This is an optimization exercise on Yosys and OpenROAD, whose aim is small area, not a production implementation.
Where RTL was checked, it was by simulation tests only, not by an equivalence proof against the original.
Some runs may be left out. An edit can pass the tests and still lose a function that they never use.
For run 3, only the layout was checked, not whether the RTL still works.

--- flow/config.mk ---
export PLATFORM = sky130hd
export DESIGN_NAME = toplevel_connect4
export DESIGN_NICKNAME = toplevel_connect4
export VERILOG_FILES = /design/flow/design.v
export SDC_FILE = /design/flow/constraint.sdc
export NUM_CORES = 4
export LEC_CHECK = 0
export CAP_MARGIN = 20
export CORE_MARGIN = 2
export CORE_UTILIZATION = 40
export SLEW_MARGIN = 20
--- flow/constraint.sdc ---
create_clock -name core_clock -period 20.0 [get_ports {clk}]
set_input_delay 4.0000 -clock core_clock [delete_from_list [all_inputs] [get_ports {clk}]]
set_output_delay 4.0000 -clock core_clock [all_outputs]
set_load 0.01 [all_outputs]
--- flow/design.v ---
module Button_debounce (
    input  logic clk,
    input  logic rst,
    input  logic button_in,
    output logic button_out
);
    logic sync_ff1, sync_ff2, state;
    logic [5:0] count;
    wire differ = sync_ff2 ^ state;
    wire last   = count[0] & count[1] & count[2] & count[4];
    wire run    = differ & ~last;
    always_ff @(posedge clk or posedge rst) begin
        if (rst) begin
            sync_ff1 <= 1'b0;
            sync_ff2 <= 1'b0;
            state    <= 1'b0;
            count    <= 6'b000001;
        end else begin
            sync_ff1 <= button_in;
            sync_ff2 <= sync_ff1;
            if (differ & last) state <= sync_ff2;
            count <= run ? {count[4:0], count[5] ^ count[4]} : 6'b000001;
        end
    end
    assign button_out = state;
endmodule
module winner_detection (
    input  logic [48:0] board,
    output logic        winner_found,
    output logic [2:0]  wcol
);
    logic [5:0] occ [0:6];
    always_comb begin
        for (int c = 0; c < 7; c++) begin
            occ[c][5] = board[c*7 + 6];
            for (int i = 4; i >= 0; i--) occ[c][i] = occ[c][i+1] | board[c*7 + i + 1];
        end
    end
    logic [5:0] cp [0:1][0:6];    
    always_comb begin
        for (int c = 0; c < 7; c++)
            for (int i = 0; i < 6; i++) begin
                cp[0][c][i] = occ[c][i] & board[c*7 + i];
                cp[1][c][i] = occ[c][i] & ~board[c*7 + i];
            end
    end
    localparam int NL = 69;
    logic [2*NL-1:0] match;
    logic [2:0] lcol [0:2*NL-1];
    always_comb begin
        for (int p = 0; p < 2; p++) begin
            for (int rr = 0; rr < 6; rr++)
                for (int c = 0; c < 4; c++) begin
                    match[p*NL + rr*4 + c] = cp[p][c][rr] & cp[p][c+1][rr] & cp[p][c+2][rr] & cp[p][c+3][rr];
                    lcol[p*NL + rr*4 + c] = 3'(c + 3);
                end
            for (int c = 0; c < 7; c++)
                for (int rr = 0; rr < 3; rr++) begin
                    match[p*NL + 24 + c*3 + rr] = cp[p][c][rr] & cp[p][c][rr+1] & cp[p][c][rr+2] & cp[p][c][rr+3];
                    lcol[p*NL + 24 + c*3 + rr] = 3'(c);
                end
            for (int rr = 0; rr < 3; rr++)
                for (int c = 0; c < 4; c++) begin
                    match[p*NL + 45 + rr*4 + c] = cp[p][c][rr] & cp[p][c+1][rr+1] & cp[p][c+2][rr+2] & cp[p][c+3][rr+3];
                    lcol[p*NL + 45 + rr*4 + c] = 3'(c + 3);
                end
            for (int rr = 3; rr < 6; rr++)
                for (int c = 0; c < 4; c++) begin
                    match[p*NL + 57 + (rr-3)*4 + c] = cp[p][c][rr] & cp[p][c+1][rr-1] & cp[p][c+2][rr-2] & cp[p][c+3][rr-3];
                    lcol[p*NL + 57 + (rr-3)*4 + c] = 3'(c + 3);
                end
        end
    end
    always_comb begin
        winner_found = 1'b0;
        wcol = 3'd0;
        for (int i = 0; i < 2*NL; i++) begin
            if (match[i] && !winner_found) begin
                winner_found = 1'b1;
                wcol = lcol[i];
            end
        end
    end
endmodule
module videoGen (
    input  logic [3:0]  xq, yq,
    input  logic [5:0]  xr, yr,
    input  logic [3:0]  st,
    input  logic [48:0] board,
    input  logic [2:0]  sel,
    input  logic [2:0]  wcol,
    output logic [7:0]  red, green, blue
);
    wire s0      = (st == 4'd0);
    wire waiting = (st == 4'd3) | (st == 4'd5);
    wire go_st   = (st == 4'd8);
    function automatic logic xge(input logic [3:0] q, input logic [5:0] rr, input integer X);
        xge = (q > (X + 10) / 55) || (q == (X + 10) / 55 && rr >= (X + 10) % 55);
    endfunction
    function automatic logic xeq(input logic [3:0] q, input logic [5:0] rr, input integer X);
        xeq = (q == (X + 10) / 55) && (rr == (X + 10) % 55);
    endfunction
    function automatic logic yge(input logic [3:0] q, input logic [5:0] rr, input integer Y);
        yge = (q > (Y + 5) / 55) || (q == (Y + 5) / 55 && rr >= (Y + 5) % 55);
    endfunction
    function automatic logic yeq(input logic [3:0] q, input logic [5:0] rr, input integer Y);
        yeq = (q == (Y + 5) / 55) && (rr == (Y + 5) % 55);
    endfunction
    wire x_board = (xq >= 4'd2) && (xq <= 4'd8);
    wire y_board = (yq >= 4'd1) && (yq <= 4'd6);
    wire in_cell    = x_board && (xr < 6'd50) && y_board && (yr < 6'd50);
    wire frame   = (x_board || (xq == 4'd1 && xr >= 6'd50)) && (y_board || (yq == 4'd0 && yr >= 6'd50)) && !in_cell;
    logic [6:0] colv;
    always_comb begin
        case (xq)
            4'd2: colv = board[6:0];
            4'd3: colv = board[13:7];
            4'd4: colv = board[20:14];
            4'd5: colv = board[27:21];
            4'd6: colv = board[34:28];
            4'd7: colv = board[41:35];
            default: colv = board[48:42];
        endcase
    end
    logic chip, chip_p1;
    always_comb begin
        case (yq)    
            4'd1:    begin chip = colv[6];              chip_p1 = colv[5]; end
            4'd2:    begin chip = |colv[6:5];           chip_p1 = colv[4]; end
            4'd3:    begin chip = |colv[6:4];           chip_p1 = colv[3]; end
            4'd4:    begin chip = |colv[6:3];           chip_p1 = colv[2]; end
            4'd5:    begin chip = |colv[6:2];           chip_p1 = colv[1]; end
            default: begin chip = |colv[6:1];           chip_p1 = colv[0]; end
        endcase
    end
    wire win_cell = (yq == 4'd6) && (xq == {1'b0, wcol} + 4'd2);
    wire sel_x    = (xq == {1'b0, sel} + 4'd2) && (xr < 6'd50);
    wire preview  = waiting && sel_x && (yq == 4'd0);
    wire highlight = sel_x && (yq == 4'd0) && (yr >= 6'd45);
    wire y_text = (yq == 4'd0) && (yr >= 6'd10) && (yr < 6'd40);
    wire wa = (yr <= 6'd18);                       
    wire wb = (yr <= 6'd24);                       
    wire wc = (yr >= 6'd14) && (yr <= 6'd30);      
    wire wd = (yr >= 6'd19) && (yr <= 6'd35);      
    wire we = (yr >= 6'd25);                       
    wire wf = (yr >= 6'd31);                       
    logic [3:0] wt;
    logic w_in;
    always_comb begin
        w_in = 1'b1;
        wt = 4'd0;
        if (xq == 4'd4 && xr >= 6'd45) wt = 4'(xr - 6'd45);
        else if (xq == 4'd5 && xr < 6'd10) wt = xr[3:0];
        else w_in = 1'b0;
    end
    logic w_pix;
    always_comb begin
        case (wt)
            4'd0: w_pix = wa;
            4'd1: w_pix = wb;
            4'd2: w_pix = wc;
            4'd3: w_pix = wd;
            4'd4: w_pix = we;
            4'd5: w_pix = wf;
            4'd6: w_pix = we;
            4'd7: w_pix = wd;
            4'd8: w_pix = wc;
            default: w_pix = wb;
        endcase
    end
    wire i_pix = (xq == 4'd5) && (xr >= 6'd24) && (xr <= 6'd26);
    wire n_vert = (xq == 4'd5 && xr >= 6'd40 && xr <= 6'd42) || (xq == 4'd6 && xr >= 6'd2 && xr <= 6'd4);
    logic [3:0] nx_d;
    logic n_in;
    always_comb begin
        n_in = 1'b1;
        nx_d = 4'd0;
        if (xq == 4'd5 && xr >= 6'd42) nx_d = 4'(xr - 6'd42);
        else if (xq == 4'd6 && xr <= 6'd2) nx_d = 4'(xr + 6'd13);
        else n_in = 1'b0;
    end
    wire [4:0] dy = 5'(yr - 6'd10);
    wire [6:0] nt = {2'b0, nx_d, 1'b0} + 7'd2 - {2'b0, dy};
    wire n_diag = n_in && (nt <= 7'd5) && !(nt == 7'd0 && nx_d >= 4'd13) && !(nt == 7'd5 && nx_d <= 4'd2);
    wire text = y_text && ((w_in && w_pix) || i_pix || n_vert || n_diag);
    wire sy_in  = yge(yq, yr, 100) && !yge(yq, yr, 181);
    wire y100   = yeq(yq, yr, 100);
    wire y140   = yeq(yq, yr, 140);
    wire y180   = yeq(yq, yr, 180);
    wire y_lo   = !yge(yq, yr, 141);    
    wire y_hi   = yge(yq, yr, 140);     
    wire x_S    = xge(xq, xr, 200) && !xge(xq, xr, 241);
    wire x_T1   = xge(xq, xr, 250) && !xge(xq, xr, 291);
    wire x_A    = xge(xq, xr, 300) && !xge(xq, xr, 341);
    wire x_R    = xge(xq, xr, 350) && !xge(xq, xr, 391);
    wire x_T2   = xge(xq, xr, 400) && !xge(xq, xr, 441);
    wire x_Ain  = xge(xq, xr, 310) && !xge(xq, xr, 331);
    wire letters = sy_in && (
          (x_S  && (y100 || y180 || y140 || (xeq(xq, xr, 200) && y_lo) || (xeq(xq, xr, 240) && y_hi)))
       || (x_T1 && (y100 || xeq(xq, xr, 270)))
       || (x_A  && (y100 || xeq(xq, xr, 300) || xeq(xq, xr, 340) || (y140 && x_Ain)))
       || (x_R  && (y100 || xeq(xq, xr, 350) || y140 || (xeq(xq, xr, 390) && y_hi)))
       || (x_T2 && (y100 || xeq(xq, xr, 420))));
    logic [7:0] rr_o, gg_o, bb_o;
    always_comb begin
        rr_o = 8'h00; gg_o = 8'h00; bb_o = 8'h00;
        if (s0) begin
            gg_o = letters ? 8'hFF : 8'h00;
        end else begin
            if (frame) begin rr_o = 8'h00; gg_o = 8'h00; bb_o = 8'h7F; end
            if (in_cell) begin
                if (!chip)        begin rr_o = 8'hFF; gg_o = 8'hFF; bb_o = 8'hFF; end
                else if (win_cell) begin rr_o = 8'hFF; gg_o = 8'hFF; bb_o = 8'h00; end
                else if (chip_p1) begin rr_o = 8'hFF; gg_o = 8'h00; bb_o = 8'h00; end
                else              begin rr_o = 8'h00; gg_o = 8'hFF; bb_o = 8'h00; end
            end
            if (!go_st) begin
                if (highlight) begin rr_o = 8'h00; gg_o = 8'hC0; bb_o = 8'h00; end
                if (preview)   begin rr_o = 8'hA0; gg_o = 8'hA0; bb_o = 8'hA0; end
            end
            if (go_st && text) begin rr_o = 8'hFF; gg_o = 8'hFF; bb_o = 8'h30; end
        end
    end
    assign red = rr_o;
    assign green = gg_o;
    assign blue = bb_o;
endmodule
module toplevel_connect4 (
    input clk,
    input rst,
    input col_left_raw,
    input col_right_raw,
    input confirm_raw,
    input p1_start_raw,
    input p2_start_raw,
    output vgaclk,
    output hsync,
    output vsync,
    output sync_b,
    output blank_b,
    output [7:0] r,
    output [7:0] g,
    output [7:0] b,
    output [6:0] segments,
    output p1_led,
    output p2_led,
    output game_over_led,
    output [3:0] estado
);
    logic left_db, right_db, confirm_db, p1s_db, p2s_db;
    Button_debounce db_left   (.clk(clk), .rst(rst), .button_in(col_left_raw),  .button_out(left_db));
    Button_debounce db_right  (.clk(clk), .rst(rst), .button_in(col_right_raw), .button_out(right_db));
    Button_debounce db_confirm(.clk(clk), .rst(rst), .button_in(confirm_raw),   .button_out(confirm_db));
    Button_debounce db_p1     (.clk(clk), .rst(rst), .button_in(p1_start_raw),  .button_out(p1s_db));
    Button_debounce db_p2     (.clk(clk), .rst(rst), .button_in(p2_start_raw),  .button_out(p2s_db));
    logic toggle;
    logic [3:0] xq, yq;
    logic [5:0] xr, yr;
    always_ff @(posedge clk or posedge rst) begin
        if (rst) toggle <= 1'b0;
        else     toggle <= ~toggle;
    end
    assign vgaclk = toggle;
    wire x_wrap = xq[3] & xq[2] & xq[1] & xr[5] & xr[2] & xr[1] & xr[0];  
    wire xr_end = xr[5] & xr[4] & xr[2] & xr[1];                          
    wire y_wrap = yq[3] & yq[0] & yr[5] & yr[1];                          
    wire yr_end = yr[5] & yr[4] & yr[2] & yr[1];                          
    always_ff @(posedge clk or posedge rst) begin
        if (rst) begin
            xq <= 4'd0; xr <= 6'd10;
            yq <= 4'd0; yr <= 6'd5;
        end else if (!toggle) begin
            if (x_wrap) begin
                xq <= 4'd0; xr <= 6'd10;
                if (y_wrap) begin
                    yq <= 4'd0; yr <= 6'd5;
                end else if (yr_end) begin
                    yq <= yq + 4'd1; yr <= 6'd0;
                end else begin
                    yr <= yr + 6'd1;
                end
            end else if (xr_end) begin
                xq <= xq + 4'd1; xr <= 6'd0;
            end else begin
                xr <= xr + 6'd1;
            end
        end
    end
    function automatic logic xge(input logic [3:0] q, input logic [5:0] rr, input integer X);
        xge = (q > (X + 10) / 55) || (q == (X + 10) / 55 && rr >= (X + 10) % 55);
    endfunction
    function automatic logic xeq(input logic [3:0] q, input logic [5:0] rr, input integer X);
        xeq = (q == (X + 10) / 55) && (rr == (X + 10) % 55);
    endfunction
    function automatic logic yge(input logic [3:0] q, input logic [5:0] rr, input integer Y);
        yge = (q > (Y + 5) / 55) || (q == (Y + 5) / 55 && rr >= (Y + 5) % 55);
    endfunction
    function automatic logic yeq(input logic [3:0] q, input logic [5:0] rr, input integer Y);
        yeq = (q == (Y + 5) / 55) && (rr == (Y + 5) % 55);
    endfunction
    assign hsync   = ~(xge(xq, xr, 656) & ~xge(xq, xr, 752));
    assign vsync   = ~(yge(yq, yr, 490) & ~yge(yq, yr, 492));
    assign sync_b  = hsync & vsync;
    assign blank_b = ~xge(xq, xr, 640) & ~yge(yq, yr, 480);
    logic [3:0] st, nx;
    logic whose_turn;
    logic move;           
    logic winner_found;
    logic all_full;
    wire start_game = p1s_db | p2s_db;
    always_comb begin
        case (st)
            4'd0: nx = start_game ? 4'd1 : 4'd0;
            4'd1: nx = whose_turn ? 4'd4 : 4'd2;
            4'd2: nx = 4'd3;
            4'd3: nx = move ? 4'd7 : 4'd3;
            4'd4: nx = 4'd5;
            4'd5: nx = move ? 4'd7 : 4'd5;
            4'd7: nx = (winner_found | all_full) ? 4'd8 : (whose_turn ? 4'd2 : 4'd4);
            4'd8: nx = start_game ? 4'd0 : 4'd8;
            default: nx = 4'd0;
        endcase
    end
    always_ff @(posedge clk or posedge rst) begin
        if (rst) st <= 4'd0;
        else     st <= nx;
    end
    always_ff @(posedge clk) begin
        if (st == 4'd7) begin
            if (!(winner_found | all_full)) whose_turn <= ~whose_turn;
        end else if (st == 4'd0 && start_game) begin
            whose_turn <= p2s_db & ~p1s_db;
        end
    end
    wire s0      = (st == 4'd0);
    wire p1_st   = (st == 4'd2) | (st == 4'd3);
    wire p2_st   = (st == 4'd4) | (st == 4'd5);
    wire waiting = (st == 4'd3) | (st == 4'd5);
    wire go_st   = (st == 4'd8);
    assign estado        = st;
    assign p1_led        = p1_st;
    assign p2_led        = p2_st;
    assign game_over_led = go_st;
    logic [11:0] tcnt;
    logic [3:0]  sec;
    logic        timer_done;
    wire reset_timer = (st == 4'd2) | (st == 4'd4);
    wire tick        = ((tcnt & 12'hFFB) == 12'hC38);
    wire sec_last    = sec[3] & sec[0];
    always_ff @(posedge clk or posedge rst) begin
        if (rst) begin
            tcnt <= 12'd0;
            sec  <= 4'd0;
        end else if (reset_timer) begin
            tcnt <= 12'd0;
            sec  <= 4'd0;
        end else if (tick) begin
            tcnt <= 12'd0;
            sec  <= sec_last ? 4'd0 : sec + 4'd1;
        end else begin
            tcnt <= {tcnt[10:0], ~(tcnt[0] ^ tcnt[1] ^ tcnt[7] ^ tcnt[11])};
        end
    end
    always_ff @(posedge clk) timer_done <= ~reset_timer & tick & sec_last;
    logic [6:0] seg;
    always_comb begin
        if (sec[3]) seg = sec[0] ? 7'b0010000 : 7'b0000000;
        else begin
            case (sec[2:0])
                3'd0: seg = 7'b1000000;
                3'd1: seg = 7'b1111001;
                3'd2: seg = 7'b0100100;
                3'd3: seg = 7'b0110000;
                3'd4: seg = 7'b0011001;
                3'd5: seg = 7'b0010010;
                3'd6: seg = 7'b0000010;
                default: seg = 7'b1111000;
            endcase
        end
    end
    assign segments = seg;
    logic [6:0] v [0:6];
    logic [5:0] occ [0:6];    
    logic [6:0] top [0:6];    
    logic [6:0] push [0:6];   
    logic [6:0] valid;        
    logic [2:0] sel;
    wire pbit = p1_st;        
    always_comb begin
        for (int c = 0; c < 7; c++) begin
            occ[c][5] = v[c][6];
            for (int i = 4; i >= 0; i--) occ[c][i] = occ[c][i+1] | v[c][i+1];
            for (int i = 0; i < 6; i++) top[c][i] = v[c][i] & ~occ[c][i];
            top[c][6] = v[c][6];
            push[c][0] = top[c][0] ? pbit : v[c][0];
            for (int i = 1; i < 7; i++) push[c][i] = top[c][i] ? pbit : (top[c][i-1] | v[c][i]);
            valid[c] = ~v[c][6];
        end
    end
    always_ff @(posedge clk) begin
        for (int c = 0; c < 7; c++) begin
            if (s0) v[c] <= 7'b0000001;
            else if (move && sel == c && valid[c]) v[c] <= push[c];
        end
    end
    assign all_full = (valid == 7'b0);
    logic left_prev, right_prev, confirm_prev;
    logic [15:0] lfsr;
    logic [2:0]  rcol;
    logic        rvalid;
    always_ff @(posedge clk) begin
        left_prev    <= left_db;
        right_prev   <= right_db;
        confirm_prev <= confirm_db;
    end
    wire left_pe    = left_db & ~left_prev;
    wire right_pe   = right_db & ~right_prev;
    wire confirm_pe = confirm_db & ~confirm_prev;
    always_ff @(posedge clk or posedge rst) begin
        if (rst) sel <= 3'd3;
        else if (waiting) begin
            if (rvalid)        sel <= rcol;
            else if (right_pe) sel <= (sel == 3'd6) ? 3'd0 : sel + 3'd1;
            else if (left_pe)  sel <= (sel == 3'd0) ? 3'd6 : sel - 3'd1;
        end
    end
    always_ff @(posedge clk)
        move <= waiting & (rvalid | (~right_pe & ~left_pe & confirm_pe & valid[sel]));
    always_ff @(posedge clk or posedge rst) begin
        if (rst) lfsr <= 16'hACE1;
        else     lfsr <= {lfsr[14:0], lfsr[15] ^ lfsr[13] ^ lfsr[12] ^ lfsr[10]};
    end
    logic [2:0] pick;
    logic [2:0] cand;
    logic       pfound;
    always_comb begin
        pick = 3'd0;
        pfound = 1'b0;
        for (int i = 0; i < 7; i++) begin
            cand = 3'((lfsr[2:0] + i) % 7);
            if (!pfound && valid[cand]) begin
                pick = cand;
                pfound = 1'b1;
            end
        end
    end
    wire random_move = waiting & timer_done;
    always_ff @(posedge clk) begin
        rvalid <= random_move & pfound;
        rcol   <= pick;
    end
    wire [48:0] board = {v[6], v[5], v[4], v[3], v[2], v[1], v[0]};
    logic [2:0] wcol;
    winner_detection winner (.board(board), .winner_found(winner_found), .wcol(wcol));
    videoGen picture (.xq(xq), .xr(xr), .yq(yq), .yr(yr), .st(st), .board(board), .sel(sel), .wcol(wcol),
                      .red(r), .green(g), .blue(b));
endmodule
--- flow/run.sh ---
#!/bin/bash
# synth_recipe.tcl (not shown) runs the flow's synth.tcl, then flattens the netlist and writes it again
# the make line also repeats each setting of config.mk as NAME=value (left out here)
make -C /OpenROAD-flow-scripts/flow DESIGN_CONFIG=/design/flow/config.mk WORK_HOME=/design/flow/orfs CLKGATE_MAP_FILE= SYNTH_SCRIPT=/design/flow/synth_recipe.tcl finish
Fig. 1: run 1, clock routing
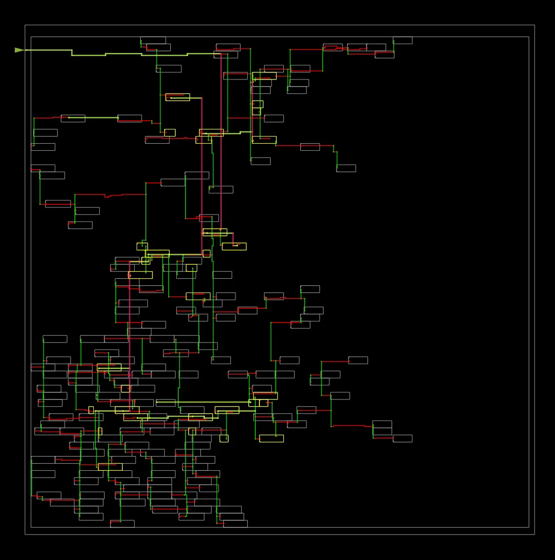
clk_buf instances: 18
worst skew pair latency: 0.44 ns

Fig. 2: run 1, gate-type map
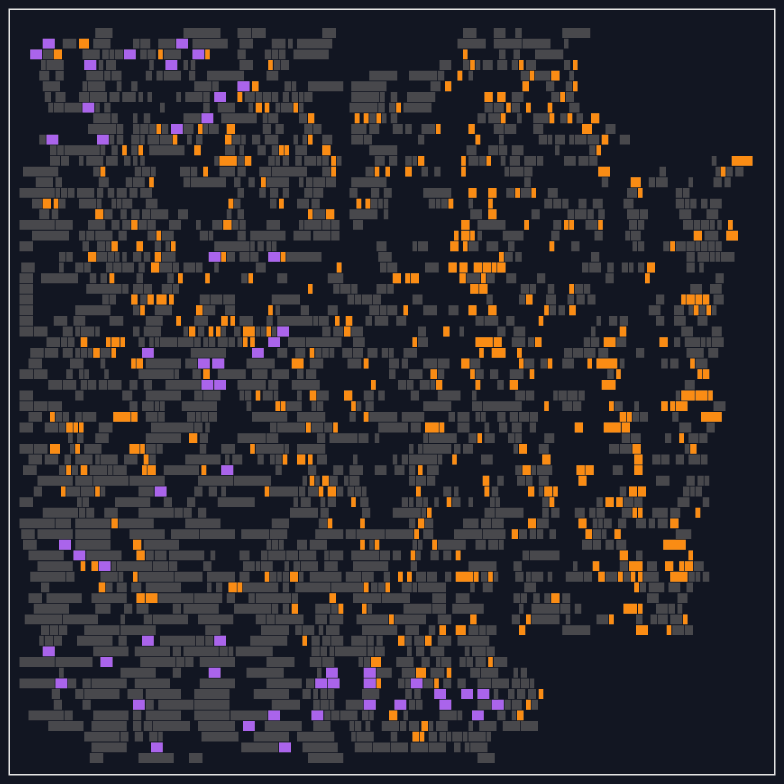
orange -> nor cells  # cells 377, most used nor2_1
purple -> xor and xnor cells  # cells 55, most used xnor2_1
most common cell after layout, fill and taps aside: nor2_1
Finished Layout Cells: 2342
fraction of area in multi-input gates: 62.65%

==> qor.yml, run 1 <==
wl_met2_um: 23670
fin_area_um2: 15790
top_usage_layer: "met2"
timing.slew.headroom_pct: 22.32
multi_input_cells: 1548
fin_ws_ns: 8.867
synth_common_cells: "nor2_1, nand2_1, a21oi_1"
multi_input_area_um2: 9893
clock_skew_ns: 0.01243
hp-class: "flop to flop"
yosys.area_share.simple_pct: 30.74
pre_cts_ws_ns: 9.559
met3_length_um: 4290
top_register: "v"
drive_gt1_share_pct: 8.028
grt_start_max_net_pins: 64
crit_required_ns: 16.00
grt_use_met1_pct: 37.58
syn_area_um2: 14580
clk_path_buf_depth: 2
critPathArrivalTime_ns: 7.13
grt_usage_pct: 27.83
crit_chain: "o31ai_1, nor4_1, nor4_2, nand4b_1, nor4b_2, nand4_1, nor4_1, nor4_1, nand2_1, a2111o_1, ha_1, xor2_1, nor4b_1, nand2_1, nor2_1, mux2i_1, nor2_1, nor4_1, o21ai_0, clkdlybuf4s50_1"
cts_resized: 0
cp-startpoint: "v[3][5]"
cp.buffers_inverters: 1
die_h_um: 194.9
cts_sinks: 164
synth_top_area_cell: "dfrtp_1"
nets: 1944
ys_seq_area_share_pct: 26.36
viasPerCell: 6.469
synth_most_common_cell: "nor2_1"
dr.pass1.iters: 6
worstMarginPinSlew_ns: 1.155
io_buffers: 49
highest_layer: "met4"
clkCellAreaFrac_pct: 3.581
worstSetupPathType: "flop to output pin"
status: "finished clean"
finalCritPeriodShare_pct: 55.67
hp-start: "lfsr[8]"
syn_inst: 1915
cts-root-buf: "clkbuf_16"
end_kind: "output pin"
grt_pass1_wl_um: 83720
ff2ff_setup_slack_ns: 14.96
final_cell_mix: "nor2_1, nand2_1, a21oi_1"
setup-violations-final: 0
synth_fa_ha_area_share_pct: 5.974
inv_count: 64
fin_util_pct: 44.18
grt_setup_unrepaired: "no"
hold_violations: 0
yosysUniqueCellTypes: 98
critPathMaxStageDelay_ns: 1.07
path_max_fanout: 19
r2r-start: "lfsr[1]"
drcViolationCount: 0
reg_top3: "v: 49 flops, lfsr: 16 flops, tcnt: 12 flops"
synth_top_family_by_area: "simple AND/OR/NAND/NOR gates"
async_flop_share_pct: 64.02
buffer_area_share_pct: 4.247
Fig. 3: run 1, signal metal coverage by tile
39 x 39 tiles, from white (low) to dark blue (high), scaled to the fullest tile. Values are wire area over tile area, all layers added.
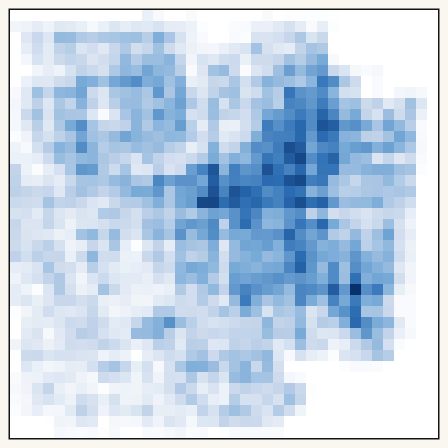
fullest tile = 0.90
tiles over half the peak = 15%
nearly empty tiles = 17%
mean over tiles = 0.23

Fig. 4: run 1, signal wires on met2
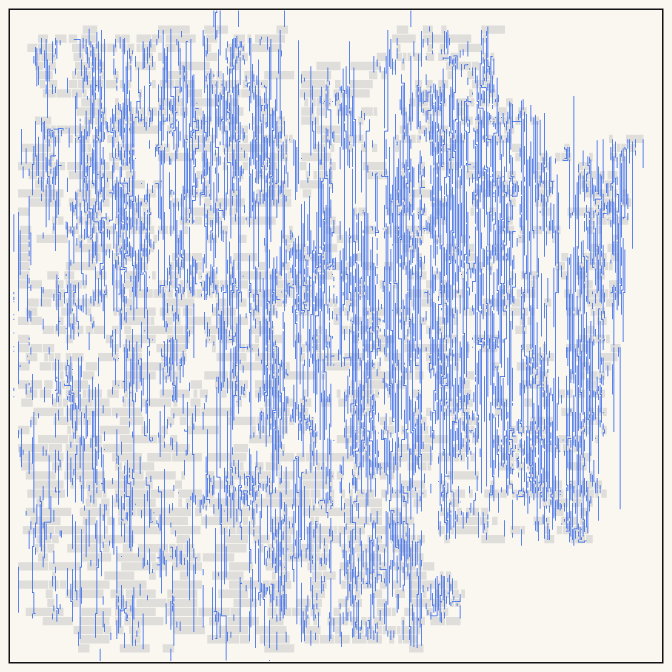
longest straight run = 59.9 um
main direction = vertical
share of all routed wire = 44%

==> run 2: changes to the inputs <==
--- a/flow/config.mk
+++ b/flow/config.mk
@@ -8,4 +8,5 @@
 export CAP_MARGIN = 20
 export CORE_MARGIN = 2
 export CORE_UTILIZATION = 40
+export CTS_BUF_LIST = sky130_fd_sc_hd__clkbuf_8
 export SLEW_MARGIN = 20
Fig. 5: run 2, gate-type map
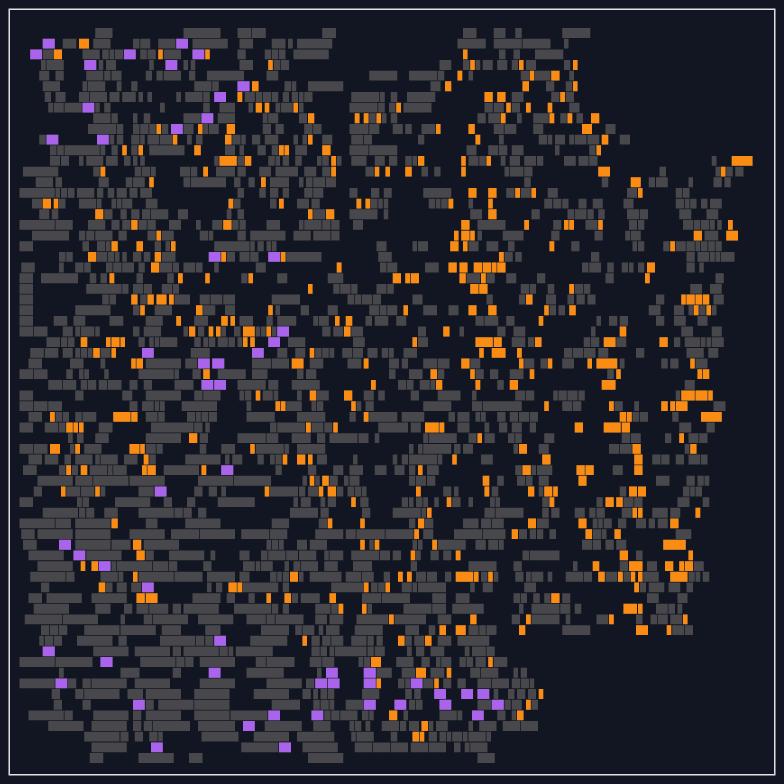
purple -> xor and xnor cells  # cells 55, most used xnor2_1
orange -> nor cells  # cells 377, most used nor2_1
fraction of area in multi-input gates: 63.42%

Fig. 6: run 2, signal metal coverage by tile
39 x 39 tiles, from white (low) to dark blue (high), scaled to the fullest tile. Values are wire area over tile area, all layers added.
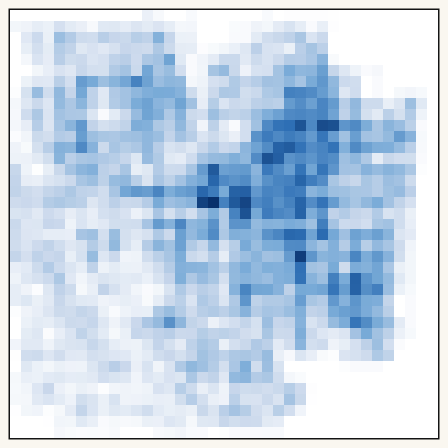
fullest tile = 0.96
densest ninth of the die = center
mean over tiles = 0.24
nearly empty tiles = 17%
tiles over half the peak = 12%

==> qor.yml, run 2 <==
gp_congestion: 1.029
whs_endpoint: "lfsr[9]"
inv_count: 64
fin_area_um2: 15600
syn_inst: 1915
worstSetupPathType: "flop to output pin"
clk_path_buf_depth: 2
hp-class: "flop to flop"
clkLatencyLatePin_ns: 0.48
setup-violations-final: 0
critPathArrivalTime_ns: 7.23
grt_start_max_net_pins: 64
final_cell_mix: "nor2_1, nand2_1, a21oi_1"
clkbuf_count: 17
io_buffers: 49
grt_pass1_wl_um: 83650
status: "finished clean"
reg_top3: "v: 49 flops, lfsr: 16 flops, tcnt: 12 flops"
synth_common_cells: "nor2_1, nand2_1, a21oi_1"
hold_violations: 0
met3_length_um: 4419
grt_setup_unrepaired: "no"
fin_cells: 2342
pre_cts_ws_ns: 9.559
crit_chain: "o31ai_1, nor4_1, nor4_2, nand4b_1, nor4b_2, nand4_1, nor4_1, nor4_1, nand2_1, a2111o_1, ha_1, xor2_1, nor4b_1, nand2_1, nor2_1, mux2i_1, nor2_1, nor4_1, o21ai_0, clkdlybuf4s50_1"
drcViolationCount: 0
synth_fa_ha_area_share_pct: 5.974
cts_hold_buf: 0
drive_gt1_share_pct: 8.028
cp.buffers_inverters: 1
nets: 1944
syn_area_um2: 14580
viasPerCell: 6.495
dr.pass1.iters: 9
cp-startpoint: "v[3][5]"
multi_input_area_um2: 9893
synth_top_area_cell: "dfrtp_1"
top_register: "v"
clkCellAreaFrac_pct: 2.398
hp-start: "lfsr[8]"
cp_top_family: "simple AND/OR/NAND/NOR gates"
yosys.area_share.simple_pct: 30.74
async_flop_share_pct: 64.02
critPathMaxStageDelay_ns: 1.07
synth_most_common_cell: "nor2_1"
ys_seq_area_share_pct: 26.36
wl_met2_um: 23550
fin_util_pct: 43.65
ff2ff_setup_slack_ns: 14.96
syn-num-nets: 1991
finalCritPeriodShare_pct: 56.14
yosysUniqueCellTypes: 98
cts_sinks: 164
timing.slew.headroom_pct: 21.68
fin_ws_ns: 8.771
path_max_fanout: 19
end_kind: "output pin"
grt_usage_pct: 27.79
clock_skew_ns: 0.02194
cts-root-buf: "clkbuf_8"
highest_layer: "met4"
Fig. 7: run 2, signal wires on met2
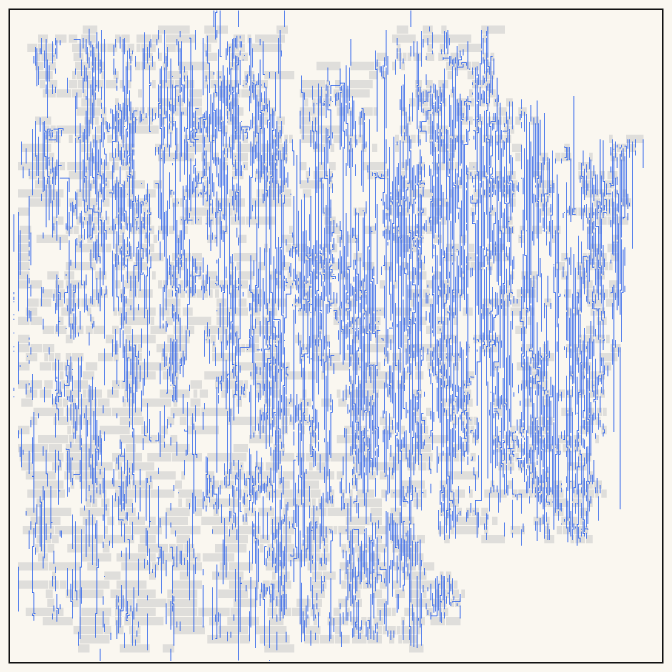
share of all routed wire = 44%
main direction = vertical

==> run 3: changes to the inputs <==
--- a/flow/design.v
+++ b/flow/design.v
@@ -180,8 +180,8 @@
         else n_in = 1'b0;
     end
     wire [4:0] dy = 5'(yr - 6'd10);
-    wire [6:0] nt = {2'b0, nx_d, 1'b0} + 7'd2 - {2'b0, dy};
-    wire n_diag = n_in && (nt <= 7'd5) && !(nt == 7'd0 && nx_d >= 4'd13) && !(nt == 7'd5 && nx_d <= 4'd2);
+    wire signed [10:0] nerr = $signed({6'b0, dy}) * 11'sd15 - $signed({7'b0, nx_d}) * 11'sd29;
+    wire n_diag = n_in && (nerr > -11'sd43) && (nerr < 11'sd43);
     wire text = y_text && ((w_in && w_pix) || i_pix || n_vert || n_diag);
     wire sy_in  = yge(yq, yr, 100) && !yge(yq, yr, 181);
     wire y100   = yeq(yq, yr, 100);
--- a/flow/config.mk
+++ b/flow/config.mk
@@ -8,5 +8,4 @@
 export CAP_MARGIN = 20
 export CORE_MARGIN = 2
 export CORE_UTILIZATION = 40
-export CTS_BUF_LIST = sky130_fd_sc_hd__clkbuf_8
 export SLEW_MARGIN = 20
Fig. 8: run 3, signal wires on met2
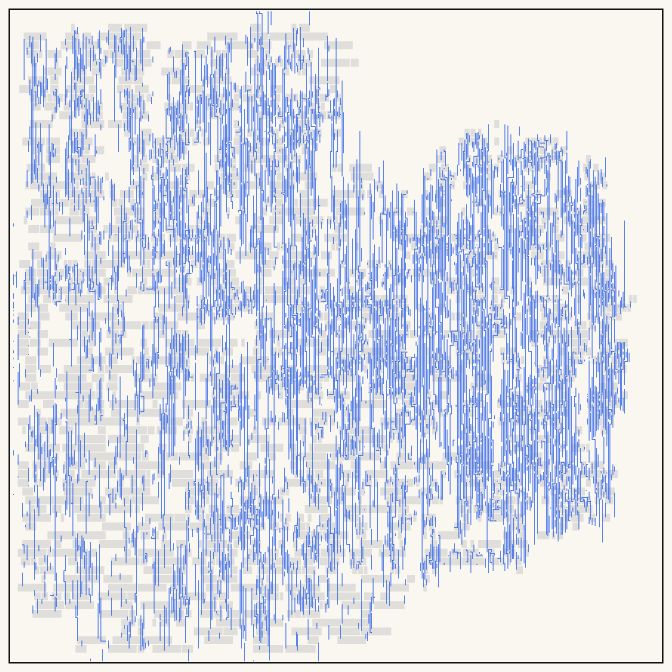
wire length on this layer = 24.0 mm
nets with wire on the layer = 1721
DR vias: 16.25k
met2 GRT Util: 40.97%
final wirelength: 55380 um

Fig. 9: run 3, signal metal coverage by tile
20 x 20 tiles, from white (low) to dark blue (high), scaled to the fullest tile. Values are wire area over tile area, all layers added.
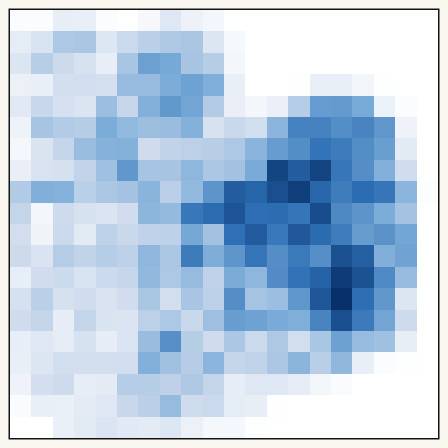
tiles over half the peak = 20%
fullest tile = 0.77
nearly empty tiles = 19%
mean over tiles = 0.23
routed len/inst: 22.04 um
gr usage total: 26.56%

==> qor.yml, run 3 <==
status: "finished clean"
multi_input_area_um2: 10980
synth_common_cells: "nor2_1, nand2_1, a21oi_1"
grt_pass1_wl_um: 87080
nets: 2091
gp_congestion: 1.040
io_buffers: 49
worstSetupPathType: "flop to output pin"
cp.buffers_inverters: 3
timing.slew.headroom_pct: 27.78
grt_start_max_net_pins: 61
drive_gt1_share_pct: 8.275
inv_count: 91
worstMarginPinSlew_ns: 1.074
area_delta_synth_final_pct: 8.245
fin_util_pct: 44.04
synth_most_common_cell: "nor2_1"
r2r-start: "v[2][5]"
end_kind: "output pin"
highest_layer: "met4"
cts_sinks: 164
layout_commonest_cell: "nor2_1"
clk_path_buf_depth: 2
syn_inst: 2025
fin_area_um2: 17100
buffer_area_share_pct: 4.024
setup-violations-final: 0
dr.pass1.iters: 8
reg_top3: "v: 49 flops, lfsr: 16 flops, tcnt: 12 flops"
top_register: "v"
pre_cts_ws_ns: 9.082
async_flop_share_pct: 64.02
synth_fa_ha_area_share_pct: 8.633
hold_violations: 0
crit_end: "r[5]"
fin_cells: 2512
path_max_fanout: 13
hp-start: "lfsr[9]"
die_h_um: 202.7
critPathArrivalTime_ns: 7.49
clock_skew_ns: 0.008579
hp-class: "flop to flop"
cp_top_family: "simple AND/OR/NAND/NOR gates"
cts-root-buf: "clkbuf_16"
die_w_um: 202.7
grt_use_met1_pct: 36.19
synth_top_family_by_area: "simple AND/OR/NAND/NOR gates"
clkCellAreaFrac_pct: 3.483
yosysUniqueCellTypes: 105
cts_resized: 0
ys_seq_area_share_pct: 24.32
ys_seq_elements: 164
top_usage_layer: "met2"
synth_top_area_cell: "dfrtp_1"
grt_setup_unrepaired: "no"
viasPerCell: 6.468
crit_chain: "inv_1, ha_1, and3b_1, nand3_1, o22ai_1, ha_1, fa_1, inv_1, fa_1, xor2_1, ha_1, or3_1, a31oi_1, a211oi_1, nor4_1, o31a_1, or2_2, o21ai_0, nor2_1, clkdlybuf4s50_1"
met3_length_um: 4656
placed_cells: 2479
fin_ws_ns: 8.507
ff2ff_setup_slack_ns: 15.01
multi_input_area_share_pct: 64.22
cts_hold_buf: 0
finalCritPeriodShare_pct: 57.46
syn-num-nets: 2135
wl_met2_um: 24050
yosys.area_share.simple_pct: 29.36
crit_required_ns: 16.00
critPathMaxStageDelay_ns: 0.62
syn_area_um2: 15800
final_cell_mix: "nor2_1, nand2_1, a21oi_1"
clkLatencyLatePin_ns: 0.44
Fig. 10: run 3, clock routing
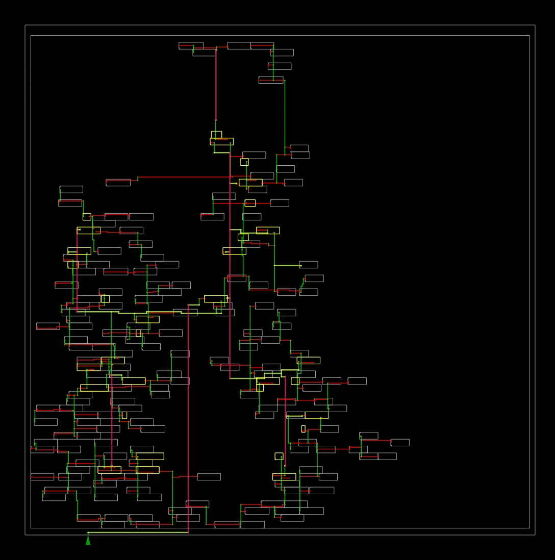
seq_cells: 164
clk_buf instances: 17

==> run 4: changes to the inputs <==
--- a/flow/design.v
+++ b/flow/design.v
@@ -180,8 +180,8 @@
         else n_in = 1'b0;
     end
     wire [4:0] dy = 5'(yr - 6'd10);
-    wire signed [10:0] nerr = $signed({6'b0, dy}) * 11'sd15 - $signed({7'b0, nx_d}) * 11'sd29;
-    wire n_diag = n_in && (nerr > -11'sd43) && (nerr < 11'sd43);
+    wire [6:0] nt = {2'b0, nx_d, 1'b0} + 7'd2 - {2'b0, dy};
+    wire n_diag = n_in && (nt <= 7'd5) && !(nt == 7'd0 && nx_d >= 4'd13) && !(nt == 7'd5 && nx_d <= 4'd2);
     wire text = y_text && ((w_in && w_pix) || i_pix || n_vert || n_diag);
     wire sy_in  = yge(yq, yr, 100) && !yge(yq, yr, 181);
     wire y100   = yeq(yq, yr, 100);
==> flow/flow/run.sh (new file) <==
#!/bin/bash
# The standard layout (standard.sh), except that synthesis maps the logic with flow/area.abc.
set -euo pipefail
W=$(pwd)
export FLOW_AREA_ABC_SCRIPT=$W/flow/area.abc
# synth_recipe.tcl with the abc override inserted after its first line (the synth -nofsm -noshare wrapper)
{ head -n 1 synth_recipe.tcl; cat flow/abc_override.tcl; tail -n +2 synth_recipe.tcl; } > synth_area.tcl
sed "s#SYNTH_SCRIPT=[^ ]*#SYNTH_SCRIPT=$W/synth_area.tcl#" standard.sh > standard_area.sh
grep -q "SYNTH_SCRIPT=$W/synth_area.tcl" standard_area.sh
bash standard_area.sh > flow.log 2>&1
==> flow/flow/abc_override.tcl (new file) <==
# Map the logic with an area-oriented ABC script (flow/area.abc) in place of ORFS's speed script; every other
# synthesis step, and so every register, is the standard synthesis's.
proc abc {args} {
  set i [lsearch -exact $args -script]
  if {$i >= 0 && [lsearch -exact $args -dff] < 0} {
    lset args [expr {$i + 1}] $::env(FLOW_AREA_ABC_SCRIPT)
  }
  yosys abc {*}$args
}
==> flow/flow/area.abc (new file) <==
strash
&get -n
&fraig -x
&put
scorr
dc2
strash
&get -n
&dch -f
&nf -p
&put
==> flow/standard.sh (new file) <==
#!/bin/bash
# synth_recipe.tcl (not shown) runs the flow's synth.tcl, then flattens the netlist and writes it again
# the make line also repeats each setting of config.mk as NAME=value (left out here)
make -C /OpenROAD-flow-scripts/flow DESIGN_CONFIG=/design/flow/config.mk WORK_HOME=/design/flow/orfs CLKGATE_MAP_FILE= SYNTH_SCRIPT=/design/flow/synth_recipe.tcl "${@:-finish}"
removed: flow/run.sh
Fig. 11: run 4, M3 wires
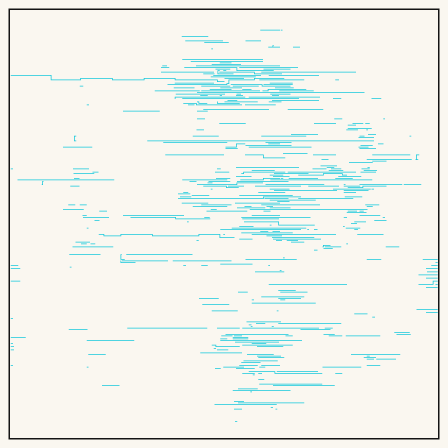
wire length on this layer = 4410 um
main direction = horizontal
nets with wire on the layer = 252
share of all routed wire = 8.8%
longest straight run = 98.4 um

Fig. 12: run 4, clock routing
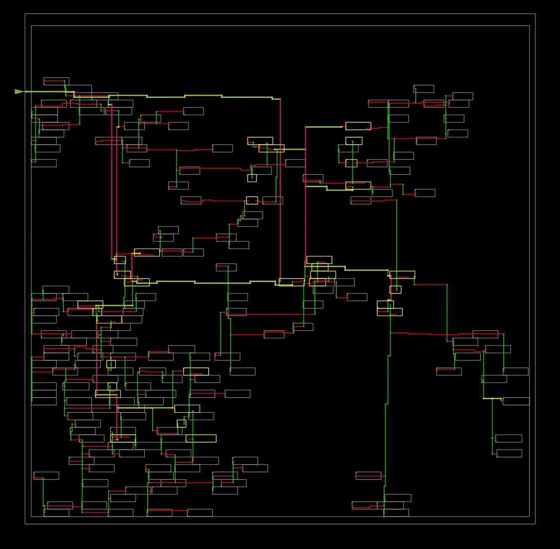
clock buffer count from CTS: 17
clk_skew: 0.01411 ns
worst skew pair latency: 0.45 ns

==> qor.yml, run 4 <==
multi_input_cells: 1486
syn_inst: 1726
layout_commonest_cell: "nor2_1"
cts-root-buf: "clkbuf_16"
fin_area_um2: 15620
vias: 14626
hp-start: "db_left.sync_ff1"
cap_violations: 0
top_usage_layer: "met2"
hold_violations: 0
syn-num-nets: 1802
critPathArrivalTime_ns: 14.99
critPathMaxStageDelay_ns: 0.62
ff2ff_setup_slack_ns: 6.98
ant_nets: 0
grt_pass1_wl_um: 77850
cp.buffers_inverters: 3
cts_hold_buf: 0
async_flop_share_pct: 64.02
status: "finished clean"
cp_top_family: "simple AND/OR/NAND/NOR gates"
wl_met2_um: 21850
grt_use_met1_pct: 39.50
ys_seq_area_share_pct: 28.82
finalCritPeriodShare_pct: 94.94
reg_top3: "v: 49 flops, lfsr: 16 flops, tcnt: 12 flops"
viasPerCell: 6.356
nets: 1921
wl_per_cell_um: 21.78
final_cell_mix: "nor2_1, nand2_1, a21oi_1"
cpMostUsedCell: "nand4_1"
drive_gt1_share_pct: 7.858
synth_top_family_by_area: "simple AND/OR/NAND/NOR gates"
grt_start_max_net_pins: 68
nFlopsAndLatches: 164
multi_input_area_um2: 9382
hp-class: "flop to flop"
synth_most_common_cell: "nor2_1"
die_h_um: 186.6
gp_congestion: 1.005
highest_layer: "met4"
timing.slew.headroom_pct: 31.02
worstMarginPinSlew_ns: 1.025
inv_count: 62
crit_required_ns: 16.00
crit_end: "g[2]"
path_max_fanout: 8
drcViolationCount: 0
area_delta_synth_final_pct: 17.15
yosysUniqueCellTypes: 69
synth_common_cells: "nor2_1, nand2_1, a21oi_1"
placed_cells: 2265
pre_cts_ws_ns: -0.2838
wl_um: 50110
clkbuf_count: 17
top_register: "v"
cts_sinks: 164
r2r-start: "v[4][3]"
setup-violations-final: 0
met3_length_um: 4407
dr.pass1.iters: 6
buffer_area_share_pct: 6.265
cts_resized: 10
clk_path_buf_depth: 2
largest_register_ffs: 49
syn_area_um2: 13330
synth_fa_ha_area_share_pct: 6.532
cp.depth: 49
whs_endpoint: "db_left.sync_ff2"
yosys.area_share.simple_pct: 36.65
ys_seq_elements: 164
io_buffers: 49
fin_ws_ns: 1.013
Fig. 13: run 4, gate-type map
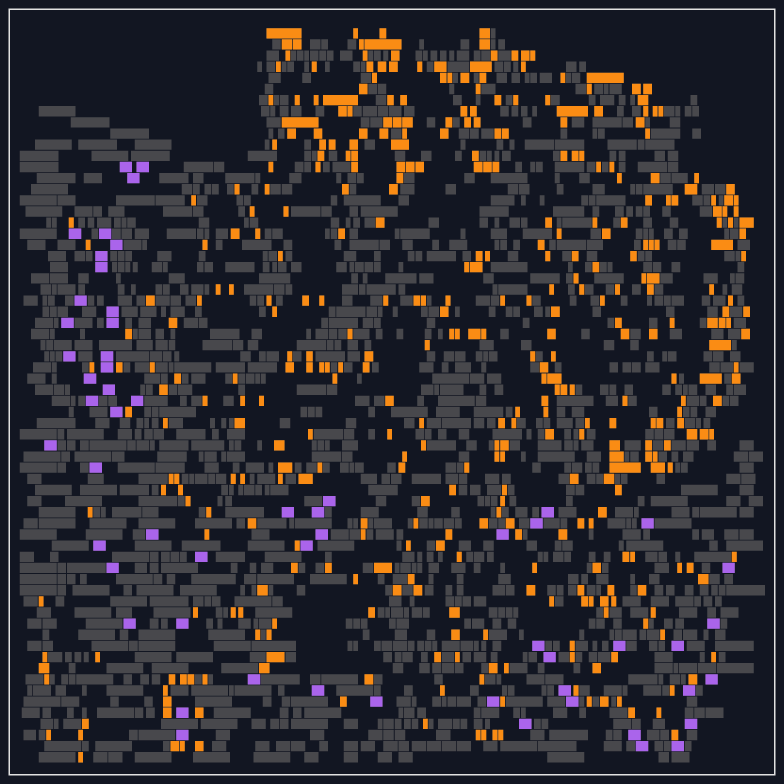
orange -> nor cells  # cells 398, most used nor2_1, where widely spread
purple -> xor and xnor cells  # cells 58, most used xnor2_1, where widely spread
Finished Layout Cells: 2301
fraction of area in multi-input gates: 60.07%

==> run 5: changes to the inputs <==
--- a/flow/design.v
+++ b/flow/design.v
@@ -14,14 +14,14 @@
             sync_ff1 <= 1'b0;
             sync_ff2 <= 1'b0;
             state    <= 1'b0;
-            count    <= 6'b000001;
         end else begin
             sync_ff1 <= button_in;
             sync_ff2 <= sync_ff1;
             if (differ & last) state <= sync_ff2;
-            count <= run ? {count[4:0], count[5] ^ count[4]} : 6'b000001;
         end
     end
+    always_ff @(posedge clk)
+        count <= run ? {count[4:0], count[5] ^ count[4]} : 6'b000001;
     assign button_out = state;
 endmodule
 module winner_detection (
@@ -30,57 +30,72 @@
     output logic [2:0]  wcol
 );
     logic [5:0] occ [0:6];
+    logic [5:0] cp [0:1][0:6];
     always_comb begin
         for (int c = 0; c < 7; c++) begin
             occ[c][5] = board[c*7 + 6];
             for (int i = 4; i >= 0; i--) occ[c][i] = occ[c][i+1] | board[c*7 + i + 1];
-        end
-    end
-    logic [5:0] cp [0:1][0:6];    
-    always_comb begin
-        for (int c = 0; c < 7; c++)
             for (int i = 0; i < 6; i++) begin
                 cp[0][c][i] = occ[c][i] & board[c*7 + i];
                 cp[1][c][i] = occ[c][i] & ~board[c*7 + i];
             end
+        end
     end
-    localparam int NL = 69;
-    logic [2*NL-1:0] match;
-    logic [2:0] lcol [0:2*NL-1];
+    logic [1:0] found_p;
+    logic [2:0] w_p [0:1];
     always_comb begin
         for (int p = 0; p < 2; p++) begin
+            logic [3:0] mh [0:5];
+            logic [3:0] md [0:2];
+            logic [3:0] ma [0:2];
+            logic [6:0] anyv;
+            logic anyh, anyd, anya;
+            logic [1:0] ch, cd, ca;
+            logic [2:0] cv;
             for (int rr = 0; rr < 6; rr++)
+                for (int c = 0; c < 4; c++)
+                    mh[rr][c] = cp[p][c][rr] & cp[p][c+1][rr] & cp[p][c+2][rr] & cp[p][c+3][rr];
+            for (int c = 0; c < 7; c++) begin
+                anyv[c] = 1'b0;
+                for (int rr = 0; rr < 3; rr++)
+                    anyv[c] = anyv[c] | (cp[p][c][rr] & cp[p][c][rr+1] & cp[p][c][rr+2] & cp[p][c][rr+3]);
+            end
+            for (int rr = 0; rr < 3; rr++)
                 for (int c = 0; c < 4; c++) begin
-                    match[p*NL + rr*4 + c] = cp[p][c][rr] & cp[p][c+1][rr] & cp[p][c+2][rr] & cp[p][c+3][rr];
-                    lcol[p*NL + rr*4 + c] = 3'(c + 3);
+                    md[rr][c] = cp[p][c][rr] & cp[p][c+1][rr+1] & cp[p][c+2][rr+2] & cp[p][c+3][rr+3];
+                    ma[rr][c] = cp[p][c][rr+3] & cp[p][c+1][rr+2] & cp[p][c+2][rr+1] & cp[p][c+3][rr];
                 end
-            for (int c = 0; c < 7; c++)
-                for (int rr = 0; rr < 3; rr++) begin
-                    match[p*NL + 24 + c*3 + rr] = cp[p][c][rr] & cp[p][c][rr+1] & cp[p][c][rr+2] & cp[p][c][rr+3];
-                    lcol[p*NL + 24 + c*3 + rr] = 3'(c);
+            anyh = 1'b0; ch = 2'd0;
+            for (int rr = 5; rr >= 0; rr--)
+                if (|mh[rr]) begin
+                    anyh = 1'b1;
+                    ch = mh[rr][0] ? 2'd0 : mh[rr][1] ? 2'd1 : mh[rr][2] ? 2'd2 : 2'd3;
                 end
-            for (int rr = 0; rr < 3; rr++)
-                for (int c = 0; c < 4; c++) begin
-                    match[p*NL + 45 + rr*4 + c] = cp[p][c][rr] & cp[p][c+1][rr+1] & cp[p][c+2][rr+2] & cp[p][c+3][rr+3];
-                    lcol[p*NL + 45 + rr*4 + c] = 3'(c + 3);
+            anyd = 1'b0; cd = 2'd0;
+            for (int rr = 2; rr >= 0; rr--)
+                if (|md[rr]) begin
+                    anyd = 1'b1;
+                    cd = md[rr][0] ? 2'd0 : md[rr][1] ? 2'd1 : md[rr][2] ? 2'd2 : 2'd3;
                 end
-            for (int rr = 3; rr < 6; rr++)
-                for (int c = 0; c < 4; c++) begin
-                    match[p*NL + 57 + (rr-3)*4 + c] = cp[p][c][rr] & cp[p][c+1][rr-1] & cp[p][c+2][rr-2] & cp[p][c+3][rr-3];
-                    lcol[p*NL + 57 + (rr-3)*4 + c] = 3'(c + 3);
+            anya = 1'b0; ca = 2'd0;
+            for (int rr = 2; rr >= 0; rr--)
+                if (|ma[rr]) begin
+                    anya = 1'b1;
+                    ca = ma[rr][0] ? 2'd0 : ma[rr][1] ? 2'd1 : ma[rr][2] ? 2'd2 : 2'd3;
                 end
+            cv = 3'd0;
+            for (int c = 6; c >= 0; c--)
+                if (anyv[c]) cv = 3'(c);
+            found_p[p] = anyh | (|anyv) | anyd | anya;
+            if (anyh)       w_p[p] = {1'b0, ch} + 3'd3;
+            else if (|anyv) w_p[p] = cv;
+            else if (anyd)  w_p[p] = {1'b0, cd} + 3'd3;
+            else if (anya)  w_p[p] = {1'b0, ca} + 3'd3;
+            else            w_p[p] = 3'd0;
         end
     end
-    always_comb begin
-        winner_found = 1'b0;
-        wcol = 3'd0;
-        for (int i = 0; i < 2*NL; i++) begin
-            if (match[i] && !winner_found) begin
-                winner_found = 1'b1;
-                wcol = lcol[i];
-            end
-        end
-    end
+    assign winner_found = |found_p;
+    assign wcol = found_p[0] ? w_p[0] : w_p[1];
 endmodule
 module videoGen (
     input  logic [3:0]  xq, yq,
@@ -407,7 +422,7 @@
     logic left_prev, right_prev, confirm_prev;
     logic [15:0] lfsr;
     logic [2:0]  rcol;
-    logic        rvalid;
+    logic        rvalid;    
     always_ff @(posedge clk) begin
         left_prev    <= left_db;
         right_prev   <= right_db;
@@ -437,18 +452,17 @@
         pick = 3'd0;
         pfound = 1'b0;
         for (int i = 0; i < 7; i++) begin
-            cand = 3'((lfsr[2:0] + i) % 7);
+            cand = 3'((lfsr[3:1] + i) % 7);
             if (!pfound && valid[cand]) begin
                 pick = cand;
                 pfound = 1'b1;
             end
         end
     end
-    wire random_move = waiting & timer_done;
-    always_ff @(posedge clk) begin
-        rvalid <= random_move & pfound;
-        rcol   <= pick;
-    end
+    logic rgen;
+    always_ff @(posedge clk) rgen <= waiting & timer_done;
+    assign rvalid = rgen & pfound;
+    assign rcol = pick;
     wire [48:0] board = {v[6], v[5], v[4], v[3], v[2], v[1], v[0]};
     logic [2:0] wcol;
     winner_detection winner (.board(board), .winner_found(winner_found), .wcol(wcol));
--- a/flow/flow/run.sh
+++ b/flow/flow/run.sh
@@ -1,5 +1,8 @@
 #!/bin/bash
-# The standard layout (standard.sh), except that synthesis maps the logic with flow/area.abc.
+# The standard layout (standard.sh), except that
+#  - synthesis maps the logic with the area-oriented ABC script flow/area.abc (every register is the standard
+#    synthesis's: only the combinational mapping changes), and
+#  - the port buffers that placement inserts are sky130_fd_sc_hd__buf_1.
 set -euo pipefail
 W=$(pwd)
 export FLOW_AREA_ABC_SCRIPT=$W/flow/area.abc
==> flow/flow/area.abc (replaced) <==
strash
&get -n
&fraig -x
&put
scorr
dc2
strash
&get -n
&deepsyn -T 120
&dch -f
&nf -p -D 8000
&put
--- a/flow/config.mk
+++ b/flow/config.mk
@@ -8,4 +8,5 @@
 export CAP_MARGIN = 20
 export CORE_MARGIN = 2
 export CORE_UTILIZATION = 40
+export CTS_BUF_LIST = sky130_fd_sc_hd__clkbuf_8
 export SLEW_MARGIN = 20
Fig. 14: run 5, gate-type map
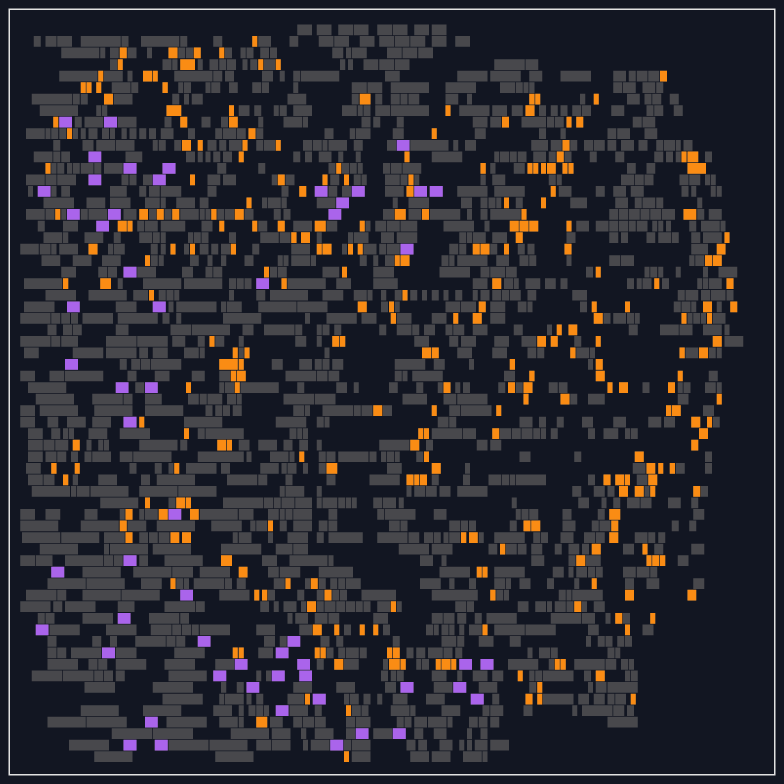
purple -> xor and xnor cells  # cells 56, most used xnor2_1
orange -> nor cells  # cells 284, most used nor2_1, where widely spread
Finished Layout Cells: 2064
fraction of area in multi-input gates: 60.70%

Fig. 15: run 5, signal wires on met2
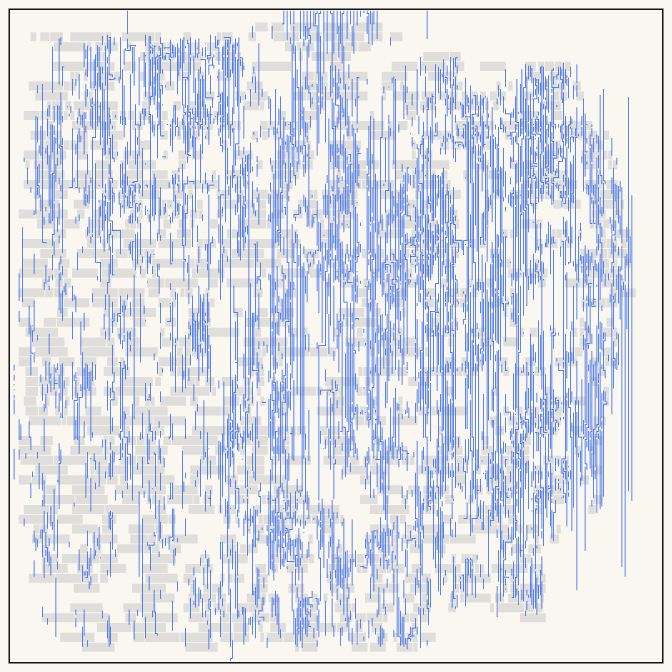
longest straight run = 109 um
wire length on this layer = 19600 um
nets with wire on the layer = 1423
main direction = vertical
DR vias: 13.15k
met2 GRT Util: 42.45%
final wirelength: 45420 um

==> qor.yml, run 5 <==
status: "finished clean"
synth_common_cells: "nand2_1, nor2_1, o21ai_0"
synth_most_common_cell: "nand2_1"
path_max_fanout: 14
top_usage_layer: "met2"
cap_violations: 0
fin_area_um2: 13910
cp-startpoint: "v[3][4]"
cts_hold_buf: 0
syn_inst: 1579
synth_top_family_by_area: "simple AND/OR/NAND/NOR gates"
hp-start: "lfsr[8]"
timing.slew.headroom_pct: 21.82
grt_start_max_net_pins: 76
cts_resized: 0
buffer_area_share_pct: 4.695
crit_required_ns: 16.00
multi_input_cells: 1330
reg_top3: "v: 49 flops, lfsr: 16 flops, tcnt: 12 flops"
fin_util_pct: 45.48
cp.buffers_inverters: 2
clkLatencyLatePin_ns: 0.48
io_buffers: 49
fin_ws_ns: 8.593
grt_use_met1_pct: 36.58
inv_count: 74
wl_met2_um: 19600
clkCellAreaFrac_pct: 2.977
numCtsBuffers: 17
finalCritPeriodShare_pct: 57.03
ant_nets: 0
clkbuf_count: 18
setup-violations-final: 0
clock_skew_ns: 0.01408
grt_setup_unrepaired: "no"
r2r-start: "lfsr[1]"
met3_length_um: 3664
pre_cts_ws_ns: 9.285
cpMostUsedCell: "o21ai_0"
gp_congestion: 1.005
hold_violations: 0
grt_usage_pct: 27.71
crit_chain: "or4_1, o31ai_1, nor4_1, nor4_1, o21ai_0, nor3b_1, nand2_1, o311a_1, a311oi_1, clkinv_1, ha_1, xor2_1, nor3_1, o21ai_0, o31ai_1, o21ai_0, o21ai_0, clkdlybuf4s50_1"
synth_top_area_cell: "dfxtp_1"
area_delta_synth_final_pct: 12.11
cp.depth: 18
multi_input_area_um2: 8444
largest_register_ffs: 49
synth_fa_ha_area_share_pct: 8.026
die_h_um: 180.1
drcViolationCount: 0
worstSetupPathType: "flop to output pin"
final_cell_mix: "nand2_1, nor2_1, o21ai_0"
critPathMaxStageDelay_ns: 0.79
cts_sinks: 161
placed_cells: 2031
nets: 1741
layout_commonest_cell: "nand2_1"
Fig. 16: run 5, M3 wires
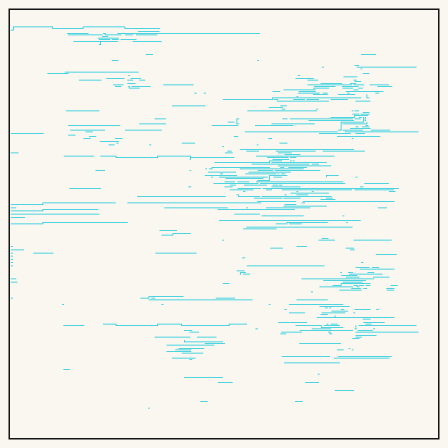
wire length on this layer = 3660 um
nets with wire on the layer = 241
longest straight run = 59.8 um
share of all routed wire = 8.1%
GR Layer Usage met3: 5.942%

==> run 6: changes to the inputs <==
--- a/flow/flow/run.sh
+++ b/flow/flow/run.sh
@@ -6,6 +6,7 @@
 set -euo pipefail
 W=$(pwd)
 export FLOW_AREA_ABC_SCRIPT=$W/flow/area.abc
+export BUFFER_PORTS_ARGS="-buffer_cell sky130_fd_sc_hd__buf_1"
 # synth_recipe.tcl with the abc override inserted after its first line (the synth -nofsm -noshare wrapper)
 { head -n 1 synth_recipe.tcl; cat flow/abc_override.tcl; tail -n +2 synth_recipe.tcl; } > synth_area.tcl
 sed "s#SYNTH_SCRIPT=[^ ]*#SYNTH_SCRIPT=$W/synth_area.tcl#" standard.sh > standard_area.sh
Fig. 17: run 6, signal metal coverage by tile
36 x 36 tiles, from white (low) to dark blue (high), scaled to the fullest tile. Values are wire area over tile area, all layers added.
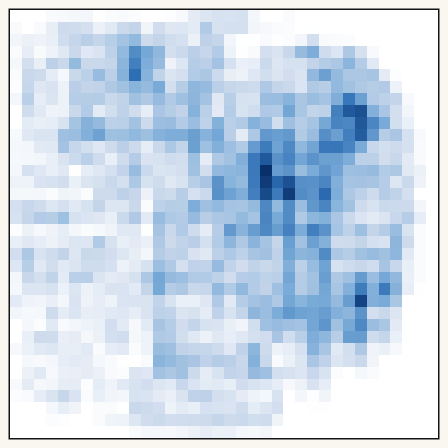
mean over tiles = 0.23
fullest tile = 1.0
emptiest ninth of the die = lower left
nearly empty tiles = 16%

Fig. 18: run 6, clock routing
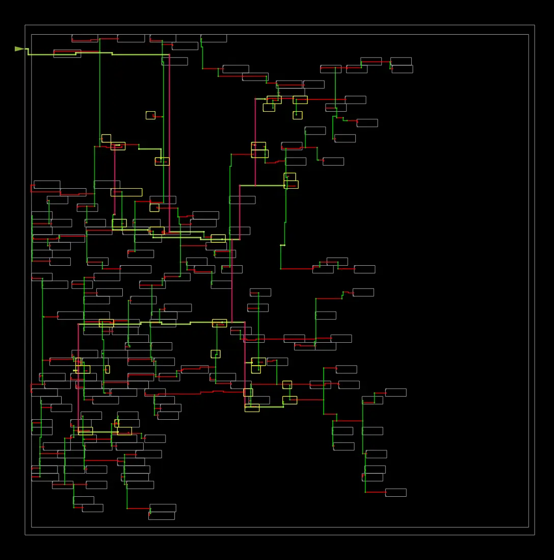
total clock sinks: 161
worst skew pair latency: 0.48 ns
seq_cells: 161

==> qor.yml, run 6 <==
top_usage_layer: "met2"
async_flop_share_pct: 46.58
hold_violations: 0
critPathMaxStageDelay_ns: 0.80
cp-startpoint: "v[2][6]"
wl_met2_um: 19550
top_register: "v"
vias: 13073
die_h_um: 180.1
ant_nets: 0
crit_chain: "nor4_1, a21oi_1, nand4_1, o211ai_1, and3b_1, nor4b_1, nor2b_1, nor4_1, o311a_1, a311oi_1, clkinv_1, ha_1, xor2_1, nor3_1, o21ai_0, o311a_1, o21ai_0, a21oi_1, a21boi_0, buf_1"
yosysUniqueCellTypes: 70
synth_most_common_cell: "nand2_1"
drtIter0Drc: 1491
synth_top_area_cell: "dfxtp_1"
multi_input_area_um2: 8421
worstSetupPathType: "flop to output pin"
fin_util_pct: 44.42
status: "finished clean"
n_antenna_cell: 0
grt_start_max_net_pins: 76
synth_common_cells: "nand2_1, nor2_1, o21ai_0"
yosys.area_share.simple_pct: 27.85
synthMuxAreaShare_pct: 2.551
nets: 1743
wl_per_cell_um: 21.77
pre_cts_ws_ns: 9.785
clkbuf_count: 17
buffer_area_share_pct: 2.808
synth_fa_ha_area_share_pct: 8.026
ys_seq_area_share_pct: 29.22
ff2ff_setup_slack_ns: 14.40
hp-class: "flop to flop"
fin_ws_ns: 9.083
grt_pass1_wl_um: 70860
multi_input_cells: 1330
numCtsBuffers: 17
finalCritPeriodShare_pct: 54.58
hp-start: "db_left.sync_ff1"
cap_violations: 0
path_max_fanout: 18
met3_usage_pct: 4.487
crit_required_ns: 16.00
slew_violations: 0
drcViolationCount: 0
grt_setup_unrepaired: "no"
die_w_um: 180.1
fin_cells: 2066
cts-root-buf: "clkbuf_8"
setup-violations-final: 0
syn-num-nets: 1665
critPathArrivalTime_ns: 6.92
crit_end: "g[6]"
syn_inst: 1579
syn_area_um2: 12410
worstMarginPinSlew_ns: 1.169
drive_gt1_share_pct: 4.491
cp.depth: 20
cts_hold_buf: 0
grt_usage_pct: 27.36
cp_top_family: "compound AO/OA/AOI/OAI gates"
met3_length_um: 3329
largest_register_ffs: 49
r2r-start: "lfsr[1]"
highest_layer: "met4"
wl_um: 44970
cts_resized: 0
whs_endpoint: "db_left.sync_ff2"
clk_path_buf_depth: 2
cts_setup_buffers: 0
final_cell_mix: "nand2_1, nor2_1, o21ai_0"
inv_count: 74
timing.slew.headroom_pct: 21.38
area_delta_synth_final_pct: 9.498
cp.buffers_inverters: 2
fin_area_um2: 13590
placed_cells: 2032
io_buffers: 49
clkCellAreaFrac_pct: 2.836
viasPerCell: 6.328
end_kind: "output pin"
reg_top3: "v: 49 flops, lfsr: 16 flops, tcnt: 12 flops"
grt_use_met1_pct: 37.43
layout_commonest_cell: "nand2_1"
clock_skew_ns: 0.01605
hold_ws_ns: 0.3523
gp_congestion: 1.001
multi_input_area_share_pct: 61.97
grt.met2_usage_pct: 41.82
synth_top_family_by_area: "simple AND/OR/NAND/NOR gates"
dr.pass1.iters: 8
ys_seq_elements: 161
Fig. 19: run 6, signal wires on met2
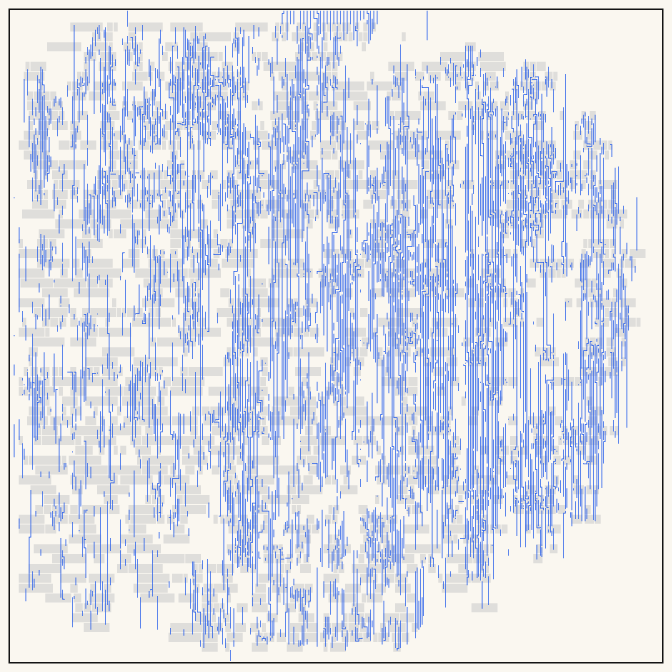
wire length on this layer = 19500 um
share of all routed wire = 43%
main direction = vertical
nets with wire on the layer = 1411

==> run 7: changes to the inputs <==
==> flow/flow/run.sh (replaced) <==
#!/bin/bash
# The standard layout (standard.sh), except that
#  - synthesis maps the logic with the area-oriented ABC script flow/area.abc (every register is the standard
#    synthesis's: only the combinational mapping changes), and
#  - the port buffers that placement inserts are sky130_fd_sc_hd__buf_1, and
#  - clock tree synthesis adds no dummy loads.
set -euo pipefail
W=$(pwd)
export FLOW_AREA_ABC_SCRIPT=$W/flow/area.abc
export BUFFER_PORTS_ARGS="-buffer_cell sky130_fd_sc_hd__buf_1"
export CTS_ARGS="-sink_clustering_enable -repair_clock_nets -buf_list sky130_fd_sc_hd__clkbuf_8 -dont_use_dummy_load"
# synth_recipe.tcl with the abc override inserted after its first line (the synth -nofsm -noshare wrapper)
{ head -n 1 synth_recipe.tcl; cat flow/abc_override.tcl; tail -n +2 synth_recipe.tcl; } > synth_area.tcl
sed "s#SYNTH_SCRIPT=[^ ]*#SYNTH_SCRIPT=$W/synth_area.tcl#" standard.sh > standard_area.sh
grep -q "SYNTH_SCRIPT=$W/synth_area.tcl" standard_area.sh
bash standard_area.sh > flow.log 2>&1
--- a/flow/config.mk
+++ b/flow/config.mk
@@ -9,4 +9,5 @@
 export CORE_MARGIN = 2
 export CORE_UTILIZATION = 40
 export CTS_BUF_LIST = sky130_fd_sc_hd__clkbuf_8
+export GPL_TIMING_DRIVEN = 0
 export SLEW_MARGIN = 20
Fig. 20: run 7, M3 wires
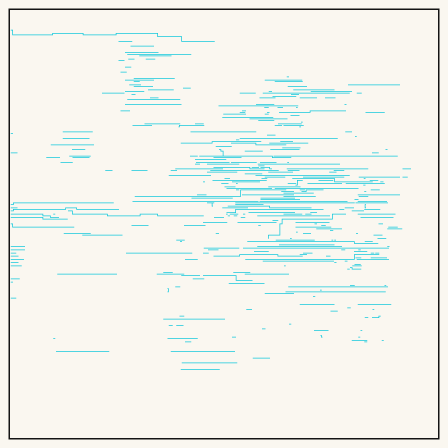
main direction = horizontal
wire length on this layer = 3500 um
nets with wire on the layer = 196
longest straight run = 61.2 um
share of all routed wire = 8.3%

Fig. 21: run 7, gate-type map
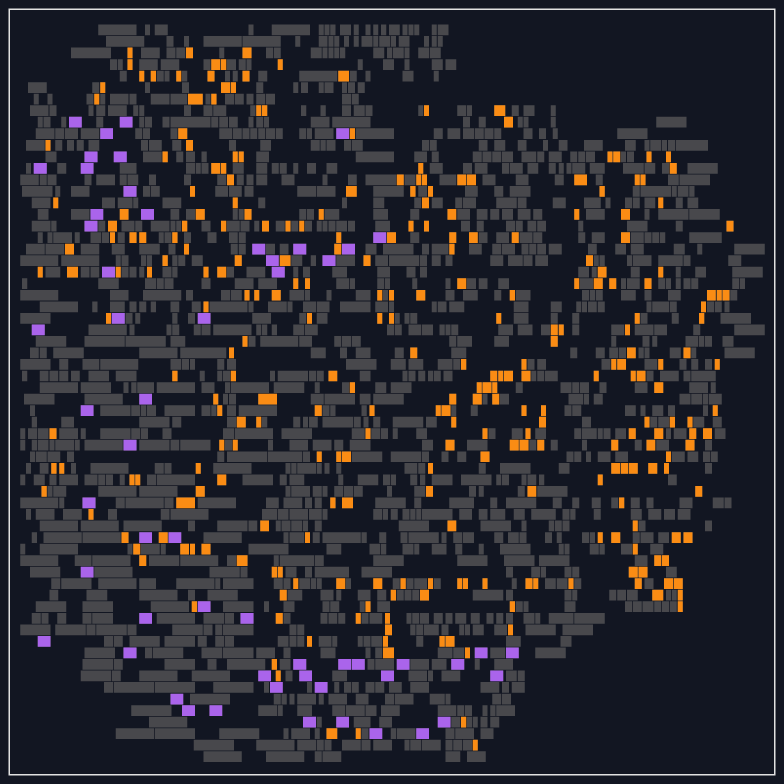
purple -> xor and xnor cells  # cells 56, most used xnor2_1
orange -> nor cells  # cells 284, most used nor2_1
Finished Layout Cells: 2046
most common cell after layout, fill and taps aside: nand2_1
fraction of area in multi-input gates: 63.02%

==> qor.yml, run 7 <==
critPathMaxStageDelay_ns: 0.80
finalCritPeriodShare_pct: 57.79
taps: 396
n_antenna_cell: 0
synth_top_area_cell: "dfxtp_1"
cts-root-buf: "clkbuf_8"
worstSetupPathType: "flop to output pin"
cap_violations: 0
end_kind: "output pin"
yosysUniqueCellTypes: 70
die_w_um: 180.1
min_delay_path_depth: 0
nFlopsAndLatches: 161
buffer_area_share_pct: 2.387
die_h_um: 180.1
hold_violations: 0
critPathArrivalTime_ns: 7.56
setup-violations-final: 0
yosys.area_share.simple_pct: 27.85
syn_inst: 1579
dr.pass1.iters: 9
synth_xor_area_share_pct: 3.952
io_buffers: 49
clk_path_buf_depth: 2
placed_cells: 2029
top_usage_layer: "met2"
grt_use_met1_pct: 34.03
hold_ws_ns: 0.3231
drcViolationCount: 0
met3_usage_pct: 5.901
grt_start_max_net_pins: 76
worstMarginPinSlew_ns: 1.109
synthMuxAreaShare_pct: 2.551
slew_violations: 0
wl_um: 42070
grt.met2_usage_pct: 40.05
grt_usage_pct: 25.60
synth_common_cells: "nand2_1, nor2_1, o21ai_0"
crit_end: "r[2]"
r2r-start: "lfsr[1]"
largest_register_ffs: 49
path_clk_slew_ns: 0.10
core_area_um2: 30590
cts_tree: "yes"
cts_resized: 0
cts_sinks: 161
wl_per_cell_um: 20.56
multi_input_cells: 1330
ff2ff_setup_slack_ns: 14.44
cp.depth: 19
grt_overflow_total: 0
cp.buffers_inverters: 3
crit_required_ns: 16.00
grt_setup_unrepaired: "no"
vias: 12932
cts_hold_buf: 0
reg_top3: "v: 49 flops, lfsr: 16 flops, tcnt: 12 flops"
clkLatencyLatePin_ns: 0.49
max_freq_mhz: 86.52
cp-startpoint: "v[6][6]"
highest_layer: "met4"
area_delta_synth_final_pct: 8.116
multi_input_area_um2: 8456
status: "finished clean"
viasPerCell: 6.321
cp_top_family: "compound AO/OA/AOI/OAI gates"
wl_met2_um: 18570
fin_area_um2: 13420
ys_seq_elements: 161
drive_gt1_share_pct: 3.879
die_area_um2: 32450
met3_length_um: 3503
finalSetupTns_ns: 0
final_cell_mix: "nand2_1, nor2_1, o21ai_0"
top_register: "v"
fin_ws_ns: 8.442
antenna_found_initial: 0
grt_pass1_wl_um: 67060
timing.slew.headroom_pct: 25.31
crit_chain: "or4_1, o31ai_1, nor3_1, nor4_1, o21ai_0, nor3b_1, nand2_1, o311a_1, a311oi_1, clkinv_1, ha_1, xor2_1, nor3_1, o21ai_0, o31ai_1, o21ai_0, o21ai_0, buf_4, buf_1"
drtIter0Drc: 1365
clkCellAreaFrac_pct: 1.744
hp-start: "lfsr[8]"
pre_cts_ws_ns: 9.007
worst_r2r_path_depth: 20
synth_most_common_cell: "nand2_1"
syn_area_per_cell_um2: 7.859
nets: 1738
clkbuf_count: 17
synth_top_family_by_area: "simple AND/OR/NAND/NOR gates"
cts_setup_buffers: 0
io_pins: 50
ys_seq_area_share_pct: 29.22
syn-num-nets: 1665
numCtsBuffers: 17
gp_congestion: 0.9852
path_max_fanout: 21
cpMostUsedCell: "o21ai_0"
syn_area_um2: 12410
sh_seq_area_pct: 27.04
hp-class: "flop to flop"
ys.flop_type: "dfxtp_1"
fin_util_pct: 43.86
synthTopCellsByArea: "dfxtp_1, dfrtp_1, ha_1"
whs_endpoint: "lfsr[9]"
finalCriticalPeriod_ns: 11.56
inv_count: 74
synth_fa_ha_area_share_pct: 8.026
async_flop_share_pct: 46.58
slowest_stage: "or4_1"
ant_nets: 0
Fig. 22: run 7, clock routing
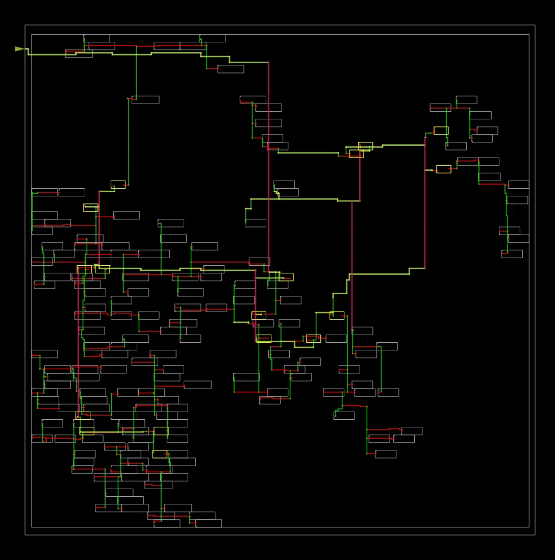
clk_skew: 0.03727 ns

==> run 8: changes to the inputs <==
--- a/flow/flow/run.sh
+++ b/flow/flow/run.sh
@@ -1,12 +1,12 @@
 #!/bin/bash
 # The standard layout (standard.sh), except that
-#  - synthesis maps the logic with the area-oriented ABC script flow/area.abc (every register is the standard
+#  - synthesis maps the logic with the area-oriented ABC scripts flow/area*.abc (the smallest result is kept) (every register is the standard
 #    synthesis's: only the combinational mapping changes), and
 #  - the port buffers that placement inserts are sky130_fd_sc_hd__buf_1, and
 #  - clock tree synthesis adds no dummy loads.
 set -euo pipefail
 W=$(pwd)
-export FLOW_AREA_ABC_SCRIPT=$W/flow/area.abc
+export FLOW_AREA_ABC_SCRIPTS="$W/flow/area1.abc $W/flow/area2.abc $W/flow/area3.abc"
 export BUFFER_PORTS_ARGS="-buffer_cell sky130_fd_sc_hd__buf_1"
 export CTS_ARGS="-sink_clustering_enable -repair_clock_nets -buf_list sky130_fd_sc_hd__clkbuf_8 -dont_use_dummy_load"
 # synth_recipe.tcl with the abc override inserted after its first line (the synth -nofsm -noshare wrapper)
==> flow/flow/abc_override.tcl (replaced) <==
# Map the logic with area-oriented ABC scripts (flow/area*.abc) in place of ORFS's speed script: each script is
# run on the same design and the mapping with the smallest cell area is kept. Every other synthesis step, and so
# every register, is the standard synthesis's.
proc abc {args} {
  set i [lsearch -exact $args -script]
  if {$i < 0 || [lsearch -exact $args -dff] >= 0} {
    yosys abc {*}$args
    return
  }
  set lib [lindex $args [expr {[lsearch -exact $args -liberty] + 1}]]
  yosys design -save pre_area_abc
  set best ""
  foreach script $::env(FLOW_AREA_ABC_SCRIPTS) {
    yosys design -load pre_area_abc
    lset args [expr {$i + 1}] $script
    yosys abc {*}$args
    set report [tee -q -s result.string stat -liberty $lib]
    if {![regexp {Chip area for module [^:]*: ([0-9.]+)} $report -> area]} {
      error "no area reported after abc with $script"
    }
    puts "area-abc: $script -> $area"
    if {$best eq "" || $area < $best} {
      set best $area
      yosys design -save best_area_abc
    }
  }
  yosys design -load best_area_abc
  puts "area-abc: kept $best"
}
==> flow/flow/area1.abc (new file) <==
strash
&get -n
&fraig -x
&put
scorr
dc2
strash
&get -n
&deepsyn -T 180 -S 1
&dch -f
&nf -p -D 8000
&put
==> flow/flow/area2.abc (new file) <==
strash
&get -n
&fraig -x
&put
scorr
dc2
strash
&get -n
&deepsyn -T 180 -S 2
&dch -f
&nf -p -D 8000
&put
==> flow/flow/area3.abc (new file) <==
strash
&get -n
&fraig -x
&put
scorr
dc2
strash
&get -n
&deepsyn -T 180 -S 3
&dch -f
&nf -p -D 8000
&put
removed: flow/flow/area.abc
Fig. 23: run 8, clock routing
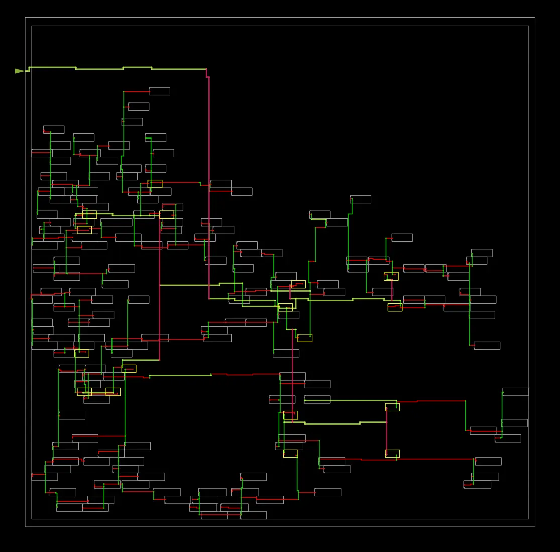
clk_skew: 0.03104 ns

Fig. 24: run 8, M3 wires
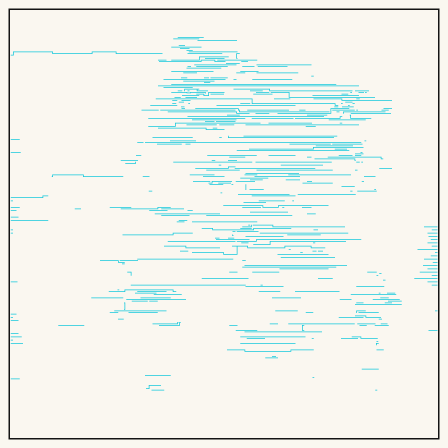
longest straight run = 90.6 um
wire length on this layer = 4350 um
share of all routed wire = 10%
main direction = horizontal
DR vias: 12.94k
final wirelength: 42600 um

==> qor.yml, run 8 <==
syn_inst: 1577
wl_met2_um: 17850
multi_input_area_share_pct: 62.91
setup-violations-final: 0
cts_hold_buf: 0
io_buffers: 49
hold_ws_ns: 0.3518
worst_r2r_path_depth: 22
synthMuxAreaShare_pct: 2.480
crit_end: "g[3]"
nFlopsAndLatches: 161
synthTopCellsByArea: "dfxtp_1, dfrtp_1, ha_1"
grt_start_max_net_pins: 76
grt.met2_usage_pct: 38.33
fin_ws_ns: 8.944
io_pins: 50
min_delay_path_depth: 0
path_max_fanout: 24
synth_top_area_cell: "dfxtp_1"
max_freq_mhz: 90.45
grt_setup_unrepaired: "no"
fin_util_pct: 43.67
taps: 396
met3_usage_pct: 6.584
grt_overflow_total: 0
grt_use_met1_pct: 36.06
wl_per_cell_um: 20.85
whs_endpoint: "db_right.sync_ff2"
placed_cells: 2026
drcViolationCount: 0
core_area_um2: 30510
n_antenna_cell: 0
highest_layer: "met4"
pre_cts_ws_ns: 9.712
multi_input_area_um2: 8382
top_register: "v"
ys_seq_area_share_pct: 29.33
nets: 1735
cts_sinks: 161
met3_length_um: 4348
clkCellAreaFrac_pct: 1.756
die_h_um: 179.8
cts_tree: "yes"
status: "finished clean"
syn_area_per_cell_um2: 7.839
cp_top_family: "compound AO/OA/AOI/OAI gates"
ys_seq_elements: 161
dr.pass1.iters: 8
layout_commonest_cell: "nor2_1"
inv_count: 72
async_flop_share_pct: 46.58
critPathMaxStageDelay_ns: 1.09
cap_violations: 0
critPathArrivalTime_ns: 7.06
finalCritPeriodShare_pct: 55.28
top_usage_layer: "met2"
cp.depth: 26
cp-startpoint: "v[2][6]"
fin_area_um2: 13320
buffer_area_share_pct: 2.338
timing.slew.headroom_pct: 23.56
finalCriticalPeriod_ns: 11.06
antenna_found_initial: 1
yosys.area_share.simple_pct: 28.64
finalSetupTns_ns: 0
hp-class: "flop to flop"
path_clk_slew_ns: 0.10
cp.buffers_inverters: 4
ff2ff_setup_slack_ns: 13.45
worstSetupPathType: "flop to output pin"
synth_most_common_cell: "nor2_1"
synth_xor_area_share_pct: 3.684
slowest_stage: "dfxtp_1"
numCtsBuffers: 17
drive_gt1_share_pct: 3.400
clkbuf_count: 17
die_w_um: 179.8
cpMostUsedCell: "a21oi_1"
multi_input_cells: 1330
syn_area_um2: 12360
end_kind: "output pin"
die_area_um2: 32330
drtIter0Drc: 1705
clkLatencyLatePin_ns: 0.48
cts_setup_buffers: 0
ant_nets: 0
synth_common_cells: "nor2_1, nand2_1, o21ai_0"
hold_violations: 0
slew_violations: 0
cts-root-buf: "clkbuf_8"
fin_cells: 2043
clk_path_buf_depth: 2
fillers: 3105
worstMarginPinSlew_ns: 1.145
r2r-start: "lfsr[1]"
area_delta_synth_final_pct: 7.783
yosys_warnings: 17
largest_register_ffs: 49
gp_congestion: 1.008
cts_resized: 0
grt_usage_pct: 25.92
ys.flop_type: "dfxtp_1"
crit_required_ns: 16.00
yosysUniqueCellTypes: 73
grt_pass1_wl_um: 67200
Fig. 25: run 8, signal metal coverage by tile
36 x 36 tiles, from white (low) to dark blue (high), scaled to the fullest tile. Values are wire area over tile area, all layers added.
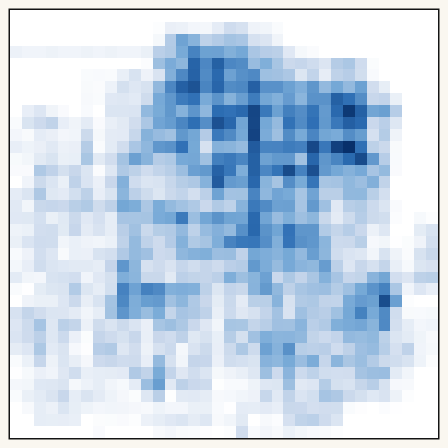
tiles over half the peak = 16%
mean over tiles = 0.22
emptiest ninth of the die = upper left
nearly empty tiles = 19%
fullest tile = 0.90

==> run 9: changes to the inputs <==
--- a/flow/design.v
+++ b/flow/design.v
@@ -127,29 +127,29 @@
     wire frame   = (x_board || (xq == 4'd1 && xr >= 6'd50)) && (y_board || (yq == 4'd0 && yr >= 6'd50)) && !in_cell;
     logic [6:0] colv;
     always_comb begin
-        case (xq)
-            4'd2: colv = board[6:0];
-            4'd3: colv = board[13:7];
-            4'd4: colv = board[20:14];
-            4'd5: colv = board[27:21];
-            4'd6: colv = board[34:28];
-            4'd7: colv = board[41:35];
+        case (xq[2:0])
+            3'd2:    colv = board[6:0];
+            3'd3:    colv = board[13:7];
+            3'd4:    colv = board[20:14];
+            3'd5:    colv = board[27:21];
+            3'd6:    colv = board[34:28];
+            3'd7:    colv = board[41:35];
             default: colv = board[48:42];
         endcase
     end
     logic chip, chip_p1;
     always_comb begin
-        case (yq)    
-            4'd1:    begin chip = colv[6];              chip_p1 = colv[5]; end
-            4'd2:    begin chip = |colv[6:5];           chip_p1 = colv[4]; end
-            4'd3:    begin chip = |colv[6:4];           chip_p1 = colv[3]; end
-            4'd4:    begin chip = |colv[6:3];           chip_p1 = colv[2]; end
-            4'd5:    begin chip = |colv[6:2];           chip_p1 = colv[1]; end
+        case (yq[2:0])
+            3'd1:    begin chip = colv[6];              chip_p1 = colv[5]; end
+            3'd2:    begin chip = |colv[6:5];           chip_p1 = colv[4]; end
+            3'd3:    begin chip = |colv[6:4];           chip_p1 = colv[3]; end
+            3'd4:    begin chip = |colv[6:3];           chip_p1 = colv[2]; end
+            3'd5:    begin chip = |colv[6:2];           chip_p1 = colv[1]; end
             default: begin chip = |colv[6:1];           chip_p1 = colv[0]; end
         endcase
     end
-    wire win_cell = (yq == 4'd6) && (xq == {1'b0, wcol} + 4'd2);
-    wire sel_x    = (xq == {1'b0, sel} + 4'd2) && (xr < 6'd50);
+    wire win_cell = (yq[2:0] == 3'd6) && (xq[2:0] == wcol + 3'd2);
+    wire sel_x    = x_board && (xq[2:0] == sel + 3'd2) && (xr < 6'd50);
     wire preview  = waiting && sel_x && (yq == 4'd0);
     wire highlight = sel_x && (yq == 4'd0) && (yr >= 6'd45);
     wire y_text = (yq == 4'd0) && (yr >= 6'd10) && (yr < 6'd40);
@@ -159,44 +159,23 @@
     wire wd = (yr >= 6'd19) && (yr <= 6'd35);      
     wire we = (yr >= 6'd25);                       
     wire wf = (yr >= 6'd31);                       
-    logic [3:0] wt;
-    logic w_in;
-    always_comb begin
-        w_in = 1'b1;
-        wt = 4'd0;
-        if (xq == 4'd4 && xr >= 6'd45) wt = 4'(xr - 6'd45);
-        else if (xq == 4'd5 && xr < 6'd10) wt = xr[3:0];
-        else w_in = 1'b0;
-    end
+    wire w_in = (xq == 4'd4 && xr >= 6'd45) || (xq == 4'd5 && xr < 6'd10);
     logic w_pix;
     always_comb begin
-        case (wt)
-            4'd0: w_pix = wa;
-            4'd1: w_pix = wb;
-            4'd2: w_pix = wc;
-            4'd3: w_pix = wd;
-            4'd4: w_pix = we;
-            4'd5: w_pix = wf;
-            4'd6: w_pix = we;
-            4'd7: w_pix = wd;
-            4'd8: w_pix = wc;
-            default: w_pix = wb;
+        case (xr)
+            6'd0, 6'd45:                  w_pix = wa;
+            6'd1, 6'd9, 6'd46, 6'd54:     w_pix = wb;
+            6'd2, 6'd8, 6'd47, 6'd53:     w_pix = wc;
+            6'd3, 6'd7, 6'd48, 6'd52:     w_pix = wd;
+            6'd4, 6'd6, 6'd49, 6'd51:     w_pix = we;
+            default:                      w_pix = wf;
         endcase
     end
     wire i_pix = (xq == 4'd5) && (xr >= 6'd24) && (xr <= 6'd26);
     wire n_vert = (xq == 4'd5 && xr >= 6'd40 && xr <= 6'd42) || (xq == 4'd6 && xr >= 6'd2 && xr <= 6'd4);
-    logic [3:0] nx_d;
-    logic n_in;
-    always_comb begin
-        n_in = 1'b1;
-        nx_d = 4'd0;
-        if (xq == 4'd5 && xr >= 6'd42) nx_d = 4'(xr - 6'd42);
-        else if (xq == 4'd6 && xr <= 6'd2) nx_d = 4'(xr + 6'd13);
-        else n_in = 1'b0;
-    end
-    wire [4:0] dy = 5'(yr - 6'd10);
-    wire [6:0] nt = {2'b0, nx_d, 1'b0} + 7'd2 - {2'b0, dy};
-    wire n_diag = n_in && (nt <= 7'd5) && !(nt == 7'd0 && nx_d >= 4'd13) && !(nt == 7'd5 && nx_d <= 4'd2);
+    wire [7:0] s2 = {1'b0, xr, 1'b0} - {2'b0, yr};
+    wire n_diag = (xq == 4'd5 && xr >= 6'd42 && s2 >= 8'd72 && s2 <= 8'd77 && !(s2 == 8'd77 && xr <= 6'd44))
+               || (xq == 4'd6 && xr <= 6'd2 && s2 >= 8'd219 && s2 <= 8'd223);    
     wire text = y_text && ((w_in && w_pix) || i_pix || n_vert || n_diag);
     wire sy_in  = yge(yq, yr, 100) && !yge(yq, yr, 181);
     wire y100   = yeq(yq, yr, 100);
Fig. 26: run 9, M3 wires
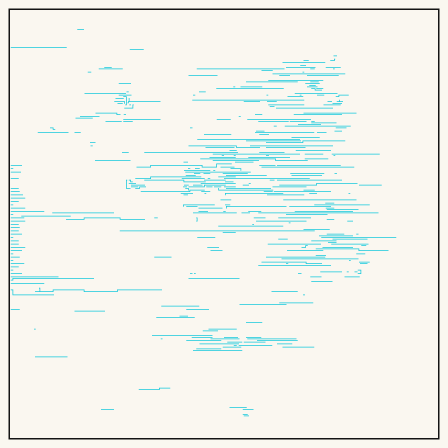
nets with wire on the layer = 218
wire length on this layer = 3430 um
main direction = horizontal

Fig. 27: run 9, clock routing
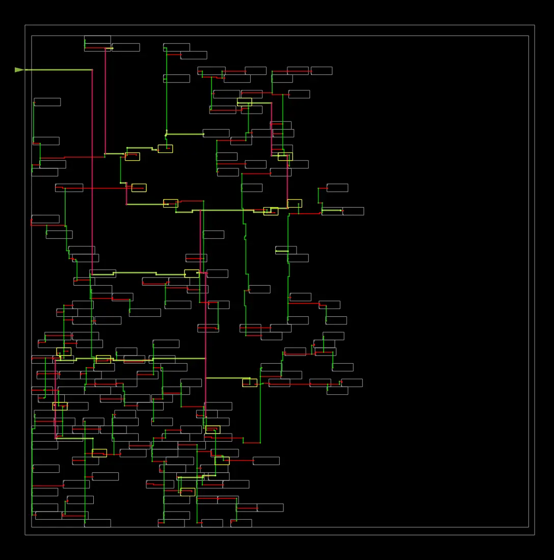
worst skew pair latency: 0.46 ns
clk_skew: 0.02350 ns

==> qor.yml, run 9 <==
worst_r2r_path_depth: 20
cts-root-buf: "clkbuf_8"
finalCritPeriodShare_pct: 59.69
setup-violations-final: 0
drive_gt1_share_pct: 3.894
cts_resized: 0
synthTopCellsByArea: "dfxtp_1, dfrtp_1, ha_1"
multi_input_cells: 1276
viasPerCell: 6.363
cp-startpoint: "v[2][6]"
synth_fa_ha_area_share_pct: 7.144
fin_util_pct: 44.05
synth_xor_area_share_pct: 2.827
area_delta_synth_final_pct: 8.335
yosys_warnings: 17
min_delay_path_depth: 0
crit_end: "g[2]"
grt_usage_pct: 26.14
multi_input_area_share_pct: 62.30
clkbuf_count: 17
syn_area_um2: 12080
ys.flop_type: "dfxtp_1"
fin_area_um2: 13090
wl_met2_um: 17490
synth_common_cells: "nor2_1, nand2_1, a21oi_1"
final_cell_mix: "nor2_1, nand2_1, a21oi_1"
status: "finished clean"
grt_use_met1_pct: 36.37
cts_hold_buf: 0
grt_overflow_total: 0
numCtsBuffers: 17
cts_tree: "yes"
hp-class: "flop to flop"
drcViolationCount: 0
hold_ws_ns: 0.3484
whs_endpoint: "lfsr[7]"
grt_setup_unrepaired: "no"
cp_top_family: "compound AO/OA/AOI/OAI gates"
taps: 390
vias: 12611
synth_top_area_cell: "dfxtp_1"
ant_nets: 0
worstSetupPathType: "flop to output pin"
die_area_um2: 31620
ys_seq_elements: 161
hp-start: "lfsr[6]"
met3_usage_pct: 4.584
cts_sinks: 161
critPathMaxStageDelay_ns: 1.12
r2r-start: "lfsr[1]"
pre_cts_ws_ns: 8.974
antenna_found_initial: 0
async_flop_share_pct: 46.58
cap_violations: 0
Fig. 28: run 9, gate-type map
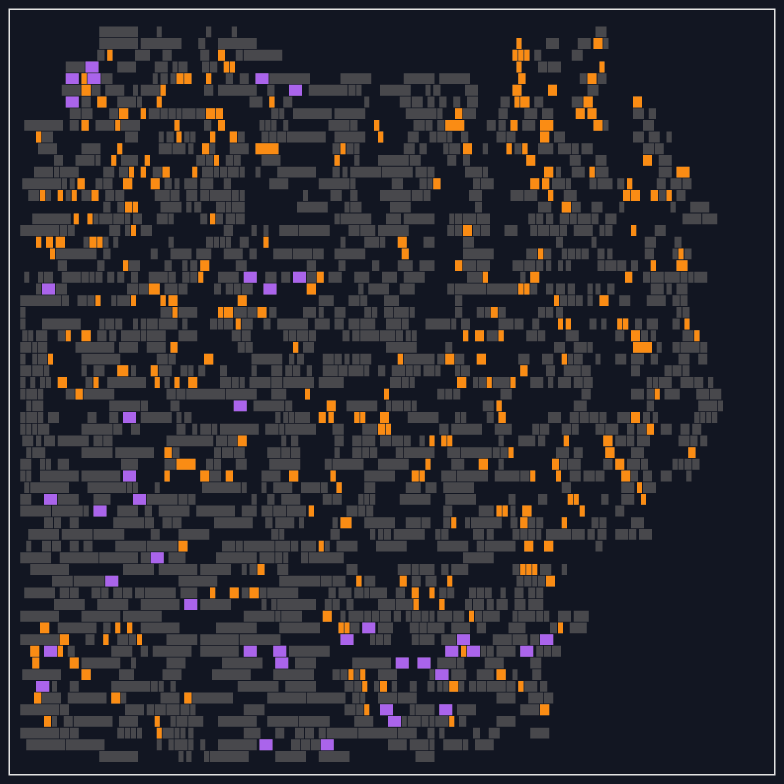
orange -> nor cells  # cells 272, most used nor2_1, where widely spread
purple -> xor and xnor cells  # cells 39, most used xnor2_1

==> run 10: changes to the inputs <==
--- a/flow/design.v
+++ b/flow/design.v
@@ -107,8 +107,8 @@
     output logic [7:0]  red, green, blue
 );
     wire s0      = (st == 4'd0);
-    wire waiting = (st == 4'd3) | (st == 4'd5);
-    wire go_st   = (st == 4'd8);
+    wire waiting = st[0] & (st[2] ^ st[1]);           
+    wire go_st   = st[3];                             
     function automatic logic xge(input logic [3:0] q, input logic [5:0] rr, input integer X);
         xge = (q > (X + 10) / 55) || (q == (X + 10) / 55 && rr >= (X + 10) % 55);
     endfunction
@@ -320,17 +320,17 @@
         else     st <= nx;
     end
     always_ff @(posedge clk) begin
-        if (st == 4'd7) begin
+        if (st[2] & st[1]) begin                       
             if (!(winner_found | all_full)) whose_turn <= ~whose_turn;
         end else if (st == 4'd0 && start_game) begin
             whose_turn <= p2s_db & ~p1s_db;
         end
     end
     wire s0      = (st == 4'd0);
-    wire p1_st   = (st == 4'd2) | (st == 4'd3);
-    wire p2_st   = (st == 4'd4) | (st == 4'd5);
-    wire waiting = (st == 4'd3) | (st == 4'd5);
-    wire go_st   = (st == 4'd8);
+    wire p1_st   = ~st[2] & st[1];                    
+    wire p2_st   = st[2] & ~st[1];                    
+    wire waiting = st[0] & (st[2] ^ st[1]);           
+    wire go_st   = st[3];                             
     assign estado        = st;
     assign p1_led        = p1_st;
     assign p2_led        = p2_st;
@@ -338,7 +338,7 @@
     logic [11:0] tcnt;
     logic [3:0]  sec;
     logic        timer_done;
-    wire reset_timer = (st == 4'd2) | (st == 4'd4);
+    wire reset_timer = ~st[0] & (st[2] ^ st[1]);       
     wire tick        = ((tcnt & 12'hFFB) == 12'hC38);
     wire sec_last    = sec[3] & sec[0];
     always_ff @(posedge clk or posedge rst) begin
@@ -425,19 +425,17 @@
         else     lfsr <= {lfsr[14:0], lfsr[15] ^ lfsr[13] ^ lfsr[12] ^ lfsr[10]};
     end
     logic [2:0] pick;
-    logic [2:0] cand;
     logic       pfound;
-    always_comb begin
-        pick = 3'd0;
-        pfound = 1'b0;
-        for (int i = 0; i < 7; i++) begin
-            cand = 3'((lfsr[3:1] + i) % 7);
-            if (!pfound && valid[cand]) begin
-                pick = cand;
-                pfound = 1'b1;
-            end
-        end
-    end
+    function automatic logic [2:0] first_open(input logic [6:0] m);    
+        first_open = 3'd0;
+        for (int i = 6; i >= 0; i--) if (m[i]) first_open = 3'(i);
+    endfunction
+    logic [6:0] from_start;    
+    always_comb
+        for (int i = 0; i < 7; i++) from_start[i] = (lfsr[3:1] == 3'd7) || (3'(i) >= lfsr[3:1]);
+    wire [6:0] open_after = valid & from_start;
+    assign pick   = (|open_after) ? first_open(open_after) : first_open(valid);
+    assign pfound = |valid;
     logic rgen;
     always_ff @(posedge clk) rgen <= waiting & timer_done;
     assign rvalid = rgen & pfound;
--- a/flow/flow/run.sh
+++ b/flow/flow/run.sh
@@ -2,11 +2,12 @@
 # The standard layout (standard.sh), except that
 #  - synthesis maps the logic with the area-oriented ABC scripts flow/area*.abc (the smallest result is kept) (every register is the standard
 #    synthesis's: only the combinational mapping changes), and
-#  - the port buffers that placement inserts are sky130_fd_sc_hd__buf_1, and
+#  - the buffers synthesis puts between output ports that share a net, and the port buffers that placement
+#    inserts, are sky130_fd_sc_hd__buf_1, and
 #  - clock tree synthesis adds no dummy loads.
 set -euo pipefail
 W=$(pwd)
-export FLOW_AREA_ABC_SCRIPTS="$W/flow/area1.abc $W/flow/area2.abc $W/flow/area3.abc"
+export FLOW_AREA_ABC_SCRIPTS="$W/flow/area1.abc"
 export BUFFER_PORTS_ARGS="-buffer_cell sky130_fd_sc_hd__buf_1"
 export CTS_ARGS="-sink_clustering_enable -repair_clock_nets -buf_list sky130_fd_sc_hd__clkbuf_8 -dont_use_dummy_load"
 # synth_recipe.tcl with the abc override inserted after its first line (the synth -nofsm -noshare wrapper)
--- a/flow/flow/abc_override.tcl
+++ b/flow/flow/abc_override.tcl
@@ -27,3 +27,7 @@
   yosys design -load best_area_abc
   puts "area-abc: kept $best"
 }
+
+# Buffers that synthesis puts between output ports driven by the same net: the smallest buffer.
+set ::env(MIN_BUF_CELL_AND_PORTS) "sky130_fd_sc_hd__buf_1 A X"
+set ::env(SYNTH_INSBUF) 0
==> flow/flow/area1.abc (replaced) <==
strash
&get -n
&fraig -x
&put
scorr
dc2
strash
&get -n
&deepsyn -T 20 -S 1
&dch -f
&nf -p -D 8000
&put
removed: flow/flow/area2.abc
removed: flow/flow/area3.abc
Fig. 29: run 10, signal metal coverage by tile
34 x 34 tiles, from white (low) to dark blue (high), scaled to the fullest tile. Values are wire area over tile area, all layers added.
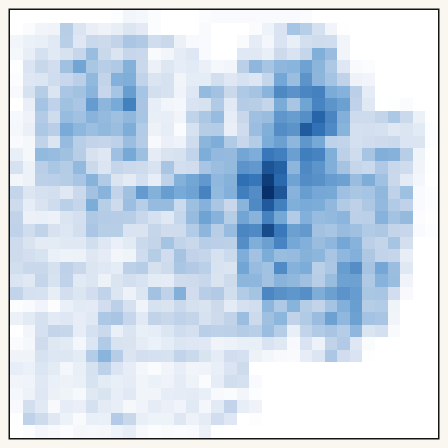
tiles over half the peak = 8.6%
fullest tile = 0.99
densest ninth of the die = center
mean over tiles = 0.22
emptiest ninth of the die = lower right

Fig. 30: run 10, M3 wires
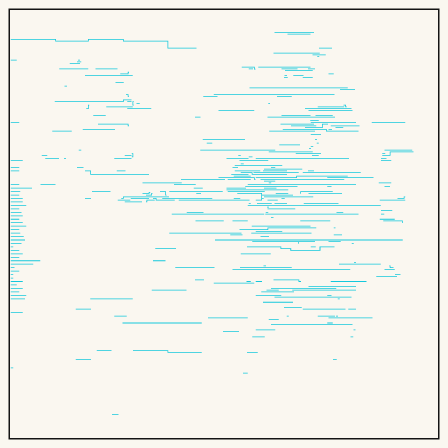
main direction = horizontal
longest straight run = 73.6 um
nets with wire on the layer = 210
share of all routed wire = 7.5%
wire length on this layer = 2750 um

==> qor.yml, run 10 <==
status: "finished clean"
hold_violations: 0
critPathArrivalTime_ns: 6.93
ff2ff_setup_slack_ns: 14.58
grt_pass1_wl_um: 58690
nets: 1484
syn-num-nets: 1413
highest_layer: "met4"
cp_top_family: "simple AND/OR/NAND/NOR gates"
path_max_fanout: 18
timing.slew.headroom_pct: 25.22
synth_xor_area_share_pct: 2.271
grt_overflow_total: 0
cp-startpoint: "v[4][6]"
die_h_um: 168.3
ant_nets: 0
io_pins: 50
dp_hpwl_um: 27850
synth_common_cells: "nand2_1, nor2_1, o21ai_0"
syn_area_um2: 10800
clkbuf_count: 17
worst_r2r_path_depth: 10
slew_violations: 0
whs_endpoint: "lfsr[5]"
cts_resized: 0
pre_cts_ws_ns: 9.776
worstSetupPathType: "flop to output pin"
wl_met2_um: 16380
max_freq_mhz: 91.52
grt_start_max_net_pins: 76
fillers: 2742
met3_usage_pct: 4.654
regArea_um2: 3626
cts_setup_buffers: 0
largest_register_ffs: 49
drcViolationCount: 0
layout_commonest_cell: "nand2_1"
synth_top_area_cell: "dfxtp_1"
hp-class: "flop to flop"
die_w_um: 168.3
setup-violations-final: 0
hp-start: "lfsr[4]"
synth_compound_area_share_pct: 26.48
numCtsBuffers: 17
top_usage_layer: "met2"
cp.buffers_inverters: 2
cap_violations: 0
grt_use_met1_pct: 35.75
hold_ws_ns: 0.3464
core_area_um2: 26730
antenna_found_initial: 0
end_kind: "output pin"
nFlopsAndLatches: 161
async_flop_share_pct: 46.58
viasPerCell: 6.401
ys_seq_area_share_pct: 33.58
clk_path_buf_depth: 2
dr.pass1.iters: 6
crit_chain: "nor4_1, nand2_1, o21ai_0, a2111oi_0, nor2_1, nor4bb_1, clkinv_1, o31ai_1, xnor2_1, nor2b_1, nor4_1, a41o_1, o21ai_0, a31oi_1, or3b_1, buf_1"
finalSetupTns_ns: 0
signal_buffers: 52
path_clk_slew_ns: 0.08
fin_ws_ns: 9.073
ys.flop_type: "dfxtp_1"
buffer_area_share_pct: 1.721
reg_top3: "v: 49 flops, lfsr: 16 flops, tcnt: 12 flops"
sh_seq_area_pct: 30.97
multi_input_cells: 1132
inv_count: 66
cts_sinks: 161
start_util_pct: 40.40
min_delay_path_depth: 0
ys_seq_elements: 161
finalCriticalPeriod_ns: 10.93
grt_setup_unrepaired: "no"
grt_pass1_vias: 10339
clkCellAreaFrac_pct: 1.998
top_register: "v"
taps: 341
place_area_um2: 11470
syn_inst: 1359
h-tree-depth: 4
yosys.area_share.simple_pct: 29.11
synthMuxAreaShare_pct: 0.8227
cts_hold_buf: 0
fin_util_pct: 43.81
synthTopCellsByArea: "dfxtp_1, dfrtp_1, ha_1"
r2r-start: "v[4][6]"
critPathMaxStageDelay_ns: 1.03
fin_cells: 1769
drtIter0Drc: 1394
slowest_stage: "nor4_1"
die_area_um2: 28320
synth.top_cell.area_share_pct: 15.76
n_antenna_cell: 0
final_cell_mix: "nand2_1, nor2_1, o21ai_0"
met3_length_um: 2749
wl_per_cell_um: 20.85
synth_top_family_by_area: "simple AND/OR/NAND/NOR gates"
synth_fa_ha_area_share_pct: 5.446
synth_most_common_cell: "nand2_1"
grt_usage_pct: 26.17
rows: 60
crit_end: "g[7]"
yosysUniqueCellTypes: 70
crit_required_ns: 16.00
yosys_warnings: 17
grt.met2_usage_pct: 40.70
cts-root-buf: "clkbuf_8"
fin_area_um2: 11710
syn_area_per_cell_um2: 7.945
finalCritPeriodShare_pct: 54.63
gp_congestion: 1.025
clkLatencyLatePin_ns: 0.48
clock_skew_ns: 0.05581
io_buffers: 49
cp.depth: 16
wl_um: 36880
worstMarginPinSlew_ns: 1.111
multi_input_area_um2: 6967
cts_tree: "yes"
area_delta_synth_final_pct: 8.424
drive_gt1_share_pct: 3.011
placed_cells: 1752
vias: 11323
multi_input_area_share_pct: 59.51
Fig. 31: run 10, gate-type map
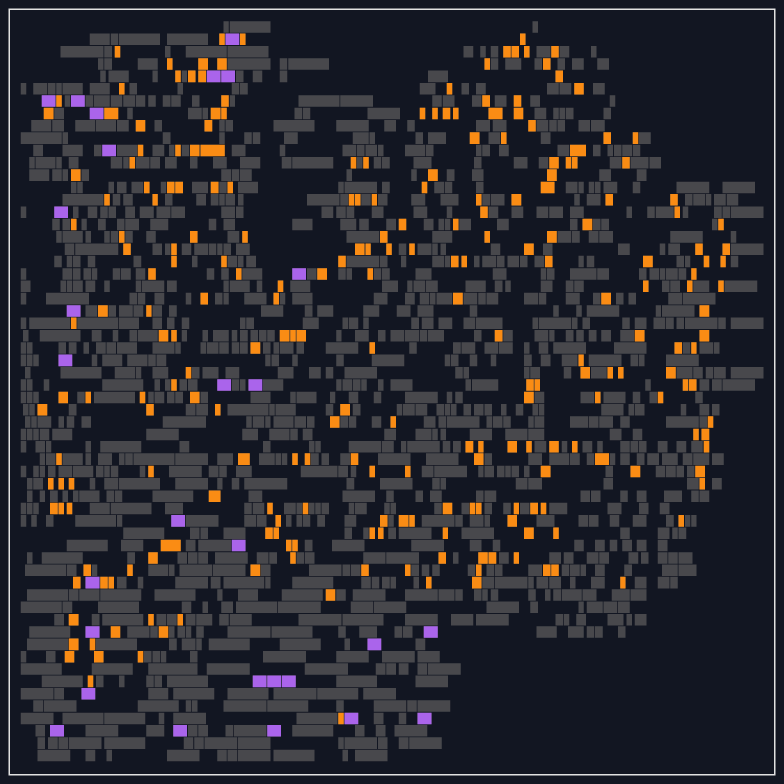
purple -> xor and xnor cells  # cells 28, most used xnor2_1
orange -> nor cells  # cells 244, most used nor2_1

==> run 11: changes to the inputs <==
--- a/flow/flow/run.sh
+++ b/flow/flow/run.sh
@@ -7,7 +7,7 @@
 #  - clock tree synthesis adds no dummy loads.
 set -euo pipefail
 W=$(pwd)
-export FLOW_AREA_ABC_SCRIPTS="$W/flow/area1.abc"
+export FLOW_AREA_ABC_SCRIPTS="$W/flow/area1.abc $W/flow/area2.abc $W/flow/area3.abc"
 export BUFFER_PORTS_ARGS="-buffer_cell sky130_fd_sc_hd__buf_1"
 export CTS_ARGS="-sink_clustering_enable -repair_clock_nets -buf_list sky130_fd_sc_hd__clkbuf_8 -dont_use_dummy_load"
 # synth_recipe.tcl with the abc override inserted after its first line (the synth -nofsm -noshare wrapper)
--- a/flow/flow/abc_override.tcl
+++ b/flow/flow/abc_override.tcl
@@ -30,4 +30,3 @@
 
 # Buffers that synthesis puts between output ports driven by the same net: the smallest buffer.
 set ::env(MIN_BUF_CELL_AND_PORTS) "sky130_fd_sc_hd__buf_1 A X"
-set ::env(SYNTH_INSBUF) 0
==> flow/flow/area1.abc (replaced) <==
strash
&get -n
&fraig -x
&put
scorr
dc2
strash
&get -n
&deepsyn -T 180 -S 1
&dch -f
&nf -p -D 8000
&put
==> flow/flow/area2.abc (new file) <==
strash
&get -n
&fraig -x
&put
scorr
dc2
strash
&get -n
&deepsyn -T 150 -S 2
&if -K 6
&mfs -e
&st
&deepsyn -T 60 -S 2
&dch -f
&nf -p -D 8000
&put
==> flow/flow/area3.abc (new file) <==
strash
&get -n
&fraig -x
&put
scorr
dc2
strash
&get -n
&deepsyn -T 240 -S 3
&dch -f
&nf -p -D 8000
&put
Fig. 32: run 11, M3 wires
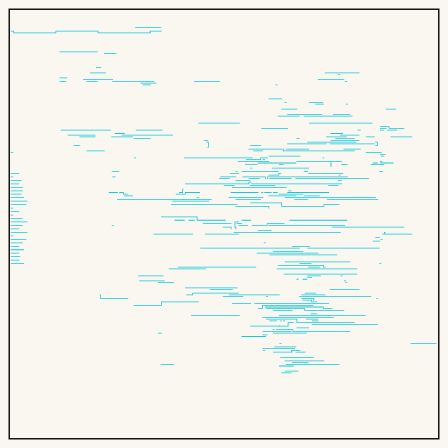
nets with wire on the layer = 191
share of all routed wire = 7.2%
main direction = horizontal
wire length on this layer = 2600 um
longest straight run = 41.6 um

Fig. 33: run 11, signal wires on met2
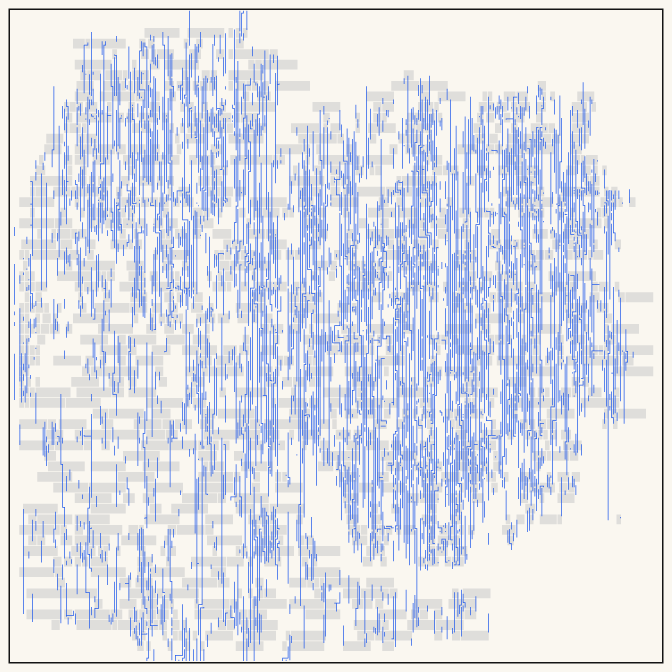
longest straight run = 81.6 um
nets with wire on the layer = 1196
share of all routed wire = 44%

==> qor.yml, run 11 <==
drive_gt1_share_pct: 2.682
hp-class: "flop to flop"
cts_tree: "yes"
taps: 335
syn_inst: 1347
worst_r2r_path_depth: 11
grt_setup_unrepaired: "no"
grt_usage_pct: 25.46
regArea_um2: 3626
dp_hpwl_um: 27230
cts-root-buf: "clkbuf_8"
ff2ff_setup_slack_ns: 14.75
timing.slew.headroom_pct: 27.97
crit_chain: "or4_1, o31ai_1, a2111oi_0, a41oi_1, nand3_1, nor4_1, nand3_1, o221ai_1, a21boi_0, o22ai_1, xnor2_1, mux2i_1, o41ai_1, o21bai_1, a21oi_1, nor2b_1, buf_1, buf_1"
cts_resized: 0
cp-startpoint: "v[6][6]"
area_delta_synth_final_pct: 8.143
status: "finished clean"
synth.top_cell.area_share_pct: 15.87
wl_um: 36270
drtIter0Drc: 1378
ys.flop_type: "dfxtp_1"
die_h_um: 167.7
io_pins: 50
cts_setup_buffers: 0
drcViolationCount: 0
crit_required_ns: 16.00
wl_per_cell_um: 20.70
top_register: "v"
place_area_um2: 11360
cap_violations: 0
multi_input_area_um2: 6802
async_flop_share_pct: 46.58
top_usage_layer: "met2"
path_clk_slew_ns: 0.09
die_w_um: 167.7
grt_pass1_vias: 10133
r2r-start: "v[2][5]"
fillers: 2646
nets: 1473
signal_buffers: 68
die_area_um2: 28140
antenna_found_initial: 0
grt_use_met1_pct: 35.92
path_max_fanout: 14
clk_path_buf_depth: 2
hp-start: "lfsr[6]"
grt_start_max_net_pins: 76
syn_area_um2: 10730
synth_common_cells: "nor2_1, nand2_1, o21ai_0"
core_area_um2: 26210
synth_fa_ha_area_share_pct: 5.483
fin_util_pct: 44.26
hold_violations: 0
wl_met2_um: 16020
yosys.area_share.simple_pct: 27.68
synth_compound_area_share_pct: 26.80
fin_area_um2: 11600
syn_area_per_cell_um2: 7.962
clkCellAreaFrac_pct: 2.017
start_util_pct: 40.93
ys_seq_area_share_pct: 33.81
h-tree-depth: 4
met3_usage_pct: 3.876
synth_xor_area_share_pct: 2.287
slowest_stage: "o31ai_1"
synth_top_family_by_area: "simple AND/OR/NAND/NOR gates"
grt_overflow_total: 0
multi_input_area_share_pct: 58.64
worstSetupPathType: "flop to output pin"
fin_ws_ns: 8.943
nFlopsAndLatches: 161
rows: 59
highest_layer: "met4"
multi_input_cells: 1105
max_freq_mhz: 90.44
dr.pass1.iters: 9
yosysUniqueCellTypes: 73
vias: 11107
met3_length_um: 2600
synth_most_common_cell: "nor2_1"
Fig. 34: run 11, clock routing
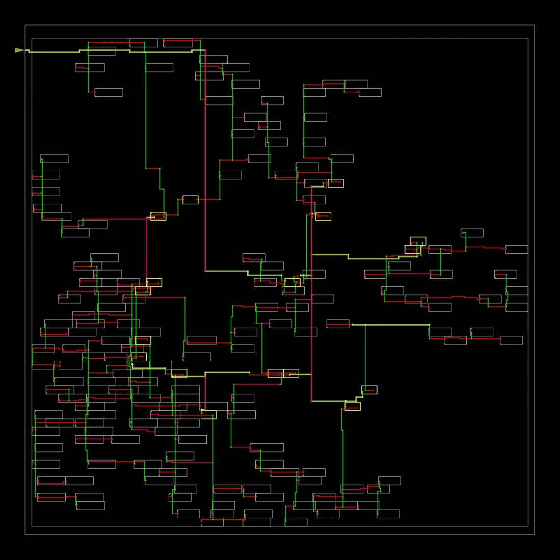
clk_skew: 0.04682 ns
worst skew pair latency: 0.48 ns


## Gallery

M3 wires.
picture 1
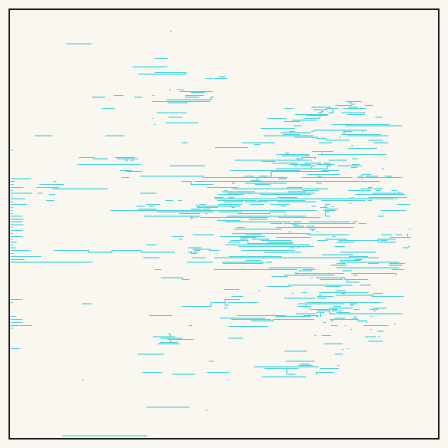
picture 2
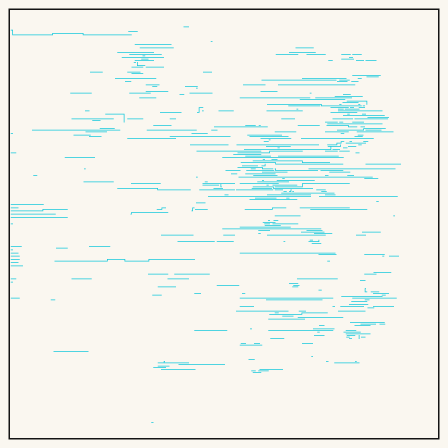
| picture | from |
|---|---|
| picture 2 | run 6 |
| picture 1 | run 3 |


==> layout pictures side by side <==
Signal metal coverage by tile.
Plate I
37 x 37 tiles, from white (low) to dark blue (high), scaled to the fullest tile. Values are wire area over tile area, all layers added.
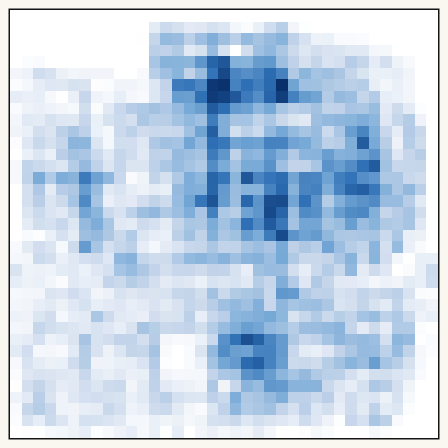
Plate II
34 x 34 tiles, from white (low) to dark blue (high), scaled to the fullest tile. Values are wire area over tile area, all layers added.
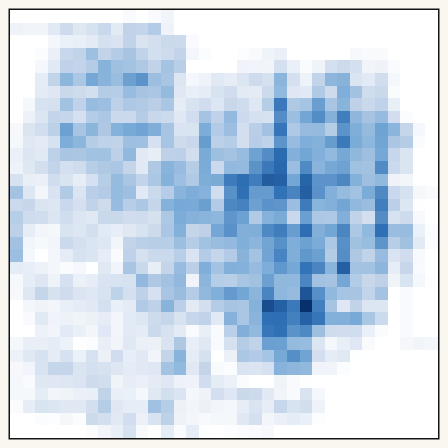
Plate III
36 x 36 tiles, from white (low) to dark blue (high), scaled to the fullest tile. Values are wire area over tile area, all layers added.
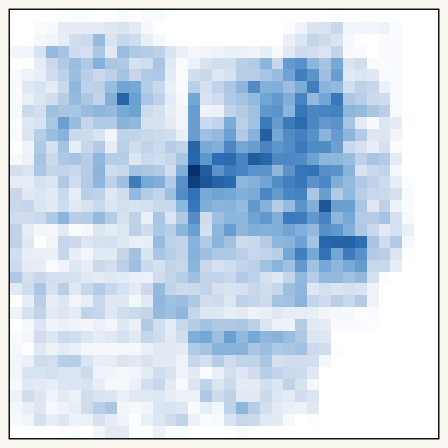
Plate IV
36 x 36 tiles, from white (low) to dark blue (high), scaled to the fullest tile. Values are wire area over tile area, all layers added.
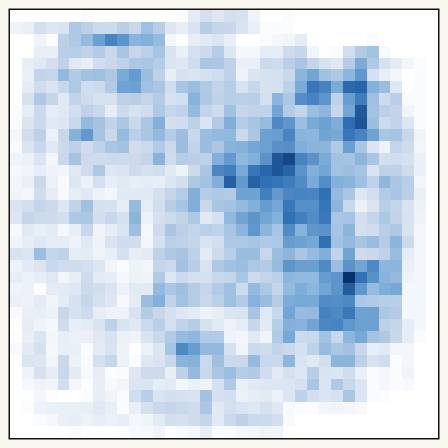
- Plate IV = run 5
- Plate III = run 9
- Plate I = run 4
- Plate II = run 11

Key to Plate III:
tiles over half the peak = 11%
fullest tile = 0.99
mean over tiles = 0.22
emptiest ninth of the die = lower right
nearly empty tiles = 20%

static timing again, ports no longer ideal:
In the flow no input, the clock included, has a driving cell. The finished layouts below were timed again as built, in two steps.
Step 1 sets driving cells, clkbuf_16 on the clock port and buf_2 on the other inputs (assumed; they add their load-dependent delay and slew).
Step 2 adds t to the input delays and takes it off the output delays; t is the mean of the earliest and latest rising clock arrival at the registers after step 1. Input paths then give back, and output paths get back, about the clock's delay inside the block.
Three values: ideal ports, drivers, drivers and shift; two values: the first two.
run	shift t [ns]	setup WS [ns]	hold WS [ns]	worst setup path at the end	worst slew at a driven data input, ns
run 1	0.487	8.867 / 8.814 / 9.302	0.353 / 0.353 / 0.353	register to output	0.03
run 2	0.518	8.771 / 8.721 / 9.239	0.359 / 0.359 / 0.359	register to output	0.03
run 3	0.483	8.507 / 8.461 / 8.944	0.345 / 0.345 / 0.345	register to output	0.03
run 4	0.491	1.013 / 0.962 / 1.453	0.350 / 0.350 / 0.350	register to output	0.03
run 5	0.518	8.593 / 8.545 / 9.063	0.356 / 0.356 / 0.356	register to output	0.05
run 6	0.514	9.083 / 9.039 / 9.553	0.352 / 0.352 / 0.352	register to output	0.04
run 7	0.522	8.442 / 8.392 / 8.915	0.323 / 0.323 / 0.323	register to output	0.03
run 8	0.514	8.944 / 8.895 / 9.409	0.352 / 0.352 / 0.352	register to output	0.03
run 9	0.496	8.061 / 8.020 / 8.516	0.348 / 0.348 / 0.348	register to output	0.03
run 10	0.502	9.073 / 9.027 / 9.530	0.346 / 0.346 / 0.346	register to output	0.03
run 11	0.500	8.943 / 8.893 / 9.393	0.345 / 0.345 / 0.345	register to output	0.04
After both steps every run listed still meets setup and hold.
